Background: an optimization exercise with open tools, aiming at small area and a short achievable clock period. Do not read the settings as production practice. Where RTL was checked, it was by simulation tests only, not by an equivalence proof against the original. Some runs may be left out. An edit can pass the tests and still lose a function that they never use. Only the layout flow was run in runs 2 and 5 to 11; the RTL was not checked for function there. Treat power and IR drop as tool artefacts here; the default activity estimate runs too high for this design.

===== design/flow/design.v =====
module Cordic #(parameter MODE = 0, STAGES = 8, WIDTH = 16, PHASE_WIDTH = 19)(
input wire                        in_clk,
input wire                        in_rst,
input wire                        in_enable,
input wire    [WIDTH-1:0]         in_x,
input wire    [WIDTH-1:0]         in_y,
input wire    [PHASE_WIDTH-1:0]   in_phase,
output wire                       out_valid,
output wire   [PHASE_WIDTH-1:0]   out_phase,
output wire   [WIDTH-1:0]         out_x,
output wire   [WIDTH-1:0]         out_y
);
localparam	ROTATIONAL = 0, 
			VECTORING  = 1;
wire signed   [WIDTH:0]         xn [STAGES:0];
wire signed   [WIDTH:0]         yn [STAGES:0];
wire signed   [PHASE_WIDTH-1:0]   zn [STAGES:0];
reg signed  [WIDTH:0]         xn_reg [STAGES:0];
reg signed  [WIDTH:0]         yn_reg [STAGES:0];
reg signed  [PHASE_WIDTH-1:0]   zn_reg [STAGES:0];
reg start;
generate
	if(MODE == ROTATIONAL) begin
reg [WIDTH-1:0] temp_x, temp_y;
reg [PHASE_WIDTH-1:0] temp_z;
always @ (posedge in_clk or negedge in_rst) 
begin
 if(!in_rst) begin
	temp_x <= 'b0;
	temp_y <= 'b0;
	temp_z <= 'b0; 
 end else if (start) begin
	temp_x <= in_x;
	temp_y <= in_y;
	temp_z <= in_phase;
	end
end
wire [PHASE_WIDTH-1:0] half_pi = 19'h19220;
wire [PHASE_WIDTH-1:0] z_limit = 19'h1b333;
reg [WIDTH-1:0] adjusted_x, adjusted_y;
reg [PHASE_WIDTH-1:0] adjusted_z;
always @ (*) 
begin
	if(temp_z[PHASE_WIDTH-1] == 1'b0 && temp_z > z_limit) begin
		adjusted_x = ~temp_y + 'b1;
		adjusted_y = temp_x;
		adjusted_z = temp_z - half_pi;
	end 
	else if(temp_z[PHASE_WIDTH-1] == 1'b1 && (~temp_z+19'b1) > z_limit) begin
		adjusted_x = temp_y;
		adjusted_y = ~temp_x + 'b1;
		adjusted_z = temp_z + half_pi;
	end 
	else begin
		adjusted_x = temp_x;
		adjusted_y = temp_y;
		adjusted_z = temp_z;
	end
end
assign xn[0] = {adjusted_x[WIDTH-1], adjusted_x};
assign yn[0] = {adjusted_y[WIDTH-1], adjusted_y};
assign zn[0] = adjusted_z;
end else if(MODE == VECTORING) begin
assign xn[0] = {in_x[WIDTH-1], in_x};
assign yn[0] = {in_y[WIDTH-1], in_y};
assign zn[0] = 'b0;
end
endgenerate
generate 
genvar i;
	if(MODE == ROTATIONAL) begin
for(i=0; i<STAGES; i=i+1) begin
  assign xn[i+1] = (zn_reg[i][PHASE_WIDTH-1] == 1'b0) ? xn_reg[i]-(yn_reg[i]>>>i)   : xn_reg[i]+(yn_reg[i]>>>i);
  assign yn[i+1] = (zn_reg[i][PHASE_WIDTH-1] == 1'b0) ? yn_reg[i]+(xn_reg[i]>>>i)   : yn_reg[i]-(xn_reg[i]>>>i);
  assign zn[i+1] = (zn_reg[i][PHASE_WIDTH-1] == 1'b0) ? zn_reg[i]-arctangent(i) : zn_reg[i]+arctangent(i);
end
end else if(MODE == VECTORING) begin
for(i=0; i<STAGES; i=i+1) begin
  assign xn[i+1] = (yn_reg[i][WIDTH] == 1'b1) ? xn_reg[i]-(yn_reg[i]>>>i)   : xn_reg[i]+(yn_reg[i]>>>i);
  assign yn[i+1] = (yn_reg[i][WIDTH] == 1'b1) ? yn_reg[i]+(xn_reg[i]>>>i)   : yn_reg[i]-(xn_reg[i]>>>i);
  assign zn[i+1] = (yn_reg[i][WIDTH] == 1'b1) ? zn_reg[i]-arctangent(i) : zn_reg[i]+arctangent(i);
end
end
endgenerate
always @ (posedge in_clk or negedge in_rst)
	if(!in_rst)
		start <= 1'b0;
	else
		start <= in_enable;
reg [STAGES+2:0] valid_reg;	
for(i=0; i<=STAGES; i=i+1) begin
  always @ (posedge in_clk or negedge in_rst)
    if(!in_rst)begin
      xn_reg[i] <= 'b0;
      yn_reg[i] <= 'b0;
      zn_reg[i] <= 'b0;    
    end
    else if(valid_reg[i+1]) begin
      xn_reg[i] <= xn[i];
      yn_reg[i] <= yn[i];
      zn_reg[i] <= zn[i];
    end
end
wire signed [15:0] k = 18'h009B7;
wire signed [31:0] scaled_x = xn_reg[STAGES] * k;
wire signed [31:0] scaled_y = yn_reg[STAGES] * k;
assign out_x = scaled_x[27:12];
assign out_y = scaled_y[27:12];
assign out_phase = zn_reg[STAGES];
always@(posedge in_clk or negedge in_rst)
begin
  if(!in_rst)
    valid_reg <= 'b0;
  else
    valid_reg <= {valid_reg[STAGES+1:0], in_enable};
end
assign out_valid = valid_reg[STAGES+2];
function [18:0] arctangent;
  input [3:0] i;
  begin
    case (i)
    0 : arctangent = 19'b000_1100100100001111;  
    1 : arctangent = 19'b000_0111011010110001;  
    2 : arctangent = 19'b000_0011111010110110;  
    3 : arctangent = 19'b000_0001111111010101;  
    4 : arctangent = 19'b000_0000111111111010;  
    5 : arctangent = 19'b000_0000011111111111;  
    6 : arctangent = 19'b000_0000001111111111;  
    7 : arctangent = 19'b000_0000000111111111;  
    8 : arctangent = 19'b000_0000000011111111;  
    9 : arctangent = 19'b000_0000000001111111;  
    10: arctangent = 19'b000_0000000000111111;  
    11: arctangent = 19'b000_0000000000011111;  
    12: arctangent = 19'b000_0000000000001111;  
    13: arctangent = 19'b000_0000000000000111;  
    14: arctangent = 19'b000_0000000000000011;  
    15: arctangent = 19'b000_0000000000000001;  
    default: arctangent = 19'b000_0000000000000000;  
    endcase
  end
endfunction
endmodule
module CordicVectoring (
  input  wire        in_clk,
  input  wire        in_rst,
  input  wire        in_enable,
  input  wire [15:0] in_x,
  input  wire [15:0] in_y,
  output wire        out_valid,
  output wire [18:0] out_phase,
  output wire [15:0] out_x,
  output wire [15:0] out_y
);
  Cordic #(.MODE(1), .STAGES(8), .WIDTH(16), .PHASE_WIDTH(19)) u_cordic (
    .in_clk    (in_clk),
    .in_rst    (in_rst),
    .in_enable (in_enable),
    .in_x      (in_x),
    .in_y      (in_y),
    .in_phase  (19'd0),
    .out_valid (out_valid),
    .out_phase (out_phase),
    .out_x     (out_x),
    .out_y     (out_y)
  );
endmodule

===== design/flow/run.sh =====
#!/bin/bash
# synth_recipe.tcl (not shown) runs the flow's synth.tcl, then flattens the netlist and writes it again
# the make line also repeats each setting of config.mk as NAME=value (left out here)
make -C /OpenROAD-flow-scripts/flow DESIGN_CONFIG=/design/flow/config.mk WORK_HOME=/design/flow/orfs CLKGATE_MAP_FILE= SYNTH_SCRIPT=/design/flow/synth_recipe.tcl finish

===== design/flow/config.mk =====
export PLATFORM = sky130hd
export DESIGN_NAME = CordicVectoring
export DESIGN_NICKNAME = CordicVectoring
export VERILOG_FILES = /design/flow/design.v
export SDC_FILE = /design/flow/constraint.sdc
export NUM_CORES = 4
export LEC_CHECK = 0
export CAP_MARGIN = 20
export CORE_MARGIN = 2
export CORE_UTILIZATION = 40
export SLEW_MARGIN = 20

===== design/flow/constraint.sdc =====
create_clock -name core_clock -period 9.0 [get_ports {in_clk}]
set_input_delay 1.8000 -clock core_clock [delete_from_list [all_inputs] [get_ports {in_clk}]]
set_output_delay 1.8000 -clock core_clock [all_outputs]
set_load 0.01 [all_outputs]

**Run 1: pin map**

Scale bar: 100 µm. Pins as bars across the die edge, other pins in grey.
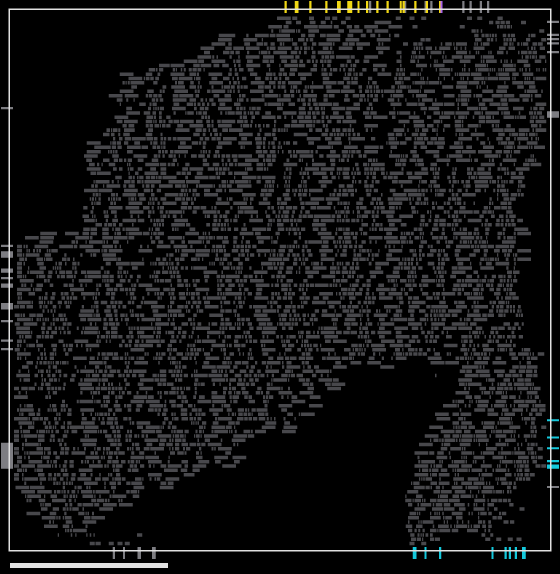
| port | colour | pins | direction | edge |
|---|---|---|---|---|
| out_valid | purple | 1 | output | top |
| out_x | cyan | 16 | output | 10 bottom, 6 right |
| out_phase | yellow | 19 | output | top |
all pins by edge: 28 left, 28 top, 16 bottom, 15 right
PortBufs: 86
Die H: 341.1 µm

**Run 1: routed metal, one colour a layer**

Scale bar: 100 µm. Two of the layers only.
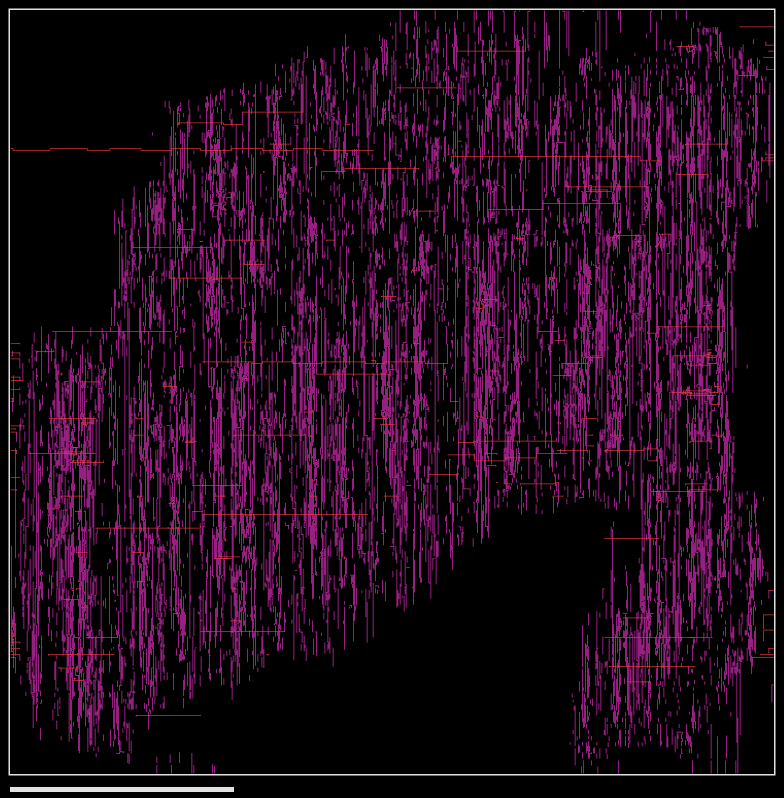
| layer | colour | wire length |
|---|---|---|
| M3 | red | 2320 µm |
| M2 | magenta | 51.4 mm |

**Run 1: I/O nets highlighted**

Scale bar: 100 µm.
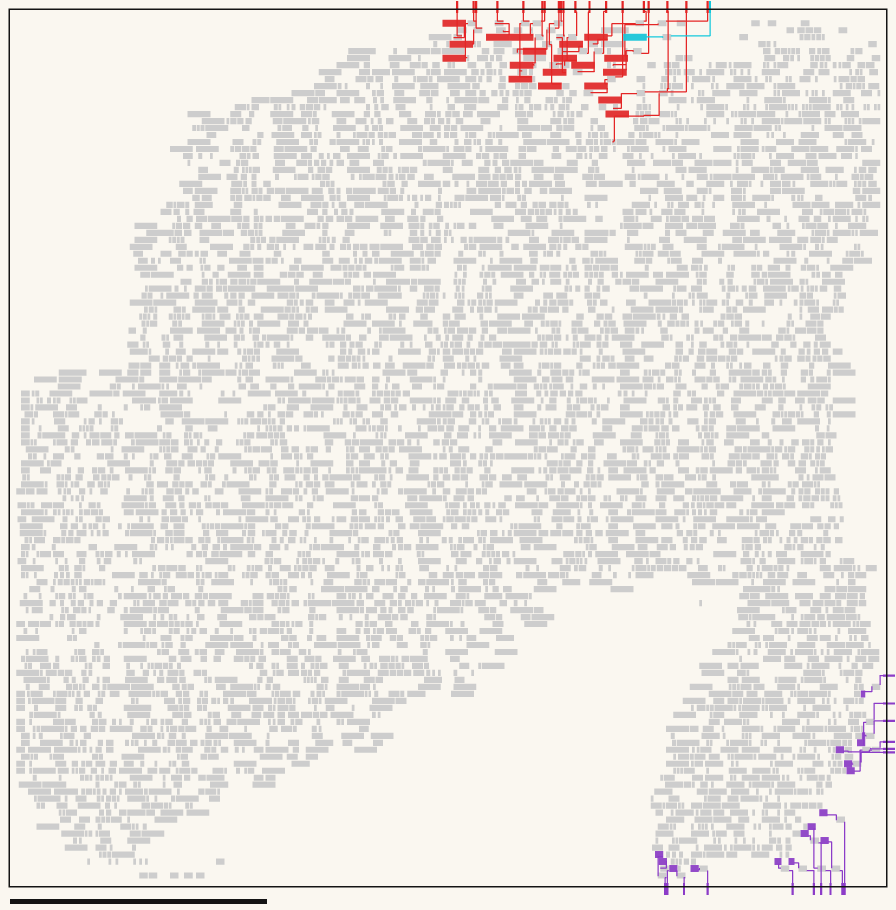
| port | colour | direction | edge | end cells | wire |
|---|---|---|---|---|---|
| out_phase | red | output | top | 19 | 604 µm |
| out_x | purple | output | 10 bottom, 6 right | 16 | 243 µm |
| out_valid | cyan | output | top | 1 | 31.8 µm |
# IOs: 87

**Run 1: routed metal per tile**

Scale bar: 100 µm. 34 x 34 tiles, from dark purple (low) to yellow (high), scaled to the fullest tile. Values are wire area over tile area, all layers added.
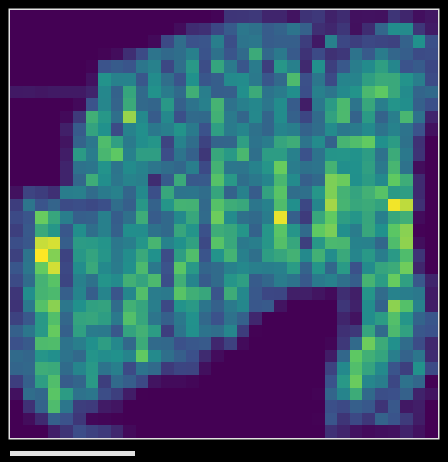
tiles over half the peak: 23%
mean over tiles: 0.14
fullest tile: 0.44
emptiest ninth of the die: bottom middle
nearly empty tiles: 20%

==> run 1: through the flow <==
| stage | hold slack, ps | setup slack, ps |
|---|---|---|
| 2_1_floorplan | 331.2 | 2210 |
| 3_3_place_gp | 331.7 | 1164 |
| 3_5_place_dp | 334.6 | 1157 |
| 4_1_cts | 341.8 | 395.9 |
| 5_1_grt | 359.2 | 75.06 |
| 6_report | 340.2 | 482.8 |
==> run 1: layout by cell type (no fill, tap or decap), drive strengths merged, types with 16 or more instances in the layout <==
master and n:
xor2 158, clkdlybuf4s50 85, a211o 16, o21a 76
nor2b 55, a31oi 57, nor2 394, nand2 235
nand2b 62, a21o 157, o211ai 22, nand3 53
o21ai 271, or3 23, a21oi 408, nor3 108
dfrtp 450, mux2i 42, nor4 30, inv 567
and3 34, o21bai 50, clkbuf 82, xnor2 325
buf 24, nor3b 17, fa 203, o31ai 25
nand4 21, a2111oi 16, ha 559, a211oi 39
mux2 202
==> run 1: final cells by class <==
class / instances / area (µm²) / share of cell area
Multi-Input combinational cell: 3873 / 31320 / 0.6298
Sequential cell: 450 / 11270 / 0.2267
Inverter: 567 / 2128 / 0.04280
Tap cell: 1500 / 1877 / 0.03774
Clock buffer: 82 / 1659 / 0.03336
Timing Repair Buffer: 109 / 1051 / 0.02113
Clock inverter: 23 / 422.9 / 0.008504
==> run 1: per-layer routing <==
layer / vias up / global-route usage
met4: 0 / 0.06360
met2: 386 / 0.3245
met3: 180 / 0.01810
met5: - / 0
met1: 16100 / 0.2151
li1: 17600 / -
==> run 1: worst reg2reg max path, delay by kind of cell (launching register included) <==
family / cells / cell delay (ps)
compound gates: 6 / 1910
flops: 1 / 440
xor+xnor: 1 / 170
buf+inv: 1 / 110
fa+ha+maj: 2 / 530
simple gates: 3 / 710
mux: 1 / 260
==> run 1: kinds of logic after synthesis <==
logic type / synth area share
buffers and inverters: 0.06305
flip-flops: 0.2478
adder cells (fa/ha/maj): 0.2433
multiplexers: 0.05930
AND/OR/NAND/NOR: 0.1164
XOR/XNOR: 0.09308
AO/OA/AOI/OAI: 0.1771
==> results.cfg, run 1 <==
[cts]
tritoncts = yes
cts-htree-levels = 2
cts_buffers = 56

[drt]
met1_length_mm = 45.62
wl_per_cell_um = 15.59
routed.top_layer = met4
firstDrtPassIters = 7

[sta]
fin_crit_sh = 0.9464
layout_min_cycle_time_ps = 8517
slew_viol_final = 0
finalHoldViolCount = 0
fin_setup_tns_ps = 0

[synthesis]
synth_edf_count = 0
synth_most_common_cell = inv_1
yosysWarnings = 4
synth_top_area_cell = dfrtp_1

[setup_path]
critical-path-slowest-cell = clkdlybuf4s50_1
r2r-end = u_cordic.yn_reg[6][15]
reg2regPathDepth = 14
endpoint = out_y[10]
crit_type = reg2out
arrival_ps = 6720

[outcome]
outcome = complete, no violations

[floorplanning]
initial_core_util = 0.4034
core_mm2 = 0.1127

[layout]
fin_util = 0.4415

[place]
dp_cells = 6499
==> inputs of run 2 (changes only) <==
==> design/flow/design.v (replaced) <==
module Cordic (
  input  wire        in_clk,
  input  wire        in_rst,
  input  wire        in_enable,
  input  wire [15:0] in_x,
  input  wire [15:0] in_y,
  output wire        out_valid,
  output wire [18:0] out_phase,
  output wire [15:0] out_x,
  output wire [15:0] out_y
);
  function [18:0] atan;
    input integer i;
    begin
      case (i)
        0: atan = 19'h0c90f;
        1: atan = 19'h076b1;
        2: atan = 19'h03eb6;
        3: atan = 19'h01fd5;
        4: atan = 19'h00ffa;
        5: atan = 19'h007ff;
        6: atan = 19'h003ff;
        default: atan = 19'h001ff;
      endcase
    end
  endfunction
  reg [11:0] vld;
  always @(posedge in_clk or negedge in_rst)
    if (!in_rst) vld <= 12'b0;
    else         vld <= {vld[10:0], in_enable};
  assign out_valid = vld[11];
  reg signed [16:0] xr [0:8];
  reg signed [16:0] yr [0:8];
  reg        [7:0]  dr [1:8];    
  always @(posedge in_clk) begin
    xr[0] <= {in_x[15], in_x};
    yr[0] <= {in_y[15], in_y};
  end
  genvar i;
  generate
    for (i = 0; i < 8; i = i + 1) begin : g_stage
      wire               d  = yr[i][16];
      wire signed [16:0] xs = xr[i] >>> i;
      wire signed [16:0] ys = yr[i] >>> i;
      wire signed [16:0] xn = xr[i] + (ys ^ {17{d}}) + d;
      wire signed [16:0] yn = yr[i] + (xs ^ {17{~d}}) + !d;
      always @(posedge in_clk) begin
        xr[i+1] <= xn;
        yr[i+1] <= yn;
      end
      if (i == 0) begin : g_d0
        always @(posedge in_clk) dr[1] <= {7'b0, d};
      end else begin : g_dn
        always @(posedge in_clk) dr[i+1] <= (dr[i] & ((8'd1 << i) - 8'd1)) | ({7'b0, d} << i);
      end
    end
  endgenerate
  wire signed [31:0] ex = xr[8];
  wire signed [31:0] ey = yr[8];
  wire signed [31:0] px = (ex <<< 11) + (ex <<< 9) - (ex <<< 6) - (ex <<< 3) - ex;
  wire signed [31:0] py = (ey <<< 11) + (ey <<< 9) - (ey <<< 6) - (ey <<< 3) - ey;
  function [18:0] zsum;
    input [3:0] dirs;
    input integer base;
    integer k;
    begin
      zsum = 19'd0;
      for (k = 0; k < 4; k = k + 1)
        zsum = dirs[k] ? zsum - atan(base + k) : zsum + atan(base + k);
    end
  endfunction
  wire [18:0] zlo [0:15];
  wire [18:0] zhi [0:15];
  genvar j;
  generate
    for (j = 0; j < 16; j = j + 1) begin : g_ztab
      assign zlo[j] = zsum(j, 0);
      assign zhi[j] = zsum(j, 4);
    end
  endgenerate
  wire [18:0] z = zlo[dr[8][3:0]] + zhi[dr[8][7:4]];
  reg [15:0] ox, oy;
  reg [18:0] oz;
  always @(posedge in_clk) begin
    ox <= px[27:12];
    oy <= py[27:12];
    oz <= z;
  end
  assign out_x = ox;
  assign out_y = oy;
  assign out_phase = oz;
endmodule
module CordicVectoring (
  input  wire        in_clk,
  input  wire        in_rst,
  input  wire        in_enable,
  input  wire [15:0] in_x,
  input  wire [15:0] in_y,
  output wire        out_valid,
  output wire [18:0] out_phase,
  output wire [15:0] out_x,
  output wire [15:0] out_y
);
  Cordic u_cordic (
    .in_clk    (in_clk),
    .in_rst    (in_rst),
    .in_enable (in_enable),
    .in_x      (in_x),
    .in_y      (in_y),
    .out_valid (out_valid),
    .out_phase (out_phase),
    .out_x     (out_x),
    .out_y     (out_y)
  );
endmodule
**Run 2: pin map**

Scale bar: 100 µm. Pins as bars across the die edge, other pins in grey.
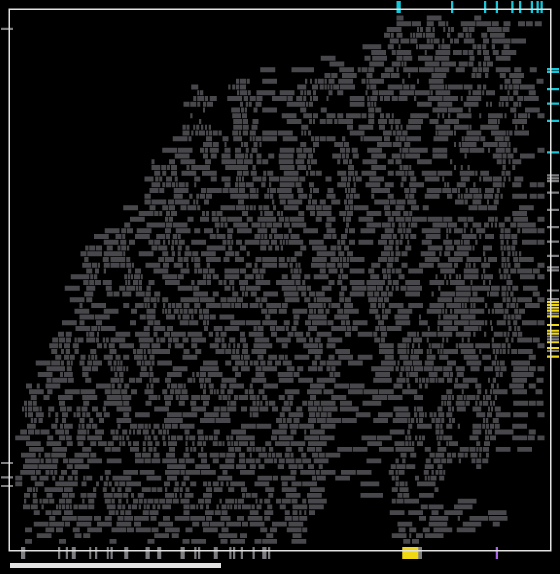
| port | colour | pins | direction | edge |
|---|---|---|---|---|
| out_x | cyan | 16 | output | 10 top, 6 right |
| out_phase | yellow | 19 | output | 11 right, 8 bottom |
| out_valid | purple | 1 | output | bottom |
all pins by edge: 40 bottom, 33 right, 10 top, 4 left
Chip Width: 255.4 µm
Die H: 255.4 µm
PortBufs: 85

**Run 2: I/O nets highlighted**

Scale bar: 100 µm.
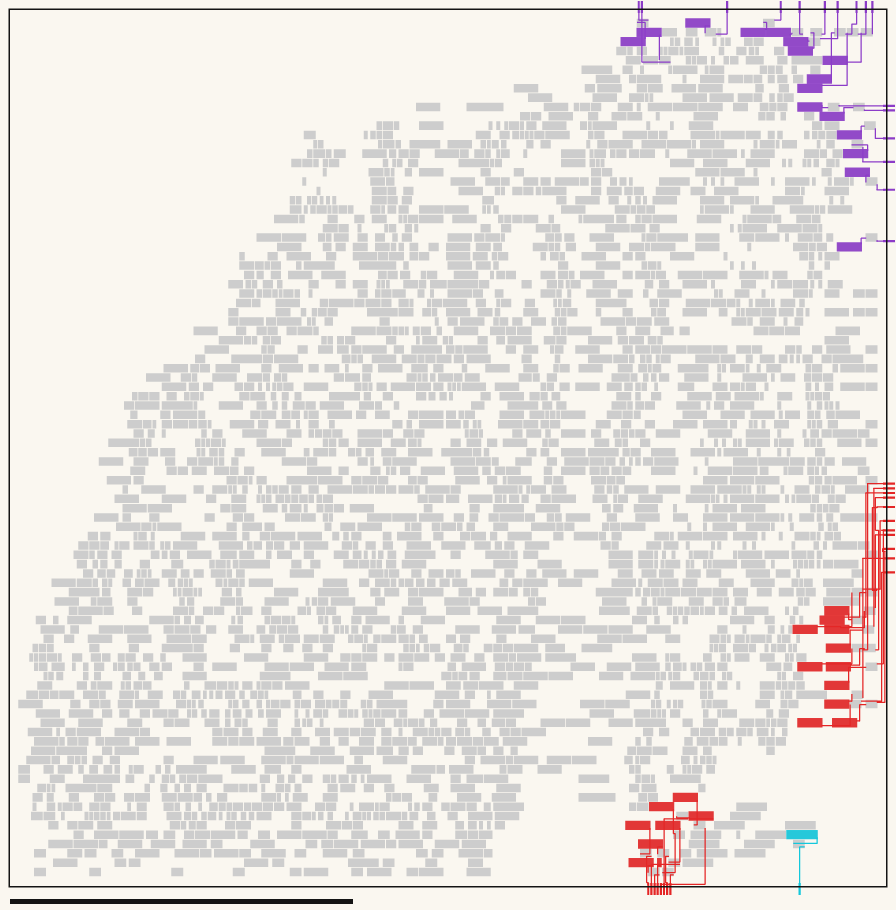
| port | colour | direction | edge | end cells | wire |
|---|---|---|---|---|---|
| out_valid | cyan | output | bottom | 1 | 21.0 µm |
| out_phase | red | output | 11 right, 8 bottom | 19 | 738 µm |
| out_x | purple | output | 10 top, 6 right | 16 | 242 µm |

**Run 2: routed metal, one colour a layer**

Scale bar: 100 µm. Two of the layers only.
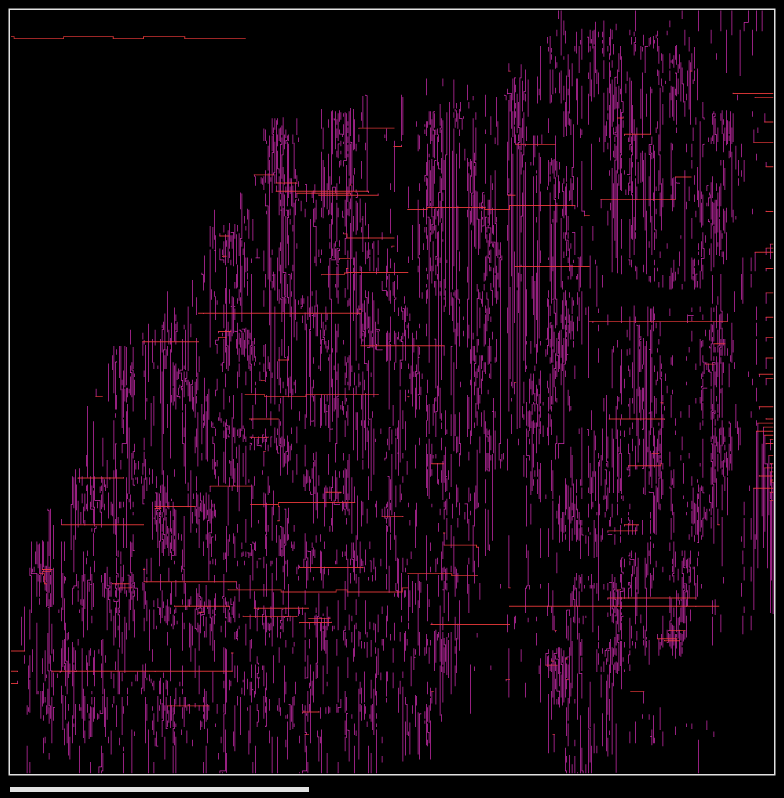
| layer | colour | wire length |
|---|---|---|
| M3 | red | 1370 µm |
| M2 | magenta | 24.2 mm |
routed via count: 17460
global router's overall resource usage: 0.1560
DR WL/cell: 13.86 µm
DRT Wirelength: 49.44 mm

==> run 2 against run 1 <==
Sequential cell count decreased by 49. Synthesized cell count is 49% lower. Maximum frequency increased by 86%. Critical path depth decreased by 6. Critical path type is now reg2reg. First-iteration DRC count down 52%. Worst hold slack worse by 18 ps.
==> results.cfg, run 2 <==
[sta]
finalHoldViolCount = 0
slew_viol_final = 0
fin_setup_tns_ps = 0
fin_crit_sh = 0.5088
layout_min_cycle_time_ps = 4579
holdWs_ps = 322.7

[cts]
clkLatencyLatePin_ps = 610
cts_buffers = 48
cts-htree-levels = 2
cts_resized = 0
tritoncts = yes

[synthesis]
synth.area.top_cells = dfxtp_1, ha_1, xnor2_1, fa_1, xor2_1
synth_most_common_cell = dfxtp_1
synth_top_area_cell = dfxtp_1
yosysWarnings = 4
synth_edf_count = 0

[floorplanning]
core_mm2 = 0.06274
num_io_pins = 87
initial_core_util = 0.4030

[layout]
final_cell_mix = dfxtp_1, ha_1, xnor2_1
final_common_cell = dfxtp_1

[setup_path]
crit_type = reg2reg
critical-path-slowest-cell = dfxtp_1
arrival_ps = 5110
crit_top_cell = a21o_1
required_ps = 9530

[drt]
firstDrtPassIters = 5
postRouteAntennaNets = 0

[outcome]
outcome = complete, no violations
## run 2: cells by family (layout without fill, tap and decap cells)
kind of cell / count (synthesis) / in the layout / synth area share
AO/OA/AOI/OAI: 537 / 537 / 0.1395
buffers and inverters: 241 / 387 / 0.03618
other: 1 / 1 / 0.0001483
multiplexers: 9 / 9 / 0.003960
XOR/XNOR: 483 / 483 / 0.1673
AND/OR/NAND/NOR: 480 / 480 / 0.09468
adder cells (fa/ha/maj): 422 / 422 / 0.2383
flip-flops: 401 / 401 / 0.3199
## run 2: cell type report
type / instances / area, µm²
Fill cell: 5900 / 33930
Multi-Input combinational cell: 1932 / 16280
Clock buffer: 64 / 1381
Timing Repair Buffer: 93 / 910.9
Inverter: 205 / 769.5
Clock inverter: 25 / 321.6
Sequential cell: 401 / 8088
Tap cell: 846 / 1059
## run 2: path summary, 6_finish.rpt
check | endpoint | slack, ps | depth (start not counted)
setup / recovery | u_cordic.ox[15] | 4420 | 13
hold / removal | u_cordic.dr[4][2] | 320 | 0
setup reg to reg | u_cordic.ox[15] | 4420 | 13
hold reg to reg | u_cordic.dr[4][2] | 320 | 0
max in group asynchronous | u_cordic.vld[0] | 7090 | 1
min in group asynchronous | u_cordic.vld[2] | 1570 | 1
## run 2: per-stage QoR
step	worst slack, ps	util	std cells
2_1_floorplan	4804	-	2574
6_report	4421	0.4592	3566
4_1_cts	4401	0.4592	3566
5_1_grt	4118	0.4592	3566
3_3_place_gp	4500	0.4320	3477
3_5_place_dp	4412	0.4320	3477
## run 2: critical path, delay by kind of cell, from the launching register on
kind | cells | cell delay [ps]
xor gates and xnor gates | 1 | 140
adders and majority gates | 4 | 1920
DFF | 1 | 550
buffers and inverters | 1 | 300
AOI/OAI and AO/OA | 7 | 1610
## run 2: routing by layer
metal / GRT usage / vias to the layer above / routed length (µm) / share of wire
met2: 0.2826 / 188 / 24190 / 0.49
li1: - / 9033 / - / -
met4: 0.04069 / 0 / 998 / 0.020
met5: 0 / - / 0 / 0
met1: 0.1930 / 8165 / 22880 / 0.46
met3: 0.02192 / 72 / 1371 / 0.028
==> inputs of run 3 (changes only) <==
--- a/design/flow/design.v
+++ b/design/flow/design.v
@@ -26,10 +26,10 @@
   endfunction
-  reg [11:0] vld;
+  reg [12:0] vld;
   always @(posedge in_clk or negedge in_rst)
-    if (!in_rst) vld <= 12'b0;
-    else         vld <= {vld[10:0], in_enable};
-  assign out_valid = vld[11];
+    if (!in_rst) vld <= 13'b0;
+    else         vld <= {vld[11:0], in_enable};
+  assign out_valid = vld[12];
   reg signed [16:0] xr [0:8];
   reg signed [16:0] yr [0:8];
-  reg        [7:0]  dr [1:8];    
+  reg        [7:0]  dr [1:9];    
   always @(posedge in_clk) begin
@@ -44,7 +44,5 @@
       wire signed [16:0] ys = yr[i] >>> i;
-      wire signed [16:0] xn = xr[i] + (ys ^ {17{d}}) + d;
-      wire signed [16:0] yn = yr[i] + (xs ^ {17{~d}}) + !d;
       always @(posedge in_clk) begin
-        xr[i+1] <= xn;
-        yr[i+1] <= yn;
+        xr[i+1] <= xr[i] + (ys ^ {17{d}}) + d;
+        yr[i+1] <= yr[i] + (xs ^ {17{~d}}) + !d;
       end
@@ -57,6 +55,24 @@
   endgenerate
-  wire signed [31:0] ex = xr[8];
-  wire signed [31:0] ey = yr[8];
-  wire signed [31:0] px = (ex <<< 11) + (ex <<< 9) - (ex <<< 6) - (ex <<< 3) - ex;
-  wire signed [31:0] py = (ey <<< 11) + (ey <<< 9) - (ey <<< 6) - (ey <<< 3) - ey;
+  reg [15:0] xa, ya;      
+  reg [11:0] xb, yb;      
+  reg        xc, yc;      
+  function [28:0] gain1;   
+    input signed [16:0] v;
+    reg signed [18:0] a;
+    reg signed [23:0] b;
+    reg        [3:0]  lo;
+    begin
+      a  = (v <<< 2) + v;
+      b  = (v <<< 6) + (v <<< 3) + v;
+      lo = {1'b0, a[2:0]} - {1'b0, b[11:9]} - {3'b0, |v[8:0]};
+      gain1 = {lo[3], a[18:3], b[23:12]};
+    end
+  endfunction
+  wire [28:0] gx = gain1(xr[8]);
+  wire [28:0] gy = gain1(yr[8]);
+  always @(posedge in_clk) begin
+    {xc, xa, xb} <= gx;
+    {yc, ya, yb} <= gy;
+    dr[9]        <= dr[8];
+  end
   function [18:0] zsum;
@@ -80,3 +96,2 @@
   endgenerate
-  wire [18:0] z = zlo[dr[8][3:0]] + zhi[dr[8][7:4]];
   reg [15:0] ox, oy;
@@ -84,5 +99,5 @@
   always @(posedge in_clk) begin
-    ox <= px[27:12];
-    oy <= py[27:12];
-    oz <= z;
+    ox <= xa - {{4{xb[11]}}, xb} - xc;
+    oy <= ya - {{4{yb[11]}}, yb} - yc;
+    oz <= zlo[dr[9][3:0]] + zhi[dr[9][7:4]];
   end
==> design/flow/flow/run.sh (new file) <==
#!/bin/bash
set -euo pipefail
bash standard.sh \
  SETUP_SLACK_MARGIN=${MARGIN:-6.4} \
  "BUFFER_PORTS_ARGS=-buffer_cell sky130_fd_sc_hd__buf_2" \
  finish > standard.log 2>&1
==> design/flow/standard.sh (new file) <==
#!/bin/bash
# synth_recipe.tcl (not shown) runs the flow's synth.tcl, then flattens the netlist and writes it again
# the make line also repeats each setting of config.mk as NAME=value (left out here)
make -C /OpenROAD-flow-scripts/flow DESIGN_CONFIG=/design/flow/config.mk WORK_HOME=/design/flow/orfs CLKGATE_MAP_FILE= SYNTH_SCRIPT=/design/flow/synth_recipe.tcl "${@:-finish}"
removed: design/flow/run.sh
**Run 3: routed metal per tile**

Scale bar: 100 µm. 27 x 27 tiles, from dark purple (low) to yellow (high), scaled to the fullest tile. Values are wire area over tile area, all layers added.
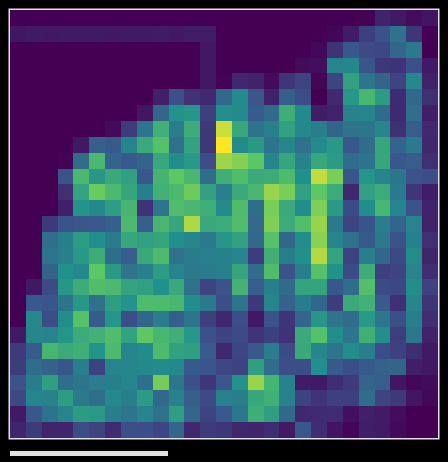
emptiest ninth of the die: top left
nearly empty tiles: 19%
densest ninth of the die: middle

**Run 3: pin map**

Scale bar: 100 µm. Pins as bars across the die edge, other pins in grey.
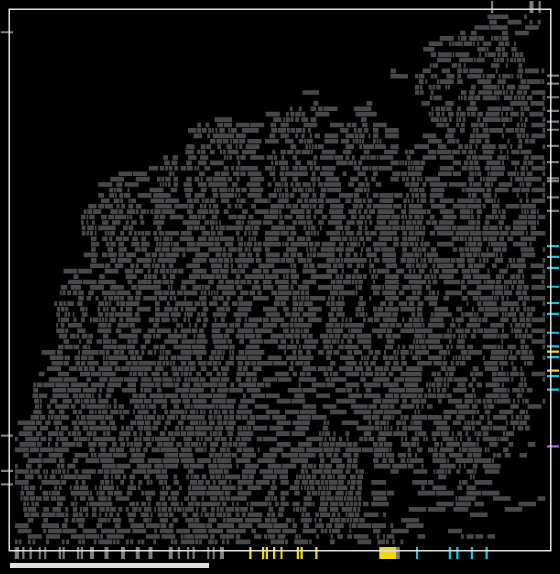
| port | colour | pins | direction | edge |
|---|---|---|---|---|
| out_x | cyan | 16 | output | 11 right, 5 bottom |
| out_valid | purple | 1 | output | right |
| out_phase | yellow | 19 | output | 17 bottom, 2 right |
Die H: 271.3 µm
Chip Width: 271.3 µm

**Run 3: I/O nets highlighted**

Scale bar: 100 µm.
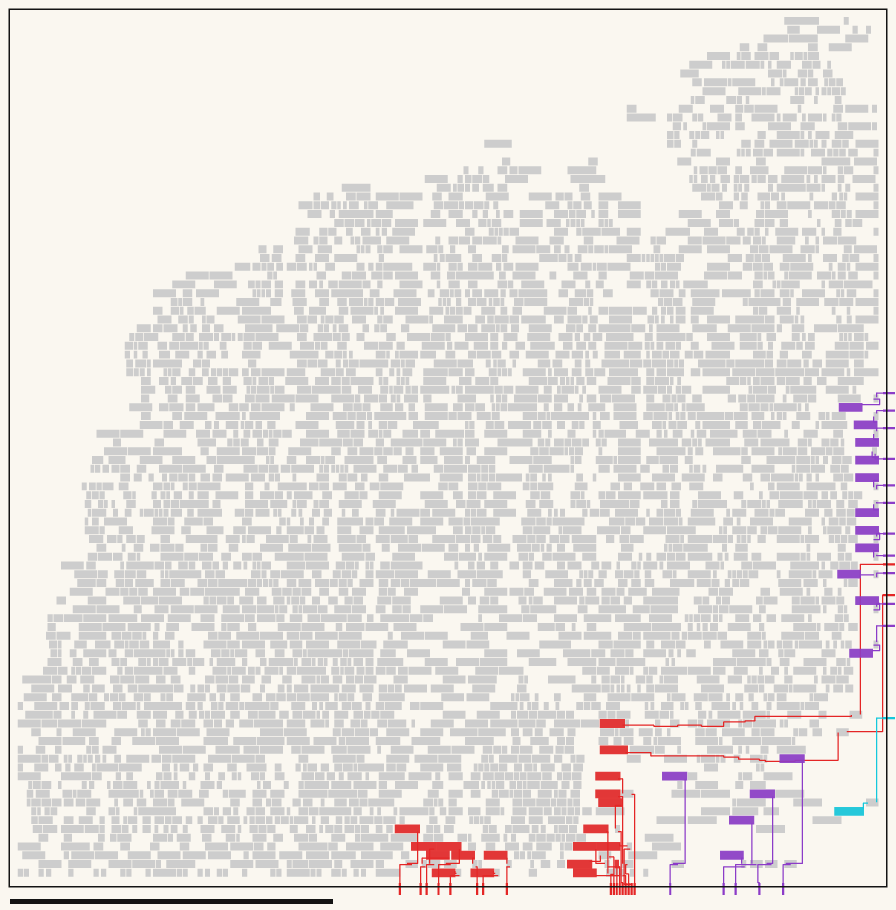
| port | colour | direction | edge | end cells | wire |
|---|---|---|---|---|---|
| out_x | purple | output | 11 right, 5 bottom | 16 | 246 µm |
| out_valid | cyan | output | right | 1 | 31.6 µm |
| out_phase | red | output | 17 bottom, 2 right | 19 | 541 µm |

==> run 3 against run 2 <==
Global-route usage up 0.82 points. Maximum frequency up 58%. Routed wire length is 29% higher. Count of clock-buffer cells in the layout rose by 3. Area after synthesis rose by 13%. Via count rose by 26%. Register-to-register slack better by 1700 ps.
==> results.cfg, run 3 <==
[cts]
tritoncts = yes
clkLatencyLatePin_ps = 610
cts_buffers = 53

[global_routing]
grt_usage = 0.1642

[setup_path]
endpoint = u_cordic.yc
crit_type = reg2reg
r2r-end = u_cordic.yc
required_ps = 9500
crit_top_cell = ha_1
reg2regPathDepth = 12
path_delay_family = adder cells
ff2ff_setup_slack_ps = 6110
arrival_ps = 3390

[synthesis]
synth.area.top_cells = dfxtp_1, ha_1, xnor2_1, xor2_1, fa_1
synth_top_area_cell = dfxtp_1
synth_most_common_cell = dfxtp_1
synth_edf_count = 0
yosysWarnings = 4

[sta]
fin_crit_sh = 0.3214
layout_min_cycle_time_ps = 2893
fin_setup_tns_ps = 0
finalHoldViolCount = 0
slew_viol_final = 0

[drt]
vias = 22050

[place]
numPortBuffers = 85
dp_cells = 4045

[floorplanning]
initial_core_util = 0.4018

[outcome]
outcome = complete, no violations

[layout]
final_cell_mix = dfxtp_1, ha_1, xnor2_1
final_common_cell = dfxtp_1

[worst_hold_path]
hold_end = u_cordic.dr[5][0]
## run 3: cell count changes after synthesis, sizes merged, moves of 16 or more
cell | before | now
fa | 99 | 51
a31oi | 23 | 39
nand2 | 94 | 123
dfxtp | 389 | 456
nor2 | 116 | 178
o21ai | 80 | 112
xnor2 | 287 | 304
ha | 323 | 359
nand2b | 30 | 56
a21oi | 162 | 198
nor3 | 49 | 91
## run 3: layout make-up
class | instances | area [µm²]
clock buffer | 67 | 1479
clock inverter | 33 | 424.2
fill | 6452 | 34540
inverter | 219 | 822.0
multi-input combinational | 2314 | 20290
sequential | 469 | 9637
tap | 950 | 1189
timing repair buffer | 319 | 2745
## run 3: timing repair
action | 4_1_cts | 5_1_grt
hold buffers | 0 | 0
cloned | 7 | 2
gates resized for setup | 323 | 315
pin swaps | 144 | 257
setup endpoints to repair | 212 | 186
buffers inserted | 113 | 104
## run 3: logic make-up (layout without fill, tap and decap cells)
| kind of cell | count (synthesis) | after routing | share of synthesized area |
|---|---|---|---|
| muxes | 18 | 18 | 0.006699 |
| DFF | 469 | 469 | 0.3308 |
| buffers and inverters | 268 | 638 | 0.03581 |
| adders and majority gates | 410 | 410 | 0.1929 |
| xor gates and xnor gates | 498 | 498 | 0.1526 |
| other | 1 | 1 | 0.0001312 |
| AOI/OAI and AO/OA | 671 | 671 | 0.1546 |
| and+or+nand+nor | 716 | 716 | 0.1264 |
## run 3: per-stage QoR
step	area, µm²	hold slack [ps]
6_report	36580	320.9
5_1_grt	36580	327.8
4_1_cts	34300	321.5
3_5_place_dp	30170	312.1
3_3_place_gp	30170	310.0
2_1_floorplan	28800	309.5
## run 3: worst register-to-register path: cells and delay by family (launching register included)
family                   cells  cell delay [ps]
flip-flops                   1              360
XOR/XNOR                     1              120
adder cells (fa/ha/maj)      4             1310
AO/OA/AOI/OAI                4              700
AND/OR/NAND/NOR              3              290
## run 3: metal layers
metal / wire length [µm] / GRT usage / up-vias
li1: - / - / 11330
met1: 27930 / 0.1948 / 10340
met2: 32200 / 0.2989 / 246
met3: 1472 / 0.02194 / 132
met4: 2415 / 0.06348 / 0
met5: 0 / 0 / -
==> inputs of run 4 (changes only) <==
==> design/flow/run.sh (new file) <==
#!/bin/bash
# synth_recipe.tcl (not shown) runs the flow's synth.tcl, then flattens the netlist and writes it again
# the make line also repeats each setting of config.mk as NAME=value (left out here)
make -C /OpenROAD-flow-scripts/flow DESIGN_CONFIG=/design/flow/config.mk WORK_HOME=/design/flow/orfs CLKGATE_MAP_FILE= SYNTH_SCRIPT=/design/flow/synth_recipe.tcl finish
removed: design/flow/flow/run.sh
removed: design/flow/standard.sh
**Run 4: static IR drop**

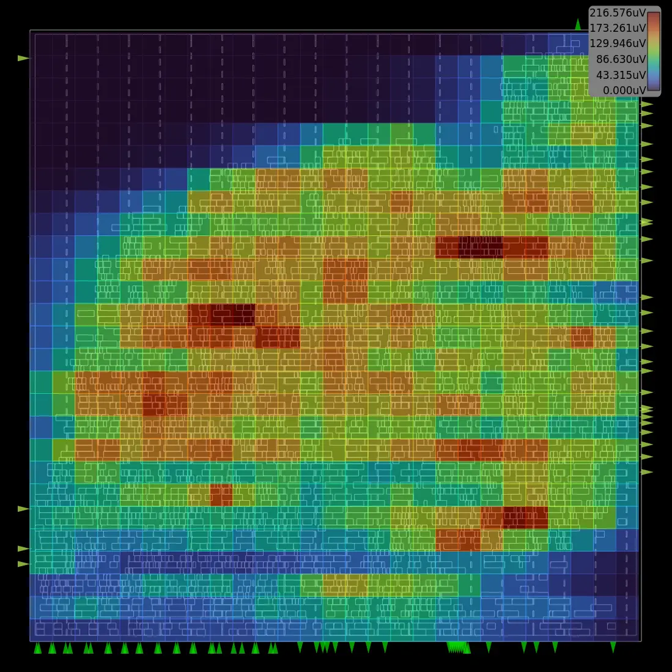

**Run 4: I/O nets highlighted**

Scale bar: 100 µm.
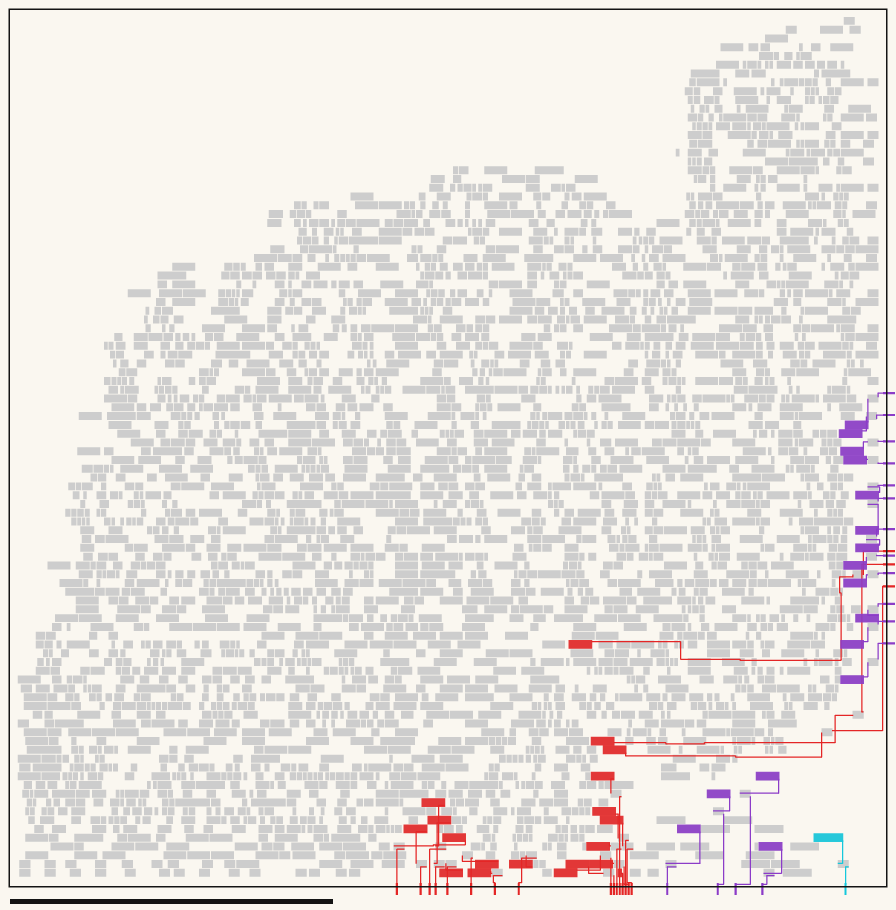
| port | colour | direction | edge | end cells | wire |
|---|---|---|---|---|---|
| out_phase | red | output | 16 bottom, 3 right | 19 | 707 µm |
| out_valid | cyan | output | bottom | 1 | 15.1 µm |
| out_x | purple | output | 12 right, 4 bottom | 16 | 231 µm |

==> run 4 against run 3 <==
Critical endpoint is now u_cordic.yr[2][12]. Cell area decreased by 11%. Maximum frequency is 15% lower. Worst hold slack improved by 3.5 ps. Clock skew increased by 2.9 ps.
==> results.cfg, run 4 <==
[outcome]
outcome = complete, no violations

[setup_path]
crit_type = reg2reg
required_ps = 9500
path_delay_family = compound AO/OA/AOI/OAI gates
arrival_ps = 3920
critical_path_peak_fanout = 32

[synthesis]
synth_most_common_cell = dfxtp_1
syn_inst = 3051
synth_top_area_cell = dfxtp_1
yosysWarnings = 4
synth.area.top_cells = dfxtp_1, ha_1, xnor2_1, xor2_1, fa_1
synthDistinctLibCells = 77
synthTopCellsByCount = dfxtp_1, ha_1, xnor2_1
synth_edf_count = 0

[layout]
final_common_cell = dfxtp_1
areaGrowthSynthToFinish_pct = 13.32
final_cell_mix = dfxtp_1, ha_1, xnor2_1

[cts]
cts_hold_buf = 0
cts_setup_buffers = 0
tritoncts = yes
cts_buffers = 55
cts_resized = 0
clkLatencyLatePin_ps = 620

[sta]
finalHoldViolCount = 0
slew_viol_final = 0
fin_setup_tns_ps = 0
holdWs_ps = 324.4
layout_min_cycle_time_ps = 3417
fin_crit_sh = 0.3797

[floorplanning]
initial_core_util = 0.4018
die_w_um = 271.3
die_h_um = 271.3

[place]
numPortBuffers = 85

[drt]
postRouteAntennaNets = 0
**Run 4: routed metal, one colour a layer**

Scale bar: 100 µm. Two of the layers only.
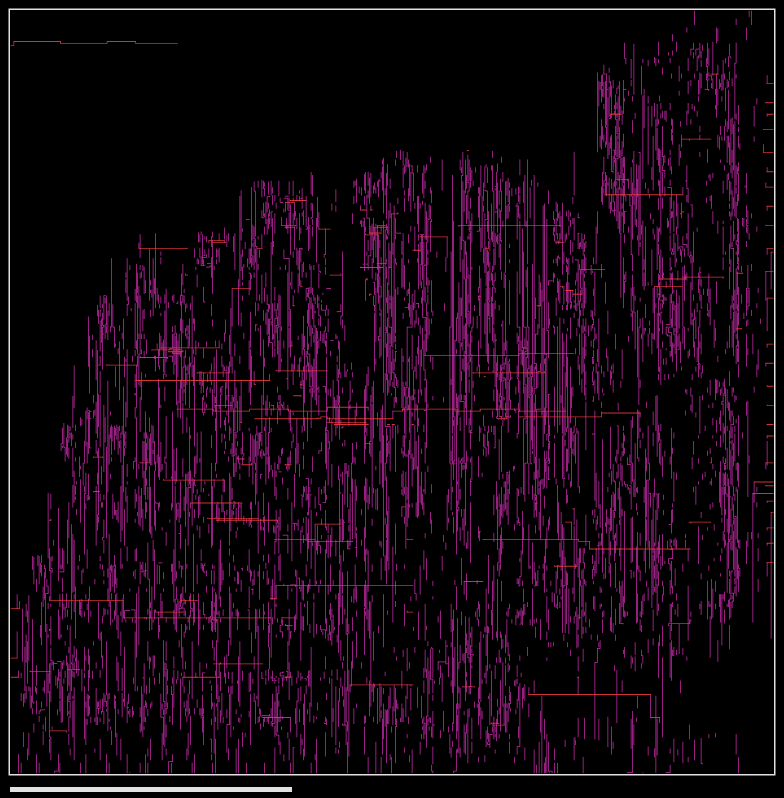
| layer | colour | wire length |
|---|---|---|
| M3 | red | 1420 µm |
| M2 | magenta | 26.8 mm |
routed via count: 20600
global router's overall resource usage: 0.1513
DR WL/cell: 13.45 µm
DRT Wirelength: 55.73 mm

-- run 4: cell counts after synthesis --
Identical to the previous run, type by type.
-- run 4: final timing paths --
path                                         start            endpoint  slack (ps)  cells past startpoint
min in group asynchronous                   in_rst     u_cordic.vld[5]        1560                      1
worst max register to register  u_cordic.yr[1][16]  u_cordic.yr[2][12]        5580                     12
worst min register to register   u_cordic.dr[3][0]   u_cordic.dr[4][0]         320                      0
worst min-delay path             u_cordic.dr[3][0]   u_cordic.dr[4][0]         320                      0
max in group asynchronous                   in_rst     u_cordic.vld[3]        7070                      1
worst max-delay path            u_cordic.yr[1][16]  u_cordic.yr[2][12]        5580                     12
-- run 4: logic make-up (layout without fill, tap and decap cells) --
logic type	Yosys count	in the layout	synth area share
other cells	1	1	0.0001312
fa+ha+maj	410	410	0.1929
simple gates	716	716	0.1264
flops	469	469	0.3308
xor+xnor	498	498	0.1526
compound gates	671	671	0.1546
buf+inv	268	410	0.03581
mux	18	18	0.006699
-- run 4: metal layers --
layer  routed length [µm]  GRT usage  vias up  share of wire
met5                    0          0        -              0
li1                     -          -    10900              -
met4                 1799    0.05625        0          0.032
met2                26770     0.2683      237           0.48
met3                 1419    0.01866       99          0.025
met1                25740     0.1871     9365           0.46
-- run 4: worst register-to-register path, cell delays in order, from the launching register on --
cell and delay [ps]:
dfxtp_1 310, buf_4 410, nand2b_1 160, and2_1 190, fa_1 420, a21o_1 170
a21oi_1 250, o21ai_0 170, a31oi_1 270, o21ai_0 210, a2111oi_0 470, nor3_1 110
xor2_1 160
-- run 4: area by class of cell --
cell class / instances / area, µm²
clock buffers: 73 / 1514
clock inverters: 25 / 394.1
fillers: 6882 / 38730
inverters: 219 / 822.0
multi-input cells: 2314 / 18100
flip-flops and latches: 469 / 9454
well taps: 950 / 1189
repair buffers: 93 / 910.9
-- run 4: metrics by stage --
step | instances | cell area (µm²)
floorplan | 3051 | 28580
finish | 4143 | 32380
CTS | 4143 | 32380
global placement | 4045 | 30480
global route | 4143 | 32380
detailed placement | 4045 | 30480
==> inputs of run 5 (changes only) <==
--- a/design/flow/design.v
+++ b/design/flow/design.v
@@ -44,5 +44,8 @@
       wire signed [16:0] ys = yr[i] >>> i;
+      wire        [16:0] xn, yn;
+      padd #(.N(17), .ARCH(1)) u_xadd (.a(xr[i]), .b(ys ^ {17{d}}),  .cin(d),  .s(xn));
+      padd #(.N(17), .ARCH(1)) u_yadd (.a(yr[i]), .b(xs ^ {17{~d}}), .cin(~d), .s(yn));
       always @(posedge in_clk) begin
-        xr[i+1] <= xr[i] + (ys ^ {17{d}}) + d;
-        yr[i+1] <= yr[i] + (xs ^ {17{~d}}) + !d;
+        xr[i+1] <= xn;
+        yr[i+1] <= yn;
       end
@@ -107,2 +110,36 @@
 endmodule
+module padd #(parameter N = 17, ARCH = 0) (
+  input  wire [N-1:0] a,
+  input  wire [N-1:0] b,
+  input  wire         cin,
+  output wire [N-1:0] s
+);
+  localparam W = N + 1;              
+  localparam L = $clog2(W);
+  localparam D = 2 * L;              
+  wire [W*(D+1)-1:0] g, p;           
+  assign g[W-1:0] = {a & b, cin};
+  assign p[W-1:0] = {a ^ b, 1'b0};
+  genvar l, k;
+  generate
+    for (l = 0; l < D; l = l + 1) begin : lv
+      for (k = 0; k < W; k = k + 1) begin : bt
+        localparam integer J =
+          (ARCH == 0) ? ((l < L && ((k >> l) & 1)) ? ((k >> l) << l) - 1 : -1) :
+          (ARCH == 2) ? ((l < L && k >= (1 << l)) ? k - (1 << l) : -1) :
+          (l < L) ? ((((k + 1) % (2 << l)) == 0) ? k - (1 << l) : -1) :
+          (l < 2 * L - 1) ? (((((k + 1) % (2 << (2 * L - 2 - l))) == (1 << (2 * L - 2 - l))) &&
+                              k >= (2 << (2 * L - 2 - l))) ? k - (1 << (2 * L - 2 - l)) : -1) : -1;
+        if (J >= 0) begin : c
+          assign g[(l+1)*W+k] = g[l*W+k] | (p[l*W+k] & g[l*W+J]);
+          assign p[(l+1)*W+k] = p[l*W+k] & p[l*W+J];
+        end else begin : n
+          assign g[(l+1)*W+k] = g[l*W+k];
+          assign p[(l+1)*W+k] = p[l*W+k];
+        end
+      end
+    end
+  endgenerate
+  assign s = p[W-1:1] ^ g[D*W+N-1:D*W];
+endmodule
 module CordicVectoring (
==> design/flow/flow/run.sh (new file) <==
#!/bin/bash
set -euo pipefail
bash standard.sh \
  SETUP_SLACK_MARGIN=${MARGIN:-6.4} \
  "BUFFER_PORTS_ARGS=-buffer_cell sky130_fd_sc_hd__buf_2" \
  finish > standard.log 2>&1
==> design/flow/standard.sh (new file) <==
#!/bin/bash
# synth_recipe.tcl (not shown) runs the flow's synth.tcl, then flattens the netlist and writes it again
# the make line also repeats each setting of config.mk as NAME=value (left out here)
make -C /OpenROAD-flow-scripts/flow DESIGN_CONFIG=/design/flow/config.mk WORK_HOME=/design/flow/orfs CLKGATE_MAP_FILE= SYNTH_SCRIPT=/design/flow/synth_recipe.tcl "${@:-finish}"
removed: design/flow/run.sh
**Run 5: routed metal, one colour a layer**

Scale bar: 100 µm. Two of the layers only.
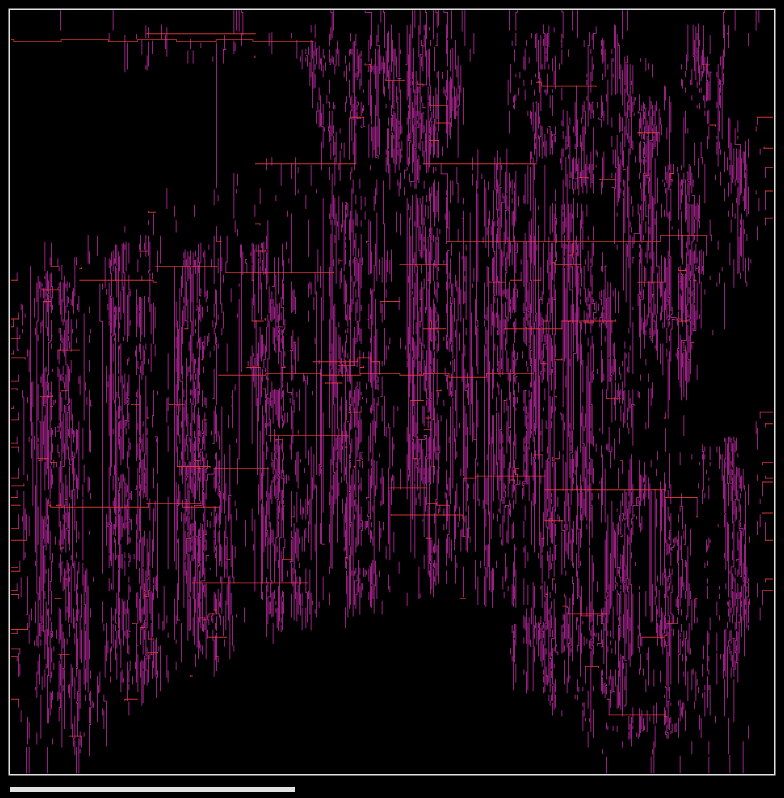
DRT Wirelength: 61.24 mm
routed via count: 19960
global router's overall resource usage: 0.1670
DR WL/cell: 14.82 µm

**Run 5: routed metal per tile**

Scale bar: 100 µm. 27 x 27 tiles, from dark purple (low) to yellow (high), scaled to the fullest tile. Values are wire area over tile area, all layers added.
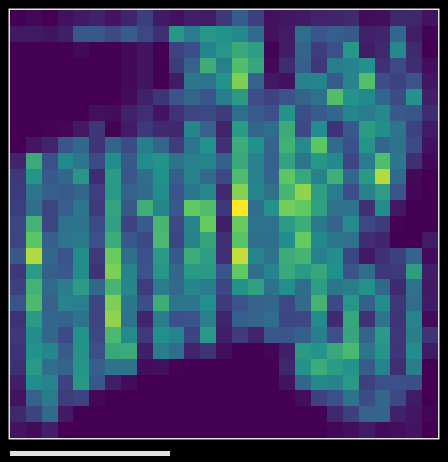

**Run 5: pin map**

Scale bar: 100 µm. Pins as bars across the die edge, other pins in grey.
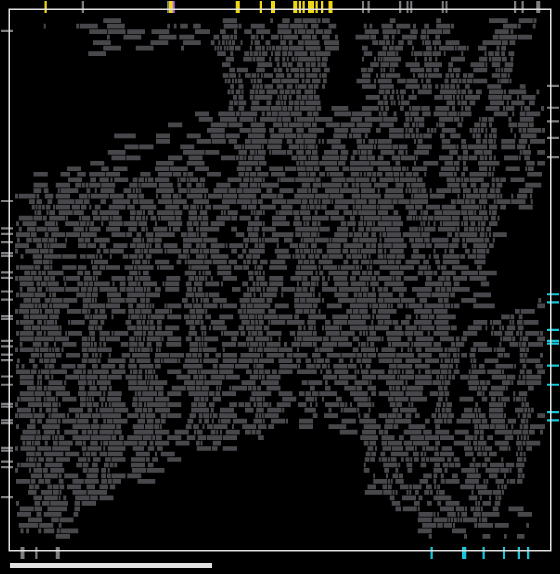
| port | colour | pins | direction | edge |
|---|---|---|---|---|
| out_valid | purple | 1 | output | top |
| out_phase | yellow | 19 | output | top |
| out_x | cyan | 16 | output | 9 right, 7 bottom |

==> run 5 against run 4 <==
Synthesized cell count is 8.9% lower. Clock skew is 2.3 ps lower. Core utilization is 8.7 points higher. Cell count is 0.27% lower. Setup slack better by 440 ps. Routed wire length is 9.9% higher. First-iteration DRC count is 38% lower. Sequential share of layout area is 3.4 points lower. Still clean.
==> results.cfg, run 5 <==
[setup_path]
critical_path_peak_fanout = 5
reg2regPathDepth = 11
rr_startpoint = u_cordic.yr[7][16]
path_delay_family = compound AO/OA/AOI/OAI gates
r2r-end = u_cordic.yr[8][15]
crit_type = reg2reg

[synthesis]
synthTopCellsByCount = dfxtp_1, inv_1, ha_1
yosysWarnings = 7
synth_most_common_cell = dfxtp_1
synthDistinctLibCells = 73
synth_top_area_cell = dfxtp_1
syn_inst = 2779
synth.area.top_cells = dfxtp_1, ha_1, fa_1, xnor2_1, xor2_1

[floorplanning]
die_w_um = 267.8
initial_core_util = 0.4050

[place]
numPortBuffers = 85
place_area_mm2 = 0.02982

[sta]
holdWs_ps = 311.1
layout_min_cycle_time_ps = 2980
finalHoldViolCount = 0

[worst_hold_path]
hold_path_depth = 0

[layout]
final_cell_mix = inv_1, dfxtp_1, ha_1
finalInstanceArea_mm2 = 0.03729
fin_cells = 4132
final_common_cell = inv_1

[drt]
wl_met2_mm = 34.68
routed.top_layer = met4
dr_wl_met3_mm = 1.407

[outcome]
outcome = complete, no violations

[cts]
clkLatencyLatePin_ps = 610
cts_hold_buf = 0
cts_setup_buffers = 169
cts_resized = 342
tritoncts = yes
cts_buffers = 55
[run 5: cell count changes after synthesis, moves of 14 or more]
| cell | before | now |
|---|---|---|
| a21o_1 | 79 | 58 |
| a21oi_1 | 196 | 164 |
| and3_1 | 36 | 22 |
| clkbuf_1 | 27 | 13 |
| fa_1 | 51 | 145 |
| inv_1 | 219 | 425 |
| nand2_1 | 123 | 86 |
| nand2b_1 | 56 | 38 |
| nand3_1 | 68 | 19 |
| nor2_1 | 178 | 109 |
| nor3_1 | 91 | 29 |
| o21ai_0 | 110 | 73 |
| or2_2 | 20 | 5 |
| xnor2_1 | 304 | 248 |
[run 5: final cells by class]
cell class              instances  area share
repair buffers                358     0.08458
inverters                     425     0.04301
well taps                     931     0.03124
multi-input cells            1851      0.5316
clock buffers                  76     0.04392
flip-flops and latches        469      0.2583
clock inverters                22    0.007381
[run 5: kinds of logic (layout without fill, tap and decap cells)]
logic type | after synthesis | after routing | share of synthesized area
AOI/OAI and AO/OA | 484 | 484 | 0.1127
xor gates and xnor gates | 440 | 440 | 0.1385
adders and majority gates | 514 | 514 | 0.2702
buffers and inverters | 459 | 881 | 0.06245
DFF | 469 | 469 | 0.3397
muxes | 9 | 9 | 0.003417
other | 1 | 1 | 0.0001348
and+or+nand+nor | 403 | 403 | 0.07288
[run 5: how the worst max path moves through the flow]
stage | cells after the start | slack, ps | startpoint | end
finish | 11 | 6020 | u_cordic.yr[7][16] | u_cordic.yr[8][15]
detailed placement | 11 | 5340 | u_cordic.yr[2][16] | u_cordic.yr[3][15]
CTS | 11 | 6010 | u_cordic.yr[7][16] | u_cordic.yr[8][15]
global route | 11 | 5940 | u_cordic.yr[7][16] | u_cordic.yr[8][15]
floorplan | 12 | 6070 | u_cordic.yr[7][16] | u_cordic.yr[8][15]
global placement | 11 | 5430 | u_cordic.yr[2][16] | u_cordic.yr[3][15]
[run 5: worst register-to-register path, cell delays in order (launching register included)]
cell	delay [ps]
dfxtp_4	360
buf_12	150
xnor2_4	200
ha_4	220
and3_4	160
a221o_1	330
o31a_1	280
o41a_1	350
a41o_1	230
o22ai_2	160
fa_1	420
inv_1	60
[run 5: metal layers]
layer	vias to the layer above	global-route usage
li1	9966	-
met1	9558	0.1636
met2	270	0.3434
met3	161	0.02108
met4	0	0.07338
met5	-	0
==> inputs of run 6 (changes only) <==
--- a/design/flow/design.v
+++ b/design/flow/design.v
@@ -45,4 +45,4 @@
       wire        [16:0] xn, yn;
-      padd #(.N(17), .ARCH(1)) u_xadd (.a(xr[i]), .b(ys ^ {17{d}}),  .cin(d),  .s(xn));
-      padd #(.N(17), .ARCH(1)) u_yadd (.a(yr[i]), .b(xs ^ {17{~d}}), .cin(~d), .s(yn));
+      padd #(.N(17), .ARCH(0)) u_xadd (.a(xr[i]), .b(ys ^ {17{d}}),  .cin(d),  .s(xn));
+      padd #(.N(17), .ARCH(0)) u_yadd (.a(yr[i]), .b(xs ^ {17{~d}}), .cin(~d), .s(yn));
       always @(posedge in_clk) begin
==> run 6 against run 5 <==
Cell count hardly changed. Die area is 1.4% lower. Synthesized cell count is 2.1% higher. Maximum frequency is 3.2% higher. Sequential cell count stayed put. Clock skew is 1.6 ps lower. Routed wire length is 0.60% lower. Area after synthesis is 1.4% lower. Core utilization is 2.0 points lower.
==> results.cfg, run 6 <==
[cts]
cts_buffers = 52
cts_hold_buf = 0
tritoncts = yes
clkLatencyLatePin_ps = 620

[floorplanning]
initial_core_util = 0.4022

[synthesis]
synth_compound_area_frac = 0.1277
synthXorXnorAreaFrac = 0.1507
syn_inst = 2837
synth_top_family_by_area = adder cells
synth_most_common_cell = dfxtp_1
syn_nets = 3322
synth_top_area_cell = dfxtp_1
synthMuxAreaShare = 0.004377
synthAdderAreaFrac = 0.2298
synthDistinctLibCells = 76
synthTopCellsByCount = dfxtp_1, inv_1, ha_1
synth_area_mm2 = 0.02744
synthSimpleGateAreaFrac = 0.08641
yosysWarnings = 7
synth.area.top_cells = dfxtp_1, ha_1, xnor2_1, xor2_1, fa_1

[global_routing]
grt_pass1_wl_mm = 98.13
met1_usage = 0.1912
grt_use_met3 = 0.02135
top_usage_layer = met2
globalRouteMet2Util = 0.3131

[outcome]
outcome = complete, no violations

[setup_path]
crit_type = reg2out
critical_path_peak_fanout = 1
path_delay_family = flip-flops

[sta]
layout_min_cycle_time_ps = 2889
finalHoldViolCount = 0
holdWs_ps = 314.1

[place]
numPortBuffers = 85

[layout]
final_cell_mix = dfxtp_1, inv_1, ha_1
final_common_cell = dfxtp_1
[run 6: cell count changes after synthesis, sizes merged, moves of 13 or more]
cell / change
xnor2: +17
fa: -55
xor2: +15
nand3: +23
inv: -52
nor2: +34
nor3: +22
nand2: +13
nor2b: -15
o21ai: +24
[run 6: per-stage QoR]
step / cell area (µm²) / cells / setup WS (ps) / utilization
2_1_floorplan: 27950 / 2837 / 6065 / -
3_3_place_gp: 29150 / 3772 / 5528 / 0.4272
3_5_place_dp: 29150 / 3772 / 5470 / 0.4272
4_1_cts: 33400 / 4018 / 6058 / 0.4896
5_1_grt: 35690 / 4128 / 6035 / 0.5232
6_report: 35690 / 4128 / 6111 / 0.5232
[run 6: repair_timing]
action,CTS,global route
cloned,7,1
hold endpoints to repair,0,0
buffers inserted,142,109
resized for setup,235,289
setup endpoints to repair,210,168
pin swaps,145,222
[run 6: cell type report]
class	instances	share of cell area
Sequential cell	469	0.2693
Tap cell	882	0.03092
Clock inverter	31	0.01181
Multi-Input combinational cell	1959	0.5273
Inverter	373	0.03922
Clock buffer	66	0.04073
Timing Repair Buffer	348	0.08062
[run 6: worst reg2reg max path: stages, from the launching register on]
cell and delay, ps:
dfxtp_4 370, fa_1 580, ha_4 220, a21oi_4 140, a21oi_2 80, or2_4 260, a21o_1 200, ha_4 220
a21o_1 160, ha_1 270, nand2_1 60, nand3b_1 90, xnor2_1 130
[run 6: worst paths after layout]
| check | from | end | depth (start not counted) |
|---|---|---|---|
| setup / recovery | u_cordic.vld[12] | out_valid | 1 |
| hold / removal | u_cordic.dr[6][3] | u_cordic.dr[7][3] | 0 |
| setup reg to reg | u_cordic.xr[8][6] | u_cordic.xc | 12 |
| hold reg to reg | u_cordic.dr[6][3] | u_cordic.dr[7][3] | 0 |
| max in group asynchronous | in_rst | u_cordic.vld[2] | 1 |
| min in group asynchronous | in_rst | u_cordic.vld[12] | 1 |
[run 6: per-layer routing]
metal	vias to the layer above	share of wire
met3	130	0.027
met1	9683	0.42
li1	10280	-
met2	253	0.52
met4	0	0.033
met5	-	0
**Run 6: I/O nets highlighted**

Scale bar: 100 µm.
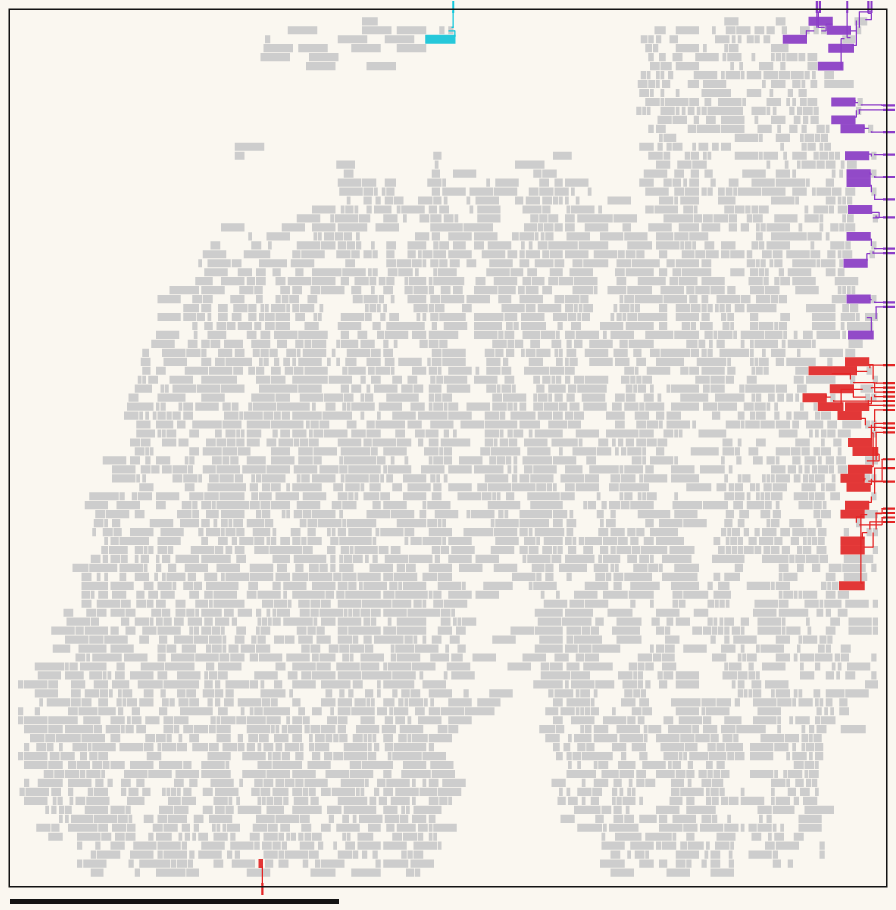
| port | colour | direction | edge | end cells | wire |
|---|---|---|---|---|---|
| out_phase | red | output | 18 right, 1 bottom | 19 | 244 µm |
| out_x | purple | output | 11 right, 5 top | 16 | 146 µm |
| out_valid | cyan | output | top | 1 | 8.90 µm |

**Run 6: pin map**

Scale bar: 100 µm. Pins as bars across the die edge, other pins in grey.
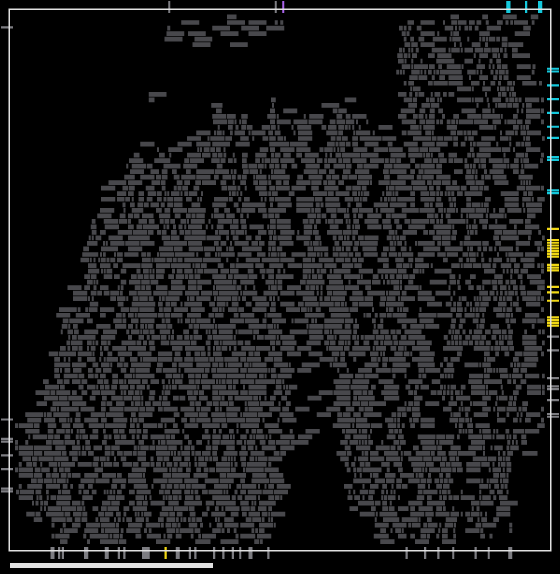
| port | colour | pins | direction | edge |
|---|---|---|---|---|
| out_x | cyan | 16 | output | 11 right, 5 top |
| out_valid | purple | 1 | output | top |
| out_phase | yellow | 19 | output | 18 right, 1 bottom |
all pins by edge: 37 right, 34 bottom, 8 left, 8 top
Chip Width: 265.9 µm
Die H: 265.9 µm

**Run 6: routed metal per tile**

Scale bar: 100 µm. 27 x 27 tiles, from dark purple (low) to yellow (high), scaled to the fullest tile. Values are wire area over tile area, all layers added.
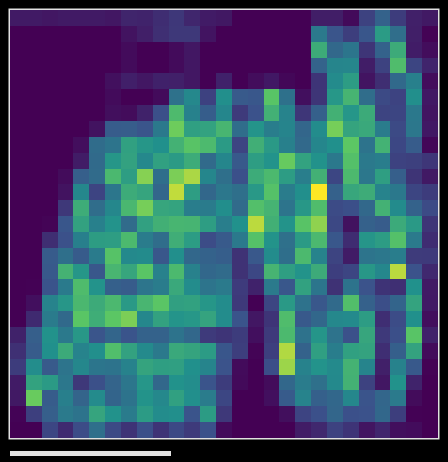
routed via count: 20340
DR WL/cell: 14.75 µm
DRT Wirelength: 60.88 mm
global router's overall resource usage: 0.1663

**Run 6: static IR drop**

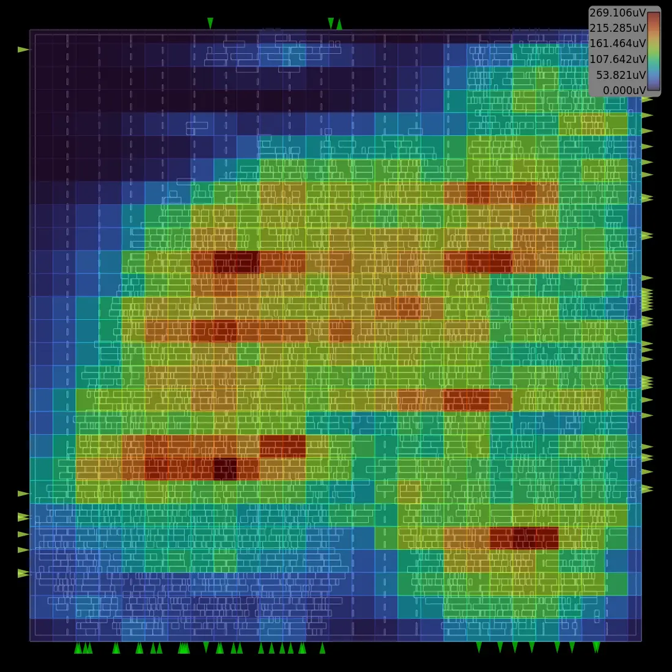

==> inputs of run 7 (changes only) <==
==> design/flow/flow/run.sh (replaced) <==
#!/bin/bash
set -euo pipefail
bash standard.sh \
  SETUP_SLACK_MARGIN=${MARGIN:-6.1} \
  "BUFFER_PORTS_ARGS=-buffer_cell sky130_fd_sc_hd__buf_2" \
  finish > standard.log 2>&1
**Run 7: static IR drop**

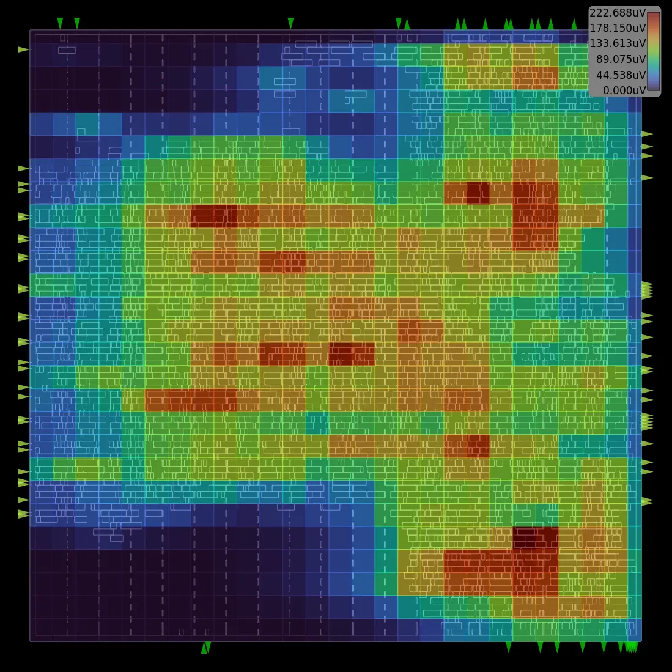

**Run 7: pin map**

Scale bar: 100 µm. Pins as bars across the die edge, other pins in grey.
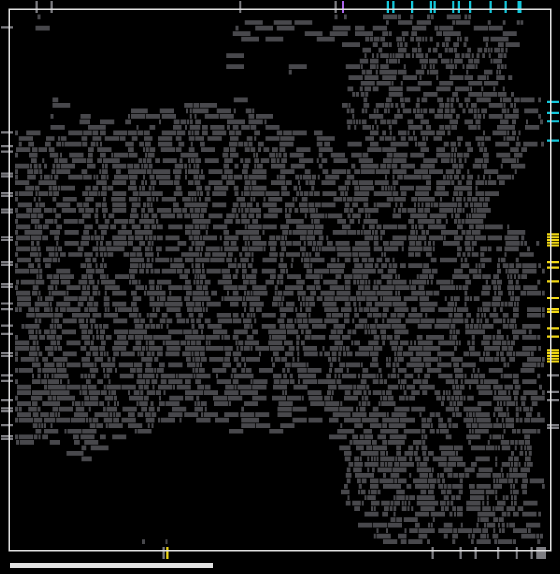

==> run 7 against run 6 <==
Maximum frequency down 2.4%. Sequential cell count unchanged. Count of clock-buffer cells in the layout up 14. Routed wire length down 12%. Non-clock buffer count down 165. First-iteration DRC count down 6.4%. Synthesized cell count unchanged. Register-to-register slack worse by 80 ps. Clock skew up 5.7 ps. Via count down 7.1%. Critical endpoint is now u_cordic.yr[2][16].
==> results.cfg, run 7 <==
[place]
numPortBuffers = 85
dp_cells = 3773

[outcome]
outcome = complete, no violations

[drt]
routed_wl_mm = 53.40
wl_per_cell_um = 13.49
vias = 18900

[sta]
finalHoldViolCount = 0
layout_min_cycle_time_ps = 2960

[layout]
final_cell_mix = dfxtp_1, inv_1, ha_1
final_common_cell = dfxtp_1
fin_cells = 3958

[synthesis]
yosysWarnings = 7
synth_area_mm2 = 0.02744
syn_inst = 2837
synth_top_area_cell = dfxtp_1

[cts]
clkLatencyLatePin_ps = 620
tritoncts = yes

[setup_path]
rr_startpoint = u_cordic.yr[1][16]
path_delay_family = compound AO/OA/AOI/OAI gates
critical_path_peak_fanout = 7

[global_routing]
grt_pass1_wl_mm = 86.87
grt_usage = 0.1482

[worst_hold_path]
hold_start = u_cordic.dr[7][3]

[floorplanning]
die_h_um = 265.9
die_w_um = 265.9
**Run 7: I/O nets highlighted**

Scale bar: 100 µm.
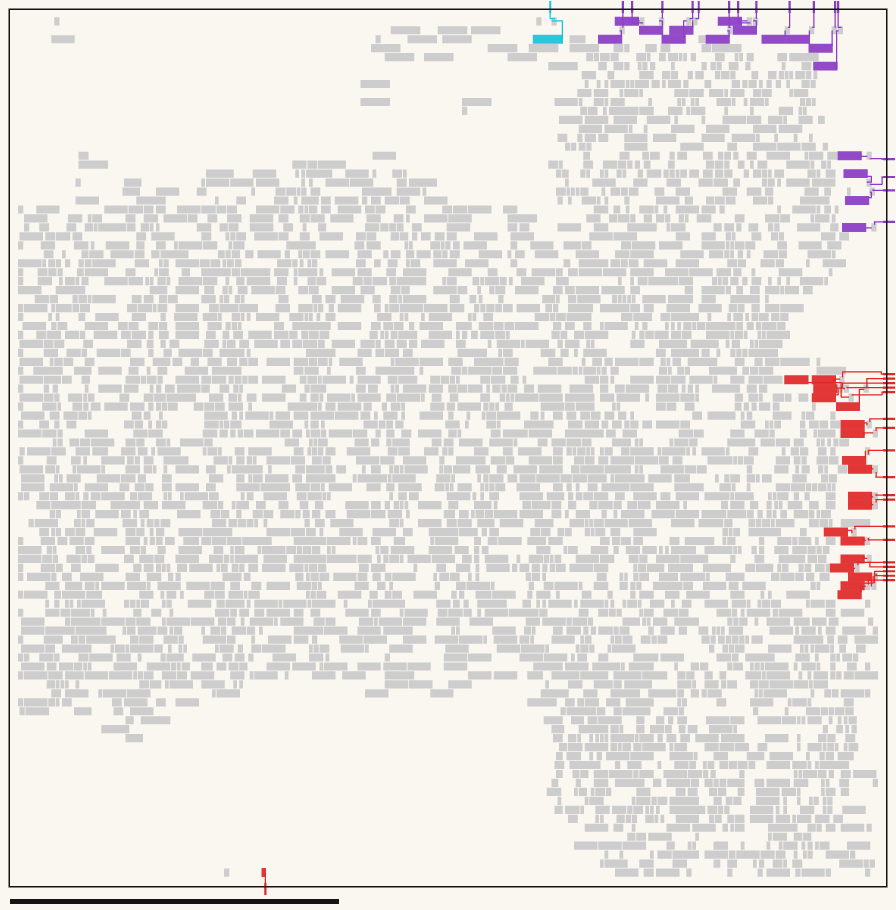
| port | colour | direction | edge | end cells | wire |
|---|---|---|---|---|---|
| out_x | purple | output | 12 top, 4 right | 16 | 130 µm |
| out_valid | cyan | output | top | 1 | 12.6 µm |
| out_phase | red | output | 18 right, 1 bottom | 19 | 190 µm |

-- run 7: cell counts after synthesis --
Identical to the previous run, type by type.
-- run 7: cell type report --
class,instances,area [µm²]
fill,6369,35700
multi-input combinational,1959,17300
sequential,469,9574
clock buffer,80,1653
inverter,373,1400
timing repair buffer,183,1385
tap,882,1104
clock inverter,12,107.6
-- run 7: metrics by stage --
stage,instance area (µm²),setup WS [ps],hold WS [ps]
finish,32520,6040,301.3
global route,32520,5981,307.7
CTS,31460,6050,297.6
detailed placement,28910,5378,312.1
global placement,28910,5430,310.5
floorplan,27580,6061,309.6
-- run 7: what timing repair did --
| action | in CTS | in global routing |
|---|---|---|
| cloned | 3 | 3 |
| resized for setup | 106 | 137 |
| endpoints found under the setup margin | 81 | 54 |
| pin swaps | 29 | 92 |
| hold buffers | 0 | 0 |
| buffers inserted | 36 | 51 |
-- run 7: layer usage --
layer	GRT usage	vias to the layer above	wire (µm)	part of all wire
met5	0	-	0	0
met4	0.06058	0	1772	0.033
met3	0.02348	97	1571	0.029
met2	0.2860	230	28050	0.53
met1	0.1590	8638	22010	0.41
li1	-	9936	-	-
-- run 7: cells by family (layout without fill, tap and decap cells) --
kind of cell | after synthesis | after routing | synth area share
compound gates | 538 | 538 | 0.1277
xor+xnor | 472 | 472 | 0.1507
fa+ha+maj | 450 | 450 | 0.2298
buf+inv | 409 | 648 | 0.05636
flops | 469 | 469 | 0.3445
mux | 11 | 11 | 0.004378
other cells | 1 | 1 | 0.0001367
simple gates | 487 | 487 | 0.08641
-- run 7: final timing paths --
kind,endpoint,slack (ps),depth (start not counted)
setup / recovery,u_cordic.yr[2][16],6040,11
hold / removal,u_cordic.dr[8][3],300,0
setup reg to reg,u_cordic.yr[2][16],6040,11
hold reg to reg,u_cordic.dr[8][3],300,0
max in group asynchronous,u_cordic.vld[0],7710,1
min in group asynchronous,u_cordic.vld[12],1060,1
**Run 7: routed metal, one colour a layer**

Scale bar: 100 µm. Two of the layers only.
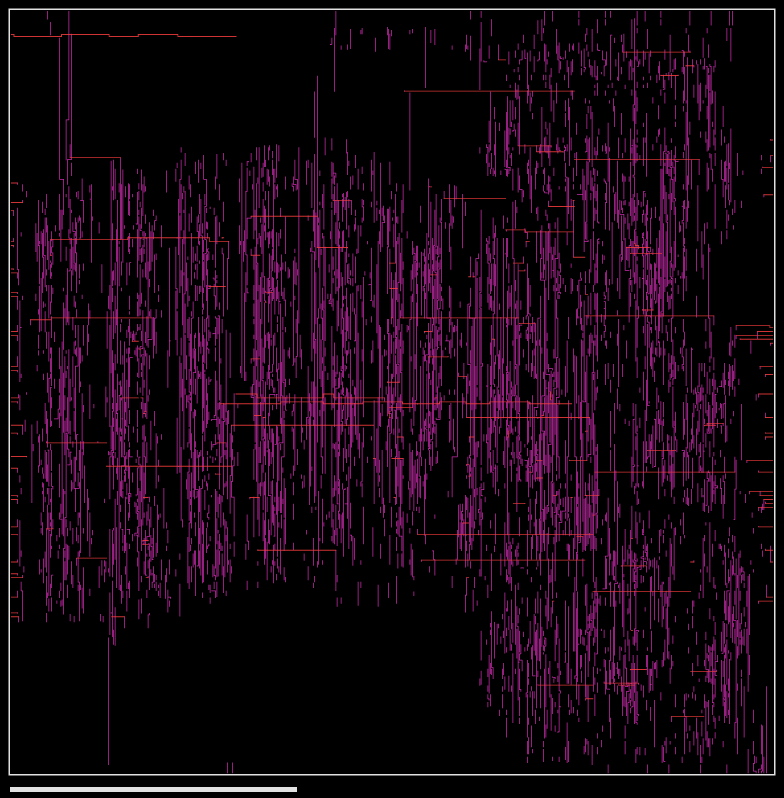

==> inputs of run 8 (changes only) <==
==> design/flow/flow/run.sh (replaced) <==
#!/bin/bash
set -euo pipefail
bash standard.sh \
  SETUP_SLACK_MARGIN=${MARGIN:-6.25} \
  "BUFFER_PORTS_ARGS=-buffer_cell sky130_fd_sc_hd__buf_2" \
  finish > standard.log 2>&1
**Run 8: routed metal, one colour a layer**

Scale bar: 100 µm. Two of the layers only.
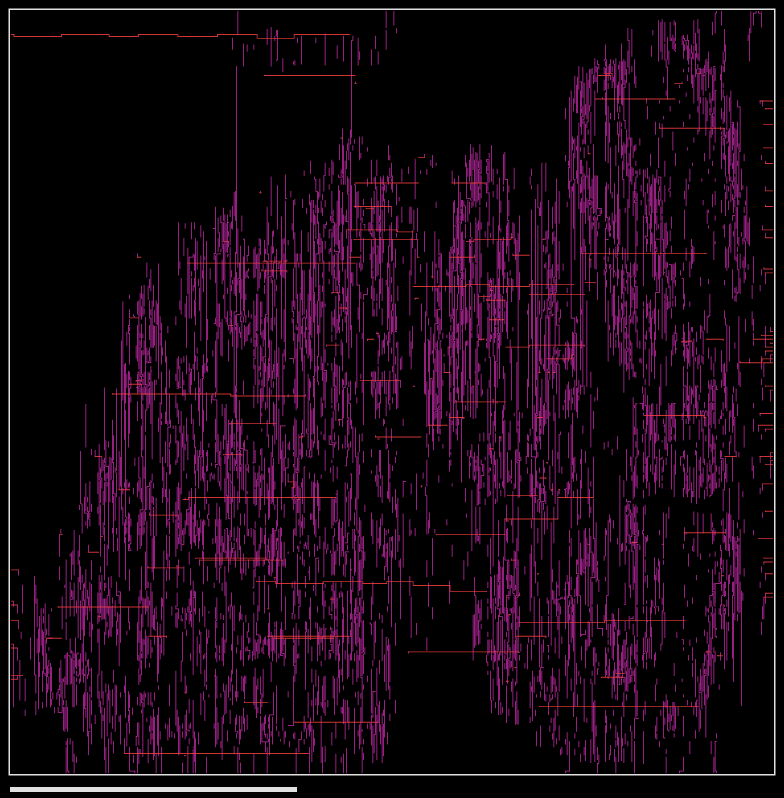
| layer | colour | wire length |
|---|---|---|
| M3 | red | 1650 µm |
| M2 | magenta | 30.1 mm |

**Run 8: routed metal per tile**

Scale bar: 100 µm. 27 x 27 tiles, from dark purple (low) to yellow (high), scaled to the fullest tile. Values are wire area over tile area, all layers added.
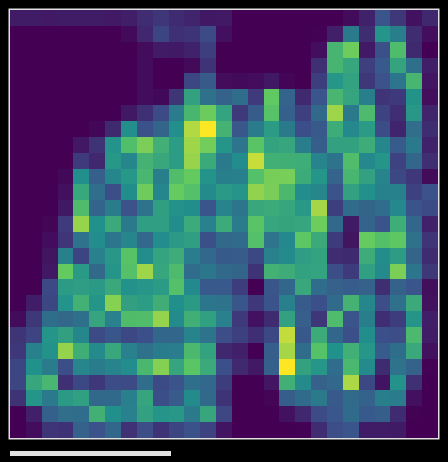
fullest tile: 0.41
nearly empty tiles: 19%
densest ninth of the die: middle
emptiest ninth of the die: top left
mean over tiles: 0.13
tiles over half the peak: 27%
global router's overall resource usage: 0.1606
DR WL/cell: 14.45 µm

==> run 8 against run 7 <==
Still clean. Synthesized cell count stayed put. Cell area grew 4.7%. Register-to-register slack improved by 90 ps. Critical endpoint is now u_cordic.xc.
==> results.cfg, run 8 <==
[setup_path]
r2r-end = u_cordic.xc
rr_startpoint = u_cordic.xr[8][1]
reg2regPathDepth = 14

[layout]
largestClassByArea = multi-input combinational cells
clockBufferCount = 77
multi_input_cells = 1959
seq_share = 0.2821
fillers = 6095
buffers = 248
nonClkBufAreaFrac = 0.06017
multi_input_area_share = 0.5300
clkCellAreaFrac = 0.05411
inv_count = 373
multi_input_area_mm2 = 0.01804

[sta]
finalHoldViolCount = 0
layout_min_cycle_time_ps = 2874

[place]
place_area_mm2 = 0.02906
numPortBuffers = 85

[global_routing]
grt_pass1_wl_mm = 94.72

[synthesis]
synth_top_area_cell = dfxtp_1

[cts]
clkLatencyLatePin_ps = 630
tritoncts = yes

[floorplanning]
die_h_um = 265.9

[drt]
routed.top_layer = met4
dr_wl_met3_mm = 1.649
routed_wl_mm = 58.17
vias = 19760
met1_length_mm = 24.54
wl_met2_mm = 30.07

[outcome]
outcome = complete, no violations
**Run 8: pin map**

Scale bar: 100 µm. Pins as bars across the die edge, other pins in grey.
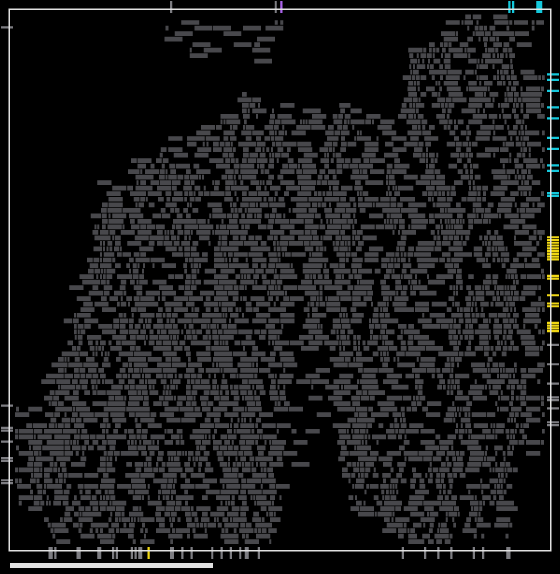
| port | colour | pins | direction | edge |
|---|---|---|---|---|
| out_valid | purple | 1 | output | top |
| out_phase | yellow | 19 | output | 18 right, 1 bottom |
| out_x | cyan | 16 | output | 11 right, 5 top |
all pins by edge: 37 right, 33 bottom, 9 left, 8 top

-- run 8: cell counts after synthesis --
No cell type changed its count.
-- run 8: worst max path at each step --
| stage | from | endpoint | slack, ps |
|---|---|---|---|
| 2_1_floorplan | u_cordic.yr[1][16] | u_cordic.yr[2][16] | 6070 |
| 3_5_place_dp | u_cordic.yr[7][16] | u_cordic.yr[8][16] | 5450 |
| 3_3_place_gp | u_cordic.yr[7][16] | u_cordic.yr[8][16] | 5540 |
| 5_1_grt | u_cordic.xr[8][1] | u_cordic.xc | 6020 |
| 4_1_cts | u_cordic.vld[12] | out_valid | 6080 |
| 6_report | u_cordic.xr[8][1] | u_cordic.xc | 6130 |
-- run 8: timing repair --
| item | CTS | global route |
|---|---|---|
| setup buffers | 80 | 72 |
| gates resized for setup | 160 | 226 |
| gates cloned | 4 | 3 |
| endpoints found under the setup margin | 175 | 120 |
| pin swaps | 82 | 138 |
| hold buffers | 0 | 0 |
-- run 8: kinds of logic after synthesis --
logic type | share of synthesized area
mux | 0.004378
compound gates | 0.1277
other cells | 0.0001367
simple gates | 0.08641
buf+inv | 0.05636
fa+ha+maj | 0.2298
xor+xnor | 0.1507
flops | 0.3445
-- run 8: worst max-delay path: stages (launching register included) --
cell and delay [ps]:
dfxtp_4 360, inv_4 30, fa_1 530, inv_1 50
ha_1 290, nand3_2 80, a21oi_2 40, or2_4 250
a21o_1 160, ha_1 270, a21o_1 160, ha_1 270
nand2_1 60, nand3b_1 80, xnor2_1 130
-- run 8: metrics by stage --
| step | setup WS (ps) | std cells | hold WS, ps |
|---|---|---|---|
| 2_1_floorplan | 6065 | 2837 | 309.5 |
| 3_3_place_gp | 5537 | 3772 | 310.5 |
| 3_5_place_dp | 5450 | 3772 | 312.1 |
| 4_1_cts | 6084 | 3952 | 325.7 |
| 5_1_grt | 6022 | 4027 | 327.1 |
| 6_report | 6126 | 4027 | 325.1 |
-- run 8: per-layer routing --
layer,GRT usage,vias to the layer above
li1,-,10080
met1,0.1835,9324
met2,0.3015,223
met3,0.02458,128
met4,0.05633,0
met5,0,-
==> inputs of run 9 (changes only) <==
==> design/flow/flow/run.sh (replaced) <==
#!/bin/bash
set -euo pipefail
bash standard.sh \
  SETUP_SLACK_MARGIN=${MARGIN:-6.0} \
  "BUFFER_PORTS_ARGS=-buffer_cell sky130_fd_sc_hd__buf_2" \
  finish > standard.log 2>&1
**Run 9: static IR drop**

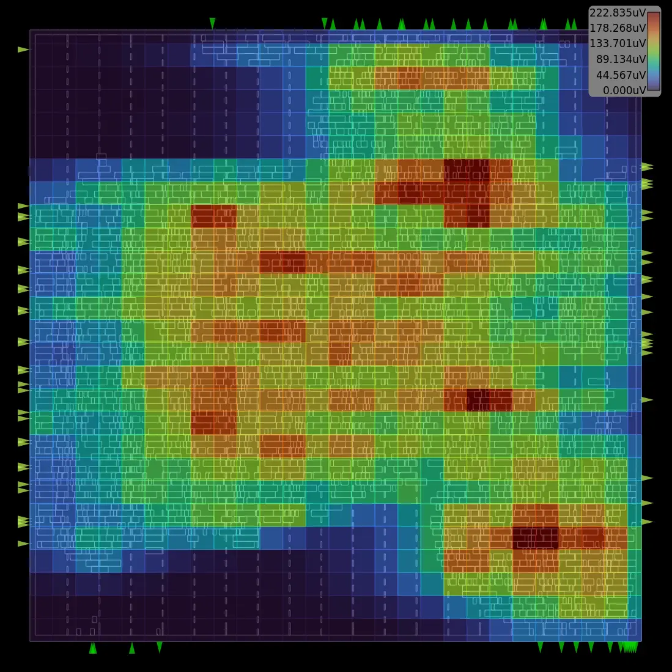

**Run 9: pin map**

Scale bar: 100 µm. Pins as bars across the die edge, other pins in grey.
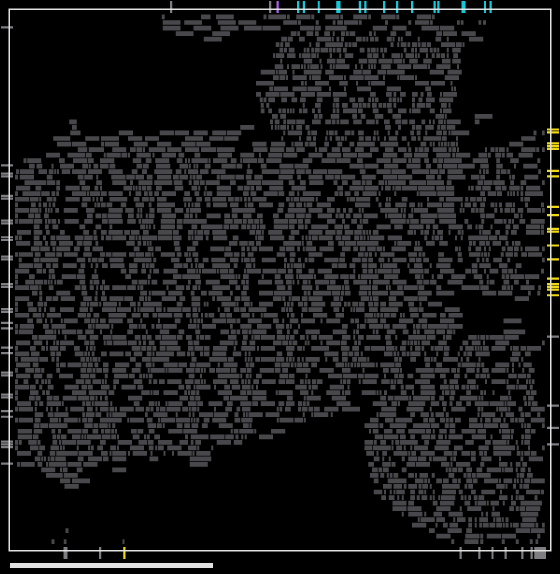
| port | colour | pins | direction | edge |
|---|---|---|---|---|
| out_phase | yellow | 19 | output | 18 right, 1 bottom |
| out_valid | purple | 1 | output | top |
| out_x | cyan | 16 | output | top |
all pins by edge: 30 left, 22 right, 19 top, 16 bottom

==> run 9 against run 8 <==
Still clean. Synthesized cell count stayed put. Non-clock buffer count shrank 92. Sequential cell count is the same. Maximum frequency shrank 2.8%. Core utilization is 2.7 points lower. Worst hold slack worse by 1.7 ps. Clock skew fell by 28 ps. Die area stayed put. Register-to-register slack lost 80 ps. Critical path type unchanged.
==> results.cfg, run 9 <==
[cts]
tritoncts = yes
clk_pin_slew_ps = 60
clkLatencyLatePin_ps = 600
cts_hold_buf = 0
cts.sinks = 469
root_buffer = clkbuf_16
cts-htree-levels = 2

[global_routing]
grt_pass1_vias = 18530
grt_usage = 0.1461
grt_pass1_wl_mm = 86.08

[sta]
slew_headroom = 0.6077
layout_min_cycle_time_ps = 2957
finalHoldViolCount = 0
fin_crit_sh = 0.3286

[synthesis]
synth_edf_count = 0
syn_nets = 3322
synthTopCellsByCount = dfxtp_1, inv_1, ha_1
synth_top_area_cell = dfxtp_1
ys.flop_type = dfxtp_1

[layout]
fin_cells = 3941
drive_gt1_frac = 0.1301

[setup_path]
critical-path-slowest-cell = dfxtp_4
path_delay_family = compound AO/OA/AOI/OAI gates
cp_slowest_stage_delay_ps = 380
ff2ff_setup_slack_ps = 6040
reg2regPathDepth = 13
crit_path_start_kind = flip-flop
rr_startpoint = u_cordic.yr[1][16]
r2r-end = u_cordic.xr[2][16]
crit_buf_inv = 2
path_cells = buf_6, buf_4, xor2_1, ha_1, nand3_1, o2111ai_1, nand2_1, nand4b_1, a21oi_1, a21oi_2, o21bai_1, ha_1, xor2_1

[place]
place_hpwl_mm = 39.41
numPortBuffers = 85
gp_congestion = 0.8338
dp_cells = 3773

[worst_hold_path]
hold_path_depth = 0
hold_end = u_cordic.dr[5][1]
hold_start = u_cordic.dr[4][1]

[drt]
drtIter0Drc = 662
vias = 18810
routed_wl_mm = 52.08
postRouteAntennaNets = 0
wl_per_cell_um = 13.22

[floorplanning]
die_h_um = 265.9
num_io_pins = 87
core_mm2 = 0.06823
fp.dieArea_mm2 = 0.07071

[outcome]
outcome = complete, no violations
**Run 9: I/O nets highlighted**

Scale bar: 100 µm.
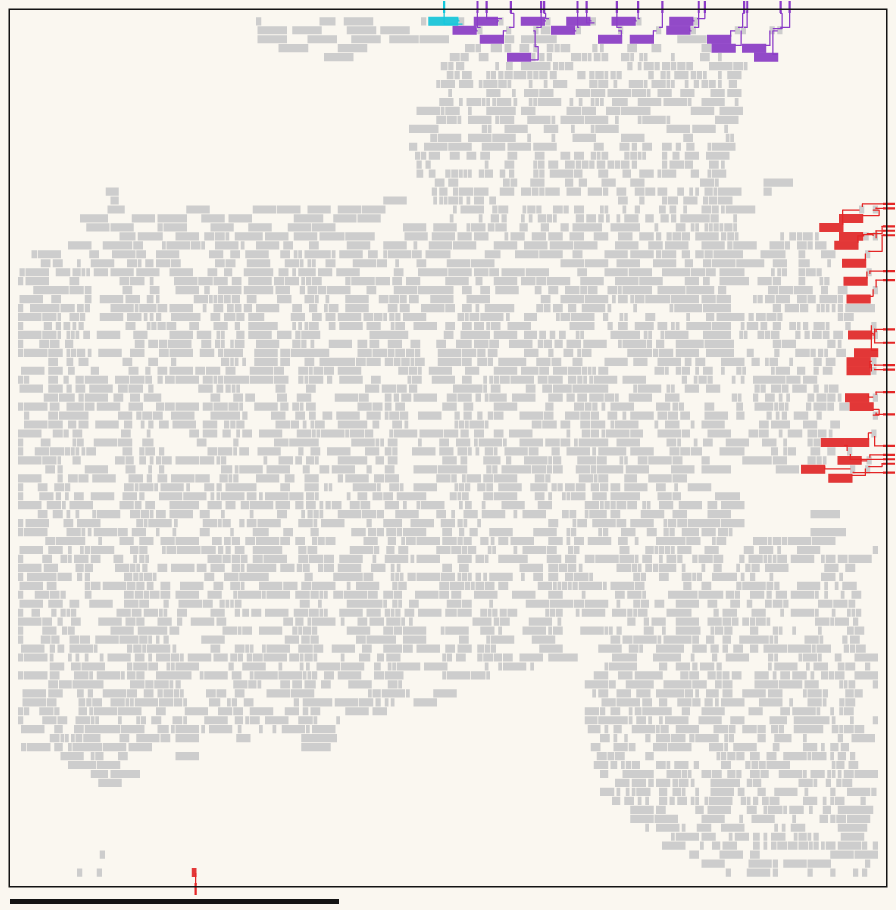
| port | colour | direction | edge | end cells | wire |
|---|---|---|---|---|---|
| out_valid | cyan | output | top | 1 | 10.6 µm |
| out_phase | red | output | 18 right, 1 bottom | 19 | 186 µm |
| out_x | purple | output | top | 16 | 150 µm |

run 9: how the worst max path moves through the flow:
stage	endpoint	cells past startpoint	slack, ps	startpoint
CTS	u_cordic.xr[7][16]	11	5980	u_cordic.yr[6][16]
finish	u_cordic.xr[2][16]	13	6040	u_cordic.yr[1][16]
global placement	u_cordic.xr[7][16]	11	5390	u_cordic.yr[6][16]
floorplan	u_cordic.yr[4][16]	13	6010	u_cordic.yr[3][16]
detailed placement	u_cordic.xr[7][16]	11	5360	u_cordic.yr[6][16]
global route	u_cordic.xr[2][16]	13	5900	u_cordic.yr[1][16]
run 9: cell families after synthesis:
group	Yosys count	synth area share
compound gates	538	0.1277
xor+xnor	472	0.1507
fa+ha+maj	450	0.2298
buf+inv	409	0.05636
flops	469	0.3445
mux	11	0.004378
other cells	1	0.0001367
simple gates	487	0.08641
run 9: cell type report:
class                      count  area [µm²]
fill                        6420       36000
multi-input combinational   1959       16930
sequential                   469        9564
clock buffer                  70        1555
inverter                     373        1400
timing repair buffer         156        1177
tap                          882        1104
clock inverter                32       490.5
run 9: metal layers:
layer  vias up  part of all wire  GRT usage  wire length (µm)
met4         0             0.033    0.05466              1740
met5         -                 0          0                 0
met2       234              0.52     0.2798             27280
met3       117             0.032    0.02274              1651
li1       9929                 -          -                 -
met1      8534              0.41     0.1609             21410
run 9: timing repair:
action / CTS / global route
gates cloned: 2 / 3
setup buffers: 18 / 43
gates resized for setup: 82 / 105
pin swaps: 3 / 50
endpoints found under the setup margin: 76 / 46
run 9: through the flow:
| stage | instance area, µm² | hold WS, ps | worst slack, ps |
|---|---|---|---|
| after floorplan | 27520 | 309.6 | 6010 |
| after global placement | 28870 | 310.7 | 5387 |
| after detailed placement | 28870 | 312.1 | 5359 |
| after CTS | 31360 | 325.9 | 5981 |
| after global routing | 32220 | 330.8 | 5902 |
| final | 32220 | 323.5 | 6043 |
==> inputs of run 10 (changes only) <==
--- a/design/flow/config.mk
+++ b/design/flow/config.mk
@@ -10,2 +10,3 @@
 export CORE_UTILIZATION = 40
+export CTS_BUF_LIST = sky130_fd_sc_hd__clkbuf_4 sky130_fd_sc_hd__clkbuf_8
 export SLEW_MARGIN = 20
**Run 10: routed metal per tile**

Scale bar: 100 µm. 27 x 27 tiles, from dark purple (low) to yellow (high), scaled to the fullest tile. Values are wire area over tile area, all layers added.
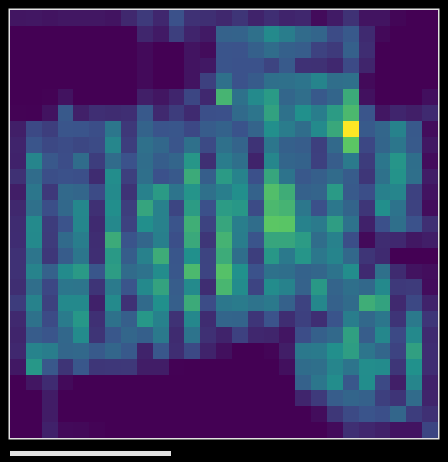
mean over tiles: 0.12
emptiest ninth of the die: top left
tiles over half the peak: 8.1%
DR WL/cell: 13.33 µm
global router's overall resource usage: 0.1498
routed via count: 18940
DRT Wirelength: 53.17 mm

**Run 10: I/O nets highlighted**

Scale bar: 100 µm.
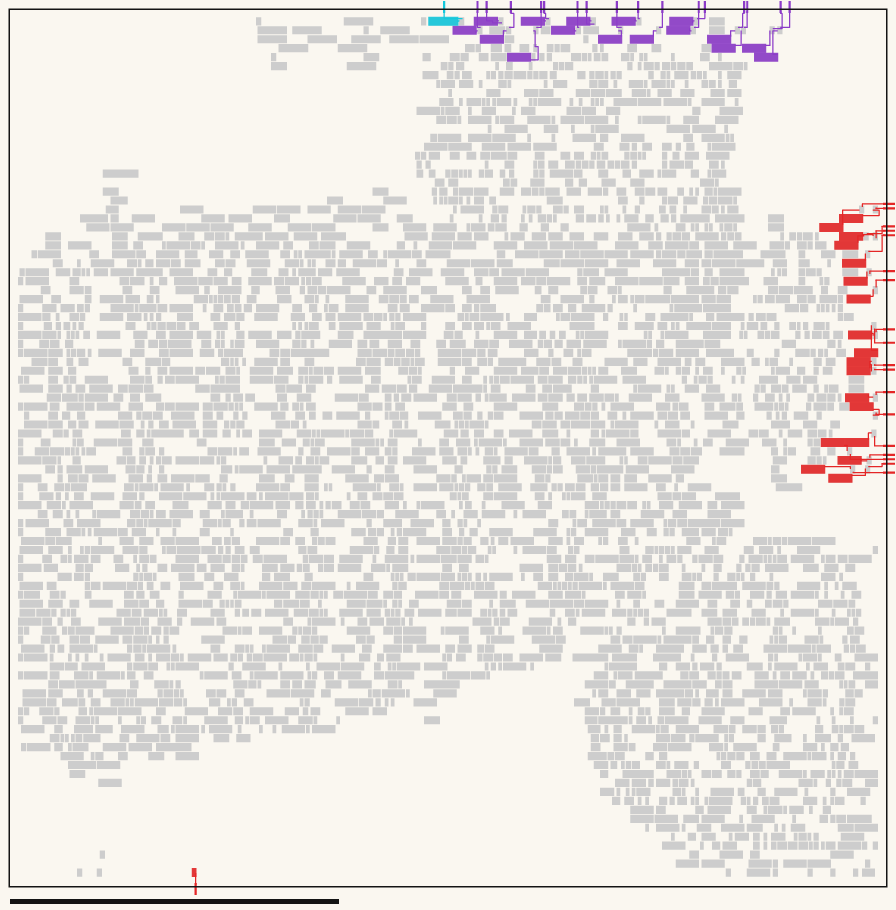

==> run 10 against run 9 <==
Worst hold slack got worse by 35 ps. Area after synthesis unchanged. Synthesized cell count did not move. Via count grew 0.64%. Global-route usage up 0.36 points. Critical endpoint is now out_valid. Setup slack improved by 14 ps. Register-to-register slack hardly changed. First-iteration DRC count down 0.60%. Largest cell class unchanged.
==> results.cfg, run 10 <==
[cts]
clk_pin_slew_ps = 60
cts.sinks = 469
cts-htree-levels = 3
clkLatencyLatePin_ps = 680

[synthesis]
syn_nets = 3322
synth_top_area_cell = dfxtp_1
synthTopCellsByCount = dfxtp_1, inv_1, ha_1
ys.flop_type = dfxtp_1

[setup_path]
path_cells = buf_2
path_delay_family = flip-flops
crit_buf_inv = 1
cp_slowest_stage_delay_ps = 350

[sta]
layout_min_cycle_time_ps = 2944
fin_crit_sh = 0.3271
holdWs_ps = 288.7
layout_setup_ws_ps = 6056

[outcome]
outcome = complete, no violations

[floorplanning]
num_io_pins = 87

[drt]
postRouteAntennaNets = 0
drtIter0Drc = 658

[layout]
multi_input_area_mm2 = 0.01696
finalInstanceArea_mm2 = 0.03206
drive_gt1_frac = 0.1481

[place]
post-place-ws_ps = 5359
place_hpwl_mm = 39.41
numPortBuffers = 85
place_area_mm2 = 0.02887
**Run 10: static IR drop**

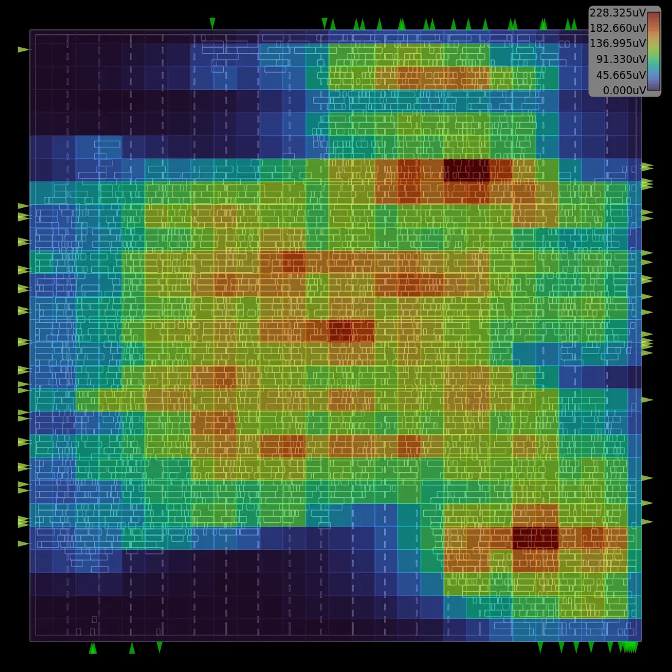

==> run 10: cell types whose count changed in the layout (fill, tap and decap cells not counted), moves of 3 or more <==
cell | previous run | this run
clkbuf_8 | 8 | 106
clkbuf_16 | 60 | 3
clkbuf_4 | 0 | 24
bufinv_16 | 12 | 4
clkbuf_1 | 5 | 0
clkinvlp_4 | 6 | 2
buf_2 | 85 | 82
xor2_1 | 206 | 203
xor2_2 | 1 | 4
==> run 10: what timing repair did <==
item,CTS,global route
hold buffers,0,0
resized for setup,86,114
pin swaps,3,69
setup endpoints to repair,81,53
hold endpoints to repair,0,0
setup buffers,17,42
gates cloned,2,3
==> run 10: routing by layer <==
layer  part of all wire  up-vias  track usage
met3              0.030      124      0.03004
met1               0.41     8594       0.1625
li1                   -     9981            -
met4              0.036        0      0.06058
met5                  0        -            0
met2               0.52      236       0.2824
==> run 10: final timing paths <==
check	from	end	slack, ps	cells past startpoint
max	u_cordic.vld[12]	out_valid	6060	1
max reg2reg	u_cordic.yr[1][16]	u_cordic.yr[2][15]	6060	10
max in group asynchronous	in_rst	u_cordic.vld[6]	7780	1
min reg2reg	u_cordic.dr[3][1]	u_cordic.dr[4][1]	290	0
min	u_cordic.dr[3][1]	u_cordic.dr[4][1]	290	0
min in group asynchronous	in_rst	u_cordic.vld[4]	1000	1
==> run 10: final cells by class <==
class | count | share of cell area
Timing Repair Buffer | 154 | 0.03633
Inverter | 373 | 0.04374
Clock inverter | 21 | 0.006985
Clock buffer | 130 | 0.05112
Sequential cell | 469 | 0.2983
Antenna cell | 1 | 0.00007805
Multi-Input combinational cell | 1959 | 0.5290
Tap cell | 882 | 0.03442
==> run 10: cell families (layout without fill, tap and decap cells) <==
group / after synthesis / count (layout) / share of synthesized area
XOR/XNOR: 472 / 472 / 0.1507
AND/OR/NAND/NOR: 487 / 487 / 0.08641
multiplexers: 11 / 11 / 0.004378
adder cells (fa/ha/maj): 450 / 450 / 0.2298
AO/OA/AOI/OAI: 538 / 538 / 0.1277
buffers and inverters: 409 / 678 / 0.05636
flip-flops: 469 / 469 / 0.3445
other: 1 / 2 / 0.0001367
**Run 10: routed metal, one colour a layer**

Scale bar: 100 µm. Two of the layers only.
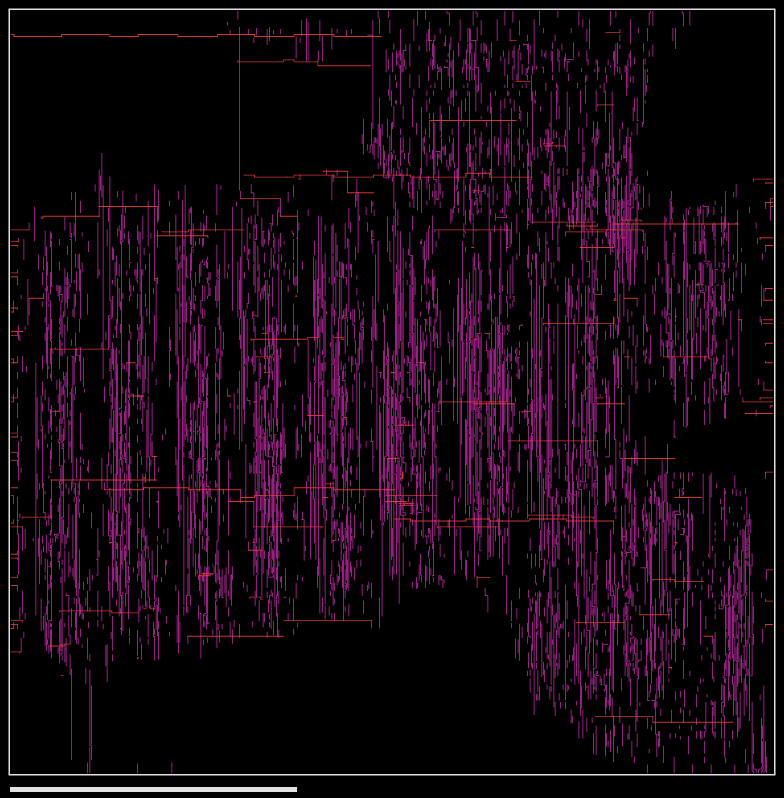

==> inputs of run 11 (changes only) <==
==> design/flow/flow/run.sh (replaced) <==
#!/bin/bash
set -euo pipefail
bash standard.sh \
  SETUP_SLACK_MARGIN=${MARGIN:-5.8} \
  "BUFFER_PORTS_ARGS=-buffer_cell sky130_fd_sc_hd__buf_2" \
  finish > standard.log 2>&1
--- a/design/flow/config.mk
+++ b/design/flow/config.mk
@@ -10,3 +10,2 @@
 export CORE_UTILIZATION = 40
-export CTS_BUF_LIST = sky130_fd_sc_hd__clkbuf_4 sky130_fd_sc_hd__clkbuf_8
 export SLEW_MARGIN = 20
**Run 11: routed metal, one colour a layer**

Scale bar: 100 µm. Two of the layers only.
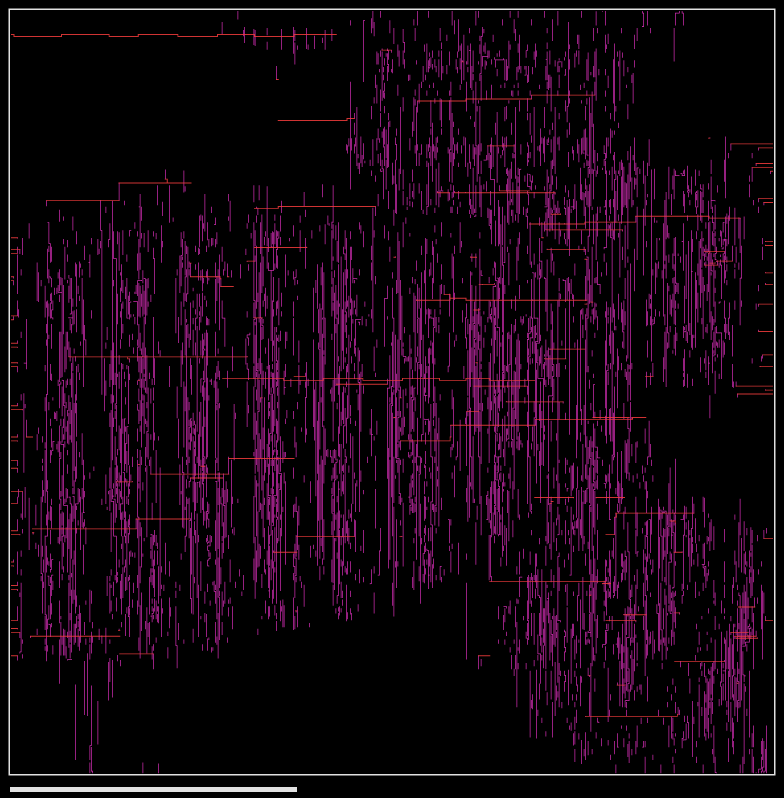
| layer | colour | wire length |
|---|---|---|
| M2 | magenta | 25.7 mm |
| M3 | red | 1550 µm |

**Run 11: static IR drop**

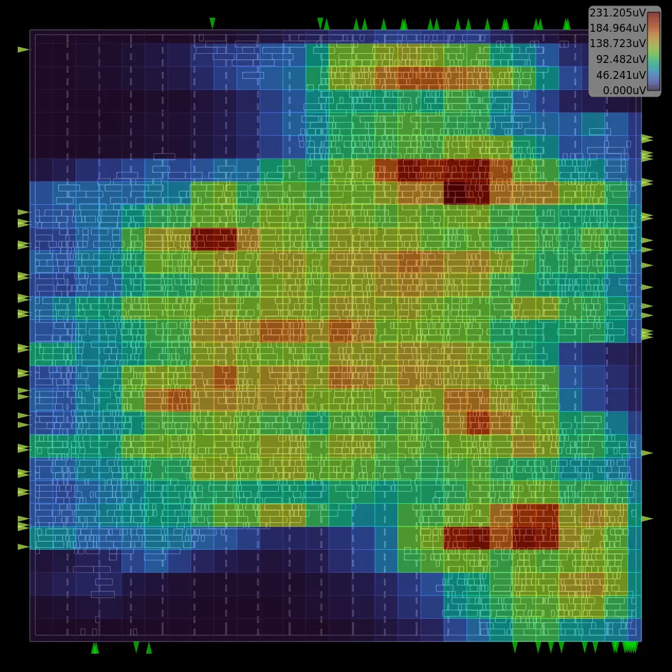

==> run 11 against run 10 <==
Core utilization decreased by 1.3 points. Clock skew decreased by 29 ps. Worst hold slack better by 36 ps. Synthesized cell count unchanged. Cell area fell by 2.9%. Cell count fell by 2.4%. Largest cell class unchanged.
==> results.cfg, run 11 <==
[layout]
fin_util = 0.4566
fin_cells = 3894
regArea_mm2 = 0.009530
n_antenna_cell = 0
multi_input_area_mm2 = 0.01658
drive_gt1_frac = 0.09064

[drt]
postRouteAntennaNets = 0
wl_per_cell_um = 12.88
drtIter0Drc = 645
vias = 18430
routed_wl_mm = 50.17

[sta]
skew_ps = 20.72
layout_min_cycle_time_ps = 3042
slew_headroom = 0.5919
tightest_slew_ps = 608.5
fmax_ghz = 0.3287
fin_crit_sh = 0.3380

[floorplanning]
num_io_pins = 87
die_w_um = 265.9
core_mm2 = 0.06823

[setup_path]
rr_startpoint = u_cordic.yr[3][16]
critical_path_peak_fanout = 28
critPathLaunch = u_cordic.yr[3][16]

[cts]
tritoncts = yes
cts.sinks = 469
cts_hold_buf = 0
clkLatencyLatePin_ps = 600
ctsLongestPathBuffers = 3
clk_pin_slew_ps = 50
cts-htree-levels = 2
root_buffer = clkbuf_16

[worst_hold_path]
hold_start = u_cordic.dr[6][0]

[synthesis]
synth.area.top_cells = dfxtp_1, ha_1, xnor2_1, xor2_1, fa_1
synth_top_area_cell = dfxtp_1
yosysWarnings = 7
syn_nets = 3322
ys.flop_type = dfxtp_1
synth_edf_count = 0
synth_area_mm2 = 0.02744
synthTopCellsByCount = dfxtp_1, inv_1, ha_1

[place]
numPortBuffers = 85
gp_congestion = 0.8570
place_hpwl_mm = 39.35

[global_routing]
grt_pass1_wl_mm = 84.30
grt_usage = 0.1432

[outcome]
outcome = complete, no violations
**Run 11: pin map**

Scale bar: 100 µm. Pins as bars across the die edge, other pins in grey.
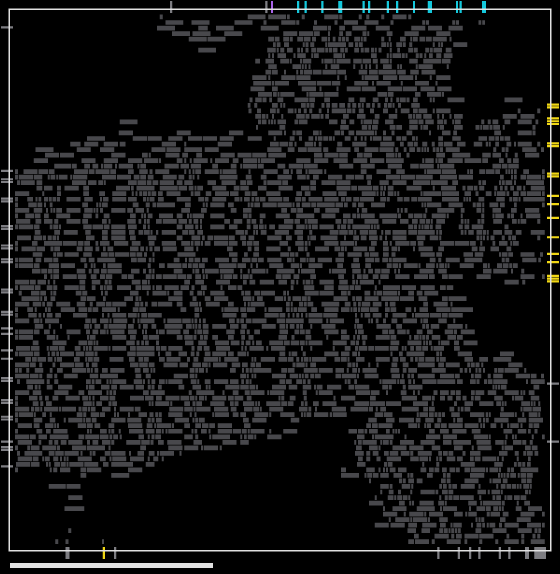
| port | colour | pins | direction | edge |
|---|---|---|---|---|
| out_valid | purple | 1 | output | top |
| out_x | cyan | 16 | output | top |
| out_phase | yellow | 19 | output | 18 right, 1 bottom |
all pins by edge: 30 left, 20 right, 19 top, 18 bottom

[run 11: final cells by class]
type,count,share of cell area
clock inverters,20,0.006266
flip-flops and latches,469,0.3060
repair buffers,109,0.02217
well taps,882,0.03543
multi-input cells,1959,0.5322
inverters,373,0.04495
clock buffers,82,0.05298
[run 11: final timing paths]
path	end	cells after the start	slack (ps)
hold / removal	u_cordic.dr[7][0]	0	320
hold reg to reg	u_cordic.dr[7][0]	0	320
max in group asynchronous	u_cordic.vld[11]	1	7700
setup / recovery	u_cordic.yr[4][16]	11	5960
min in group asynchronous	u_cordic.vld[7]	1	1080
setup reg to reg	u_cordic.yr[4][16]	11	5960
[run 11: timing repair]
| action | in CTS | in global routing |
|---|---|---|
| pin swaps | 1 | 4 |
| endpoints found under the setup margin | 36 | 36 |
| gates cloned | 0 | 0 |
| gates resized for setup | 26 | 64 |
| endpoints found under the hold margin | 0 | 0 |
| buffers inserted | 7 | 12 |
[run 11: logic make-up (layout without fill, tap and decap cells)]
logic type      after synthesis  after routing  synth area share
fa+ha+maj                   450            450            0.2298
other cells                   1              1         0.0001367
flops                       469            469            0.3445
compound gates              538            538            0.1277
mux                          11             11          0.004378
simple gates                487            487           0.08641
buf+inv                     409            584           0.05636
xor+xnor                    472            472            0.1507
[run 11: through the flow]
stage                     instance area [µm²]  hold WS [ps]  setup slack, ps
after global placement                  28860         310.7             5363
after global routing                    31150         329.3             5787
after CTS                               30830         324.8             5800
after floorplan                         27460         309.6             5818
after detailed placement                28860         312.1             5324
final                                   31150         324.5             5958
[run 11: critical path, stage by stage, from the launching register on]
cell	delay [ps]
dfxtp_1	350
buf_12	210
xnor2_1	100
ha_1	360
nand3_1	90
o211ai_1	280
a211oi_1	170
o31a_1	400
a221oi_2	290
nor2_1	100
fa_1	400
xor2_1	150
[run 11: metal layers]
layer	global-route usage	wire length (µm)	vias to the layer above
met5	0	0	-
met4	0.04844	1317	0
met3	0.02301	1551	81
met2	0.2714	25730	197
met1	0.1614	21570	8354
li1	-	-	9802

## Gallery

Static IR drop.
shot_01.png
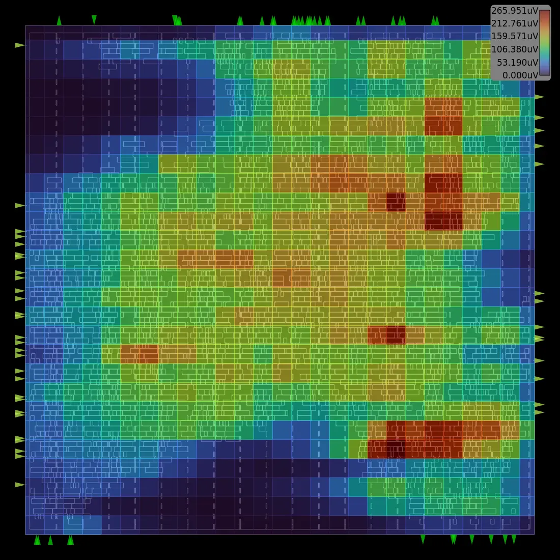
shot_02.png
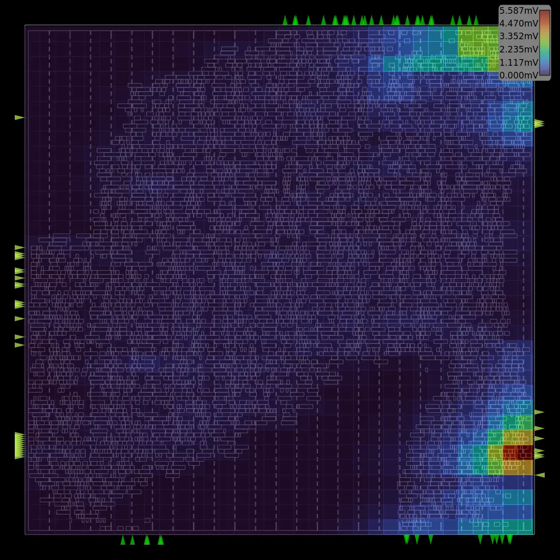
shot_03.png
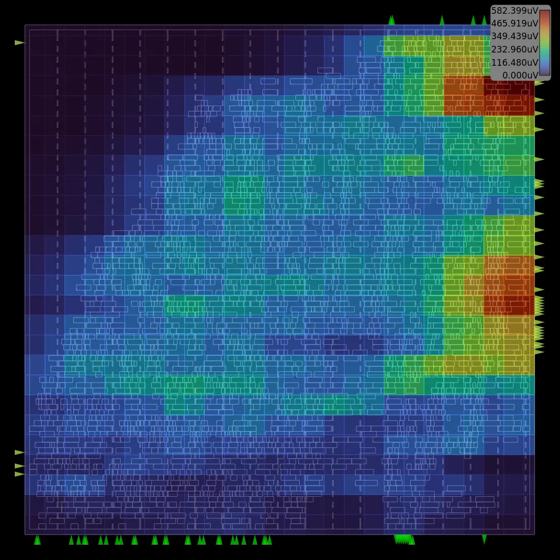
shot_04.png
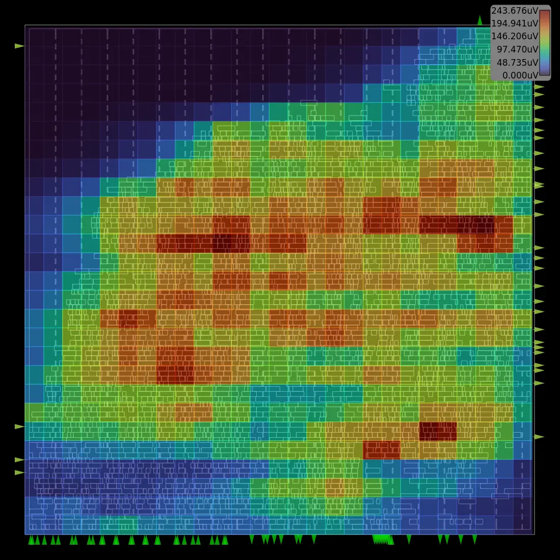
shot_04.png comes from run 3.
shot_01.png comes from run 5.
shot_03.png comes from run 2.
shot_02.png comes from run 1.


==> screenshots <==
I/O nets highlighted.
Scale bar: 100 µm.
picture 1
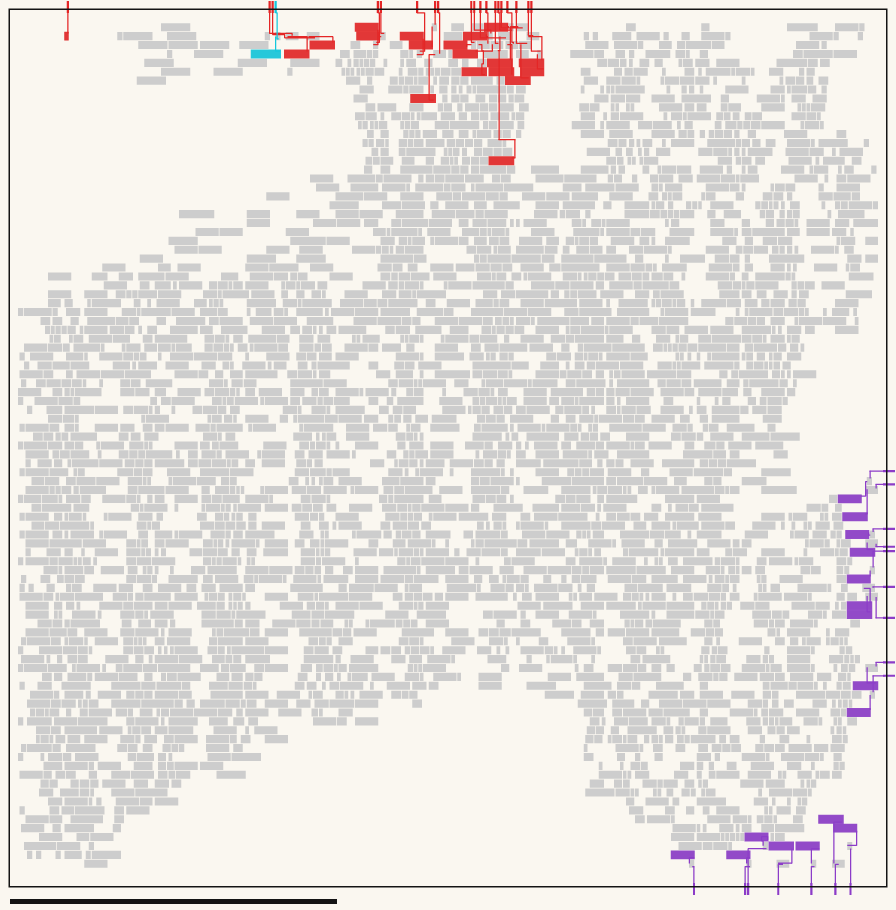
picture 2
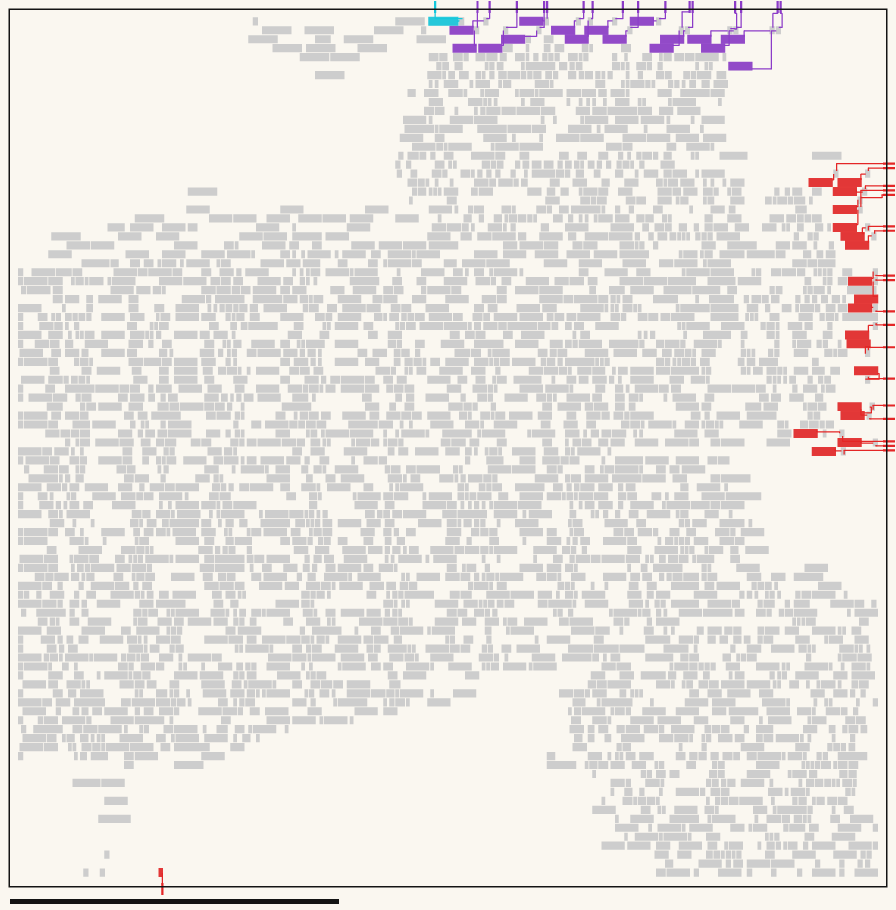
picture 3
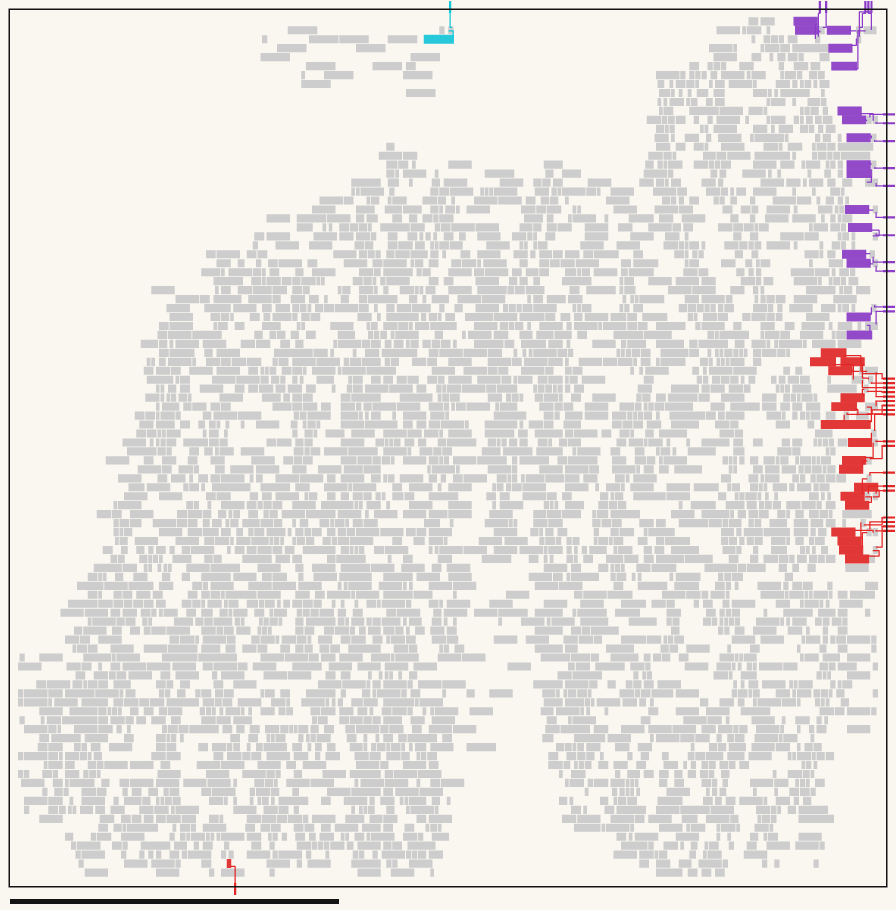
run 5: picture 1
run 11: picture 2
run 8: picture 3

Key to picture 1:
| port | colour | direction | edge | end cells | wire |
|---|---|---|---|---|---|
| out_valid | cyan | output | top | 1 | 15.4 µm |
| out_phase | red | output | top | 19 | 403 µm |
| out_x | purple | output | 9 right, 7 bottom | 16 | 207 µm |

==> afterwards: timing with drivers on the ports <==
Ports are ideal in the flow. The routed layouts listed here were re-timed in OpenROAD. Step 1, drivers: a clkbuf_16 drives in_clk and a buf_2 each remaining input, both assumed. Step 2 also shifts input and output timing later by t, the mid clock arrival at the registers, as if the neighbouring blocks saw the same clock. a / b / c = ideal ports / drivers / drivers and shift; a / b = the first two.
run	t, ns	slack for setup (ns)	worst slew at a driven data input, ns
run 1	0.711	0.483 / 0.421 / 1.132	0.11
run 2	0.643	4.421 / 4.421 / 4.421	0.04
run 3	0.659	6.107 / 6.060 / 6.107	0.03
run 4	0.671	5.583 / 5.536 / 5.583	0.03
run 5	0.657	6.020 / 6.020 / 6.020	0.03
run 6	0.671	6.111 / 6.049 / 6.120	0.03
run 7	0.659	6.040 / 6.040 / 6.040	0.05
run 8	0.669	6.126 / 6.071 / 6.126	0.03
run 9	0.652	6.043 / 6.043 / 6.043	0.04
run 10	0.718	6.056 / 6.000 / 6.062	0.04
run 11	0.653	5.958 / 5.958 / 5.958	0.04
After both steps setup and hold are still met in every run listed.
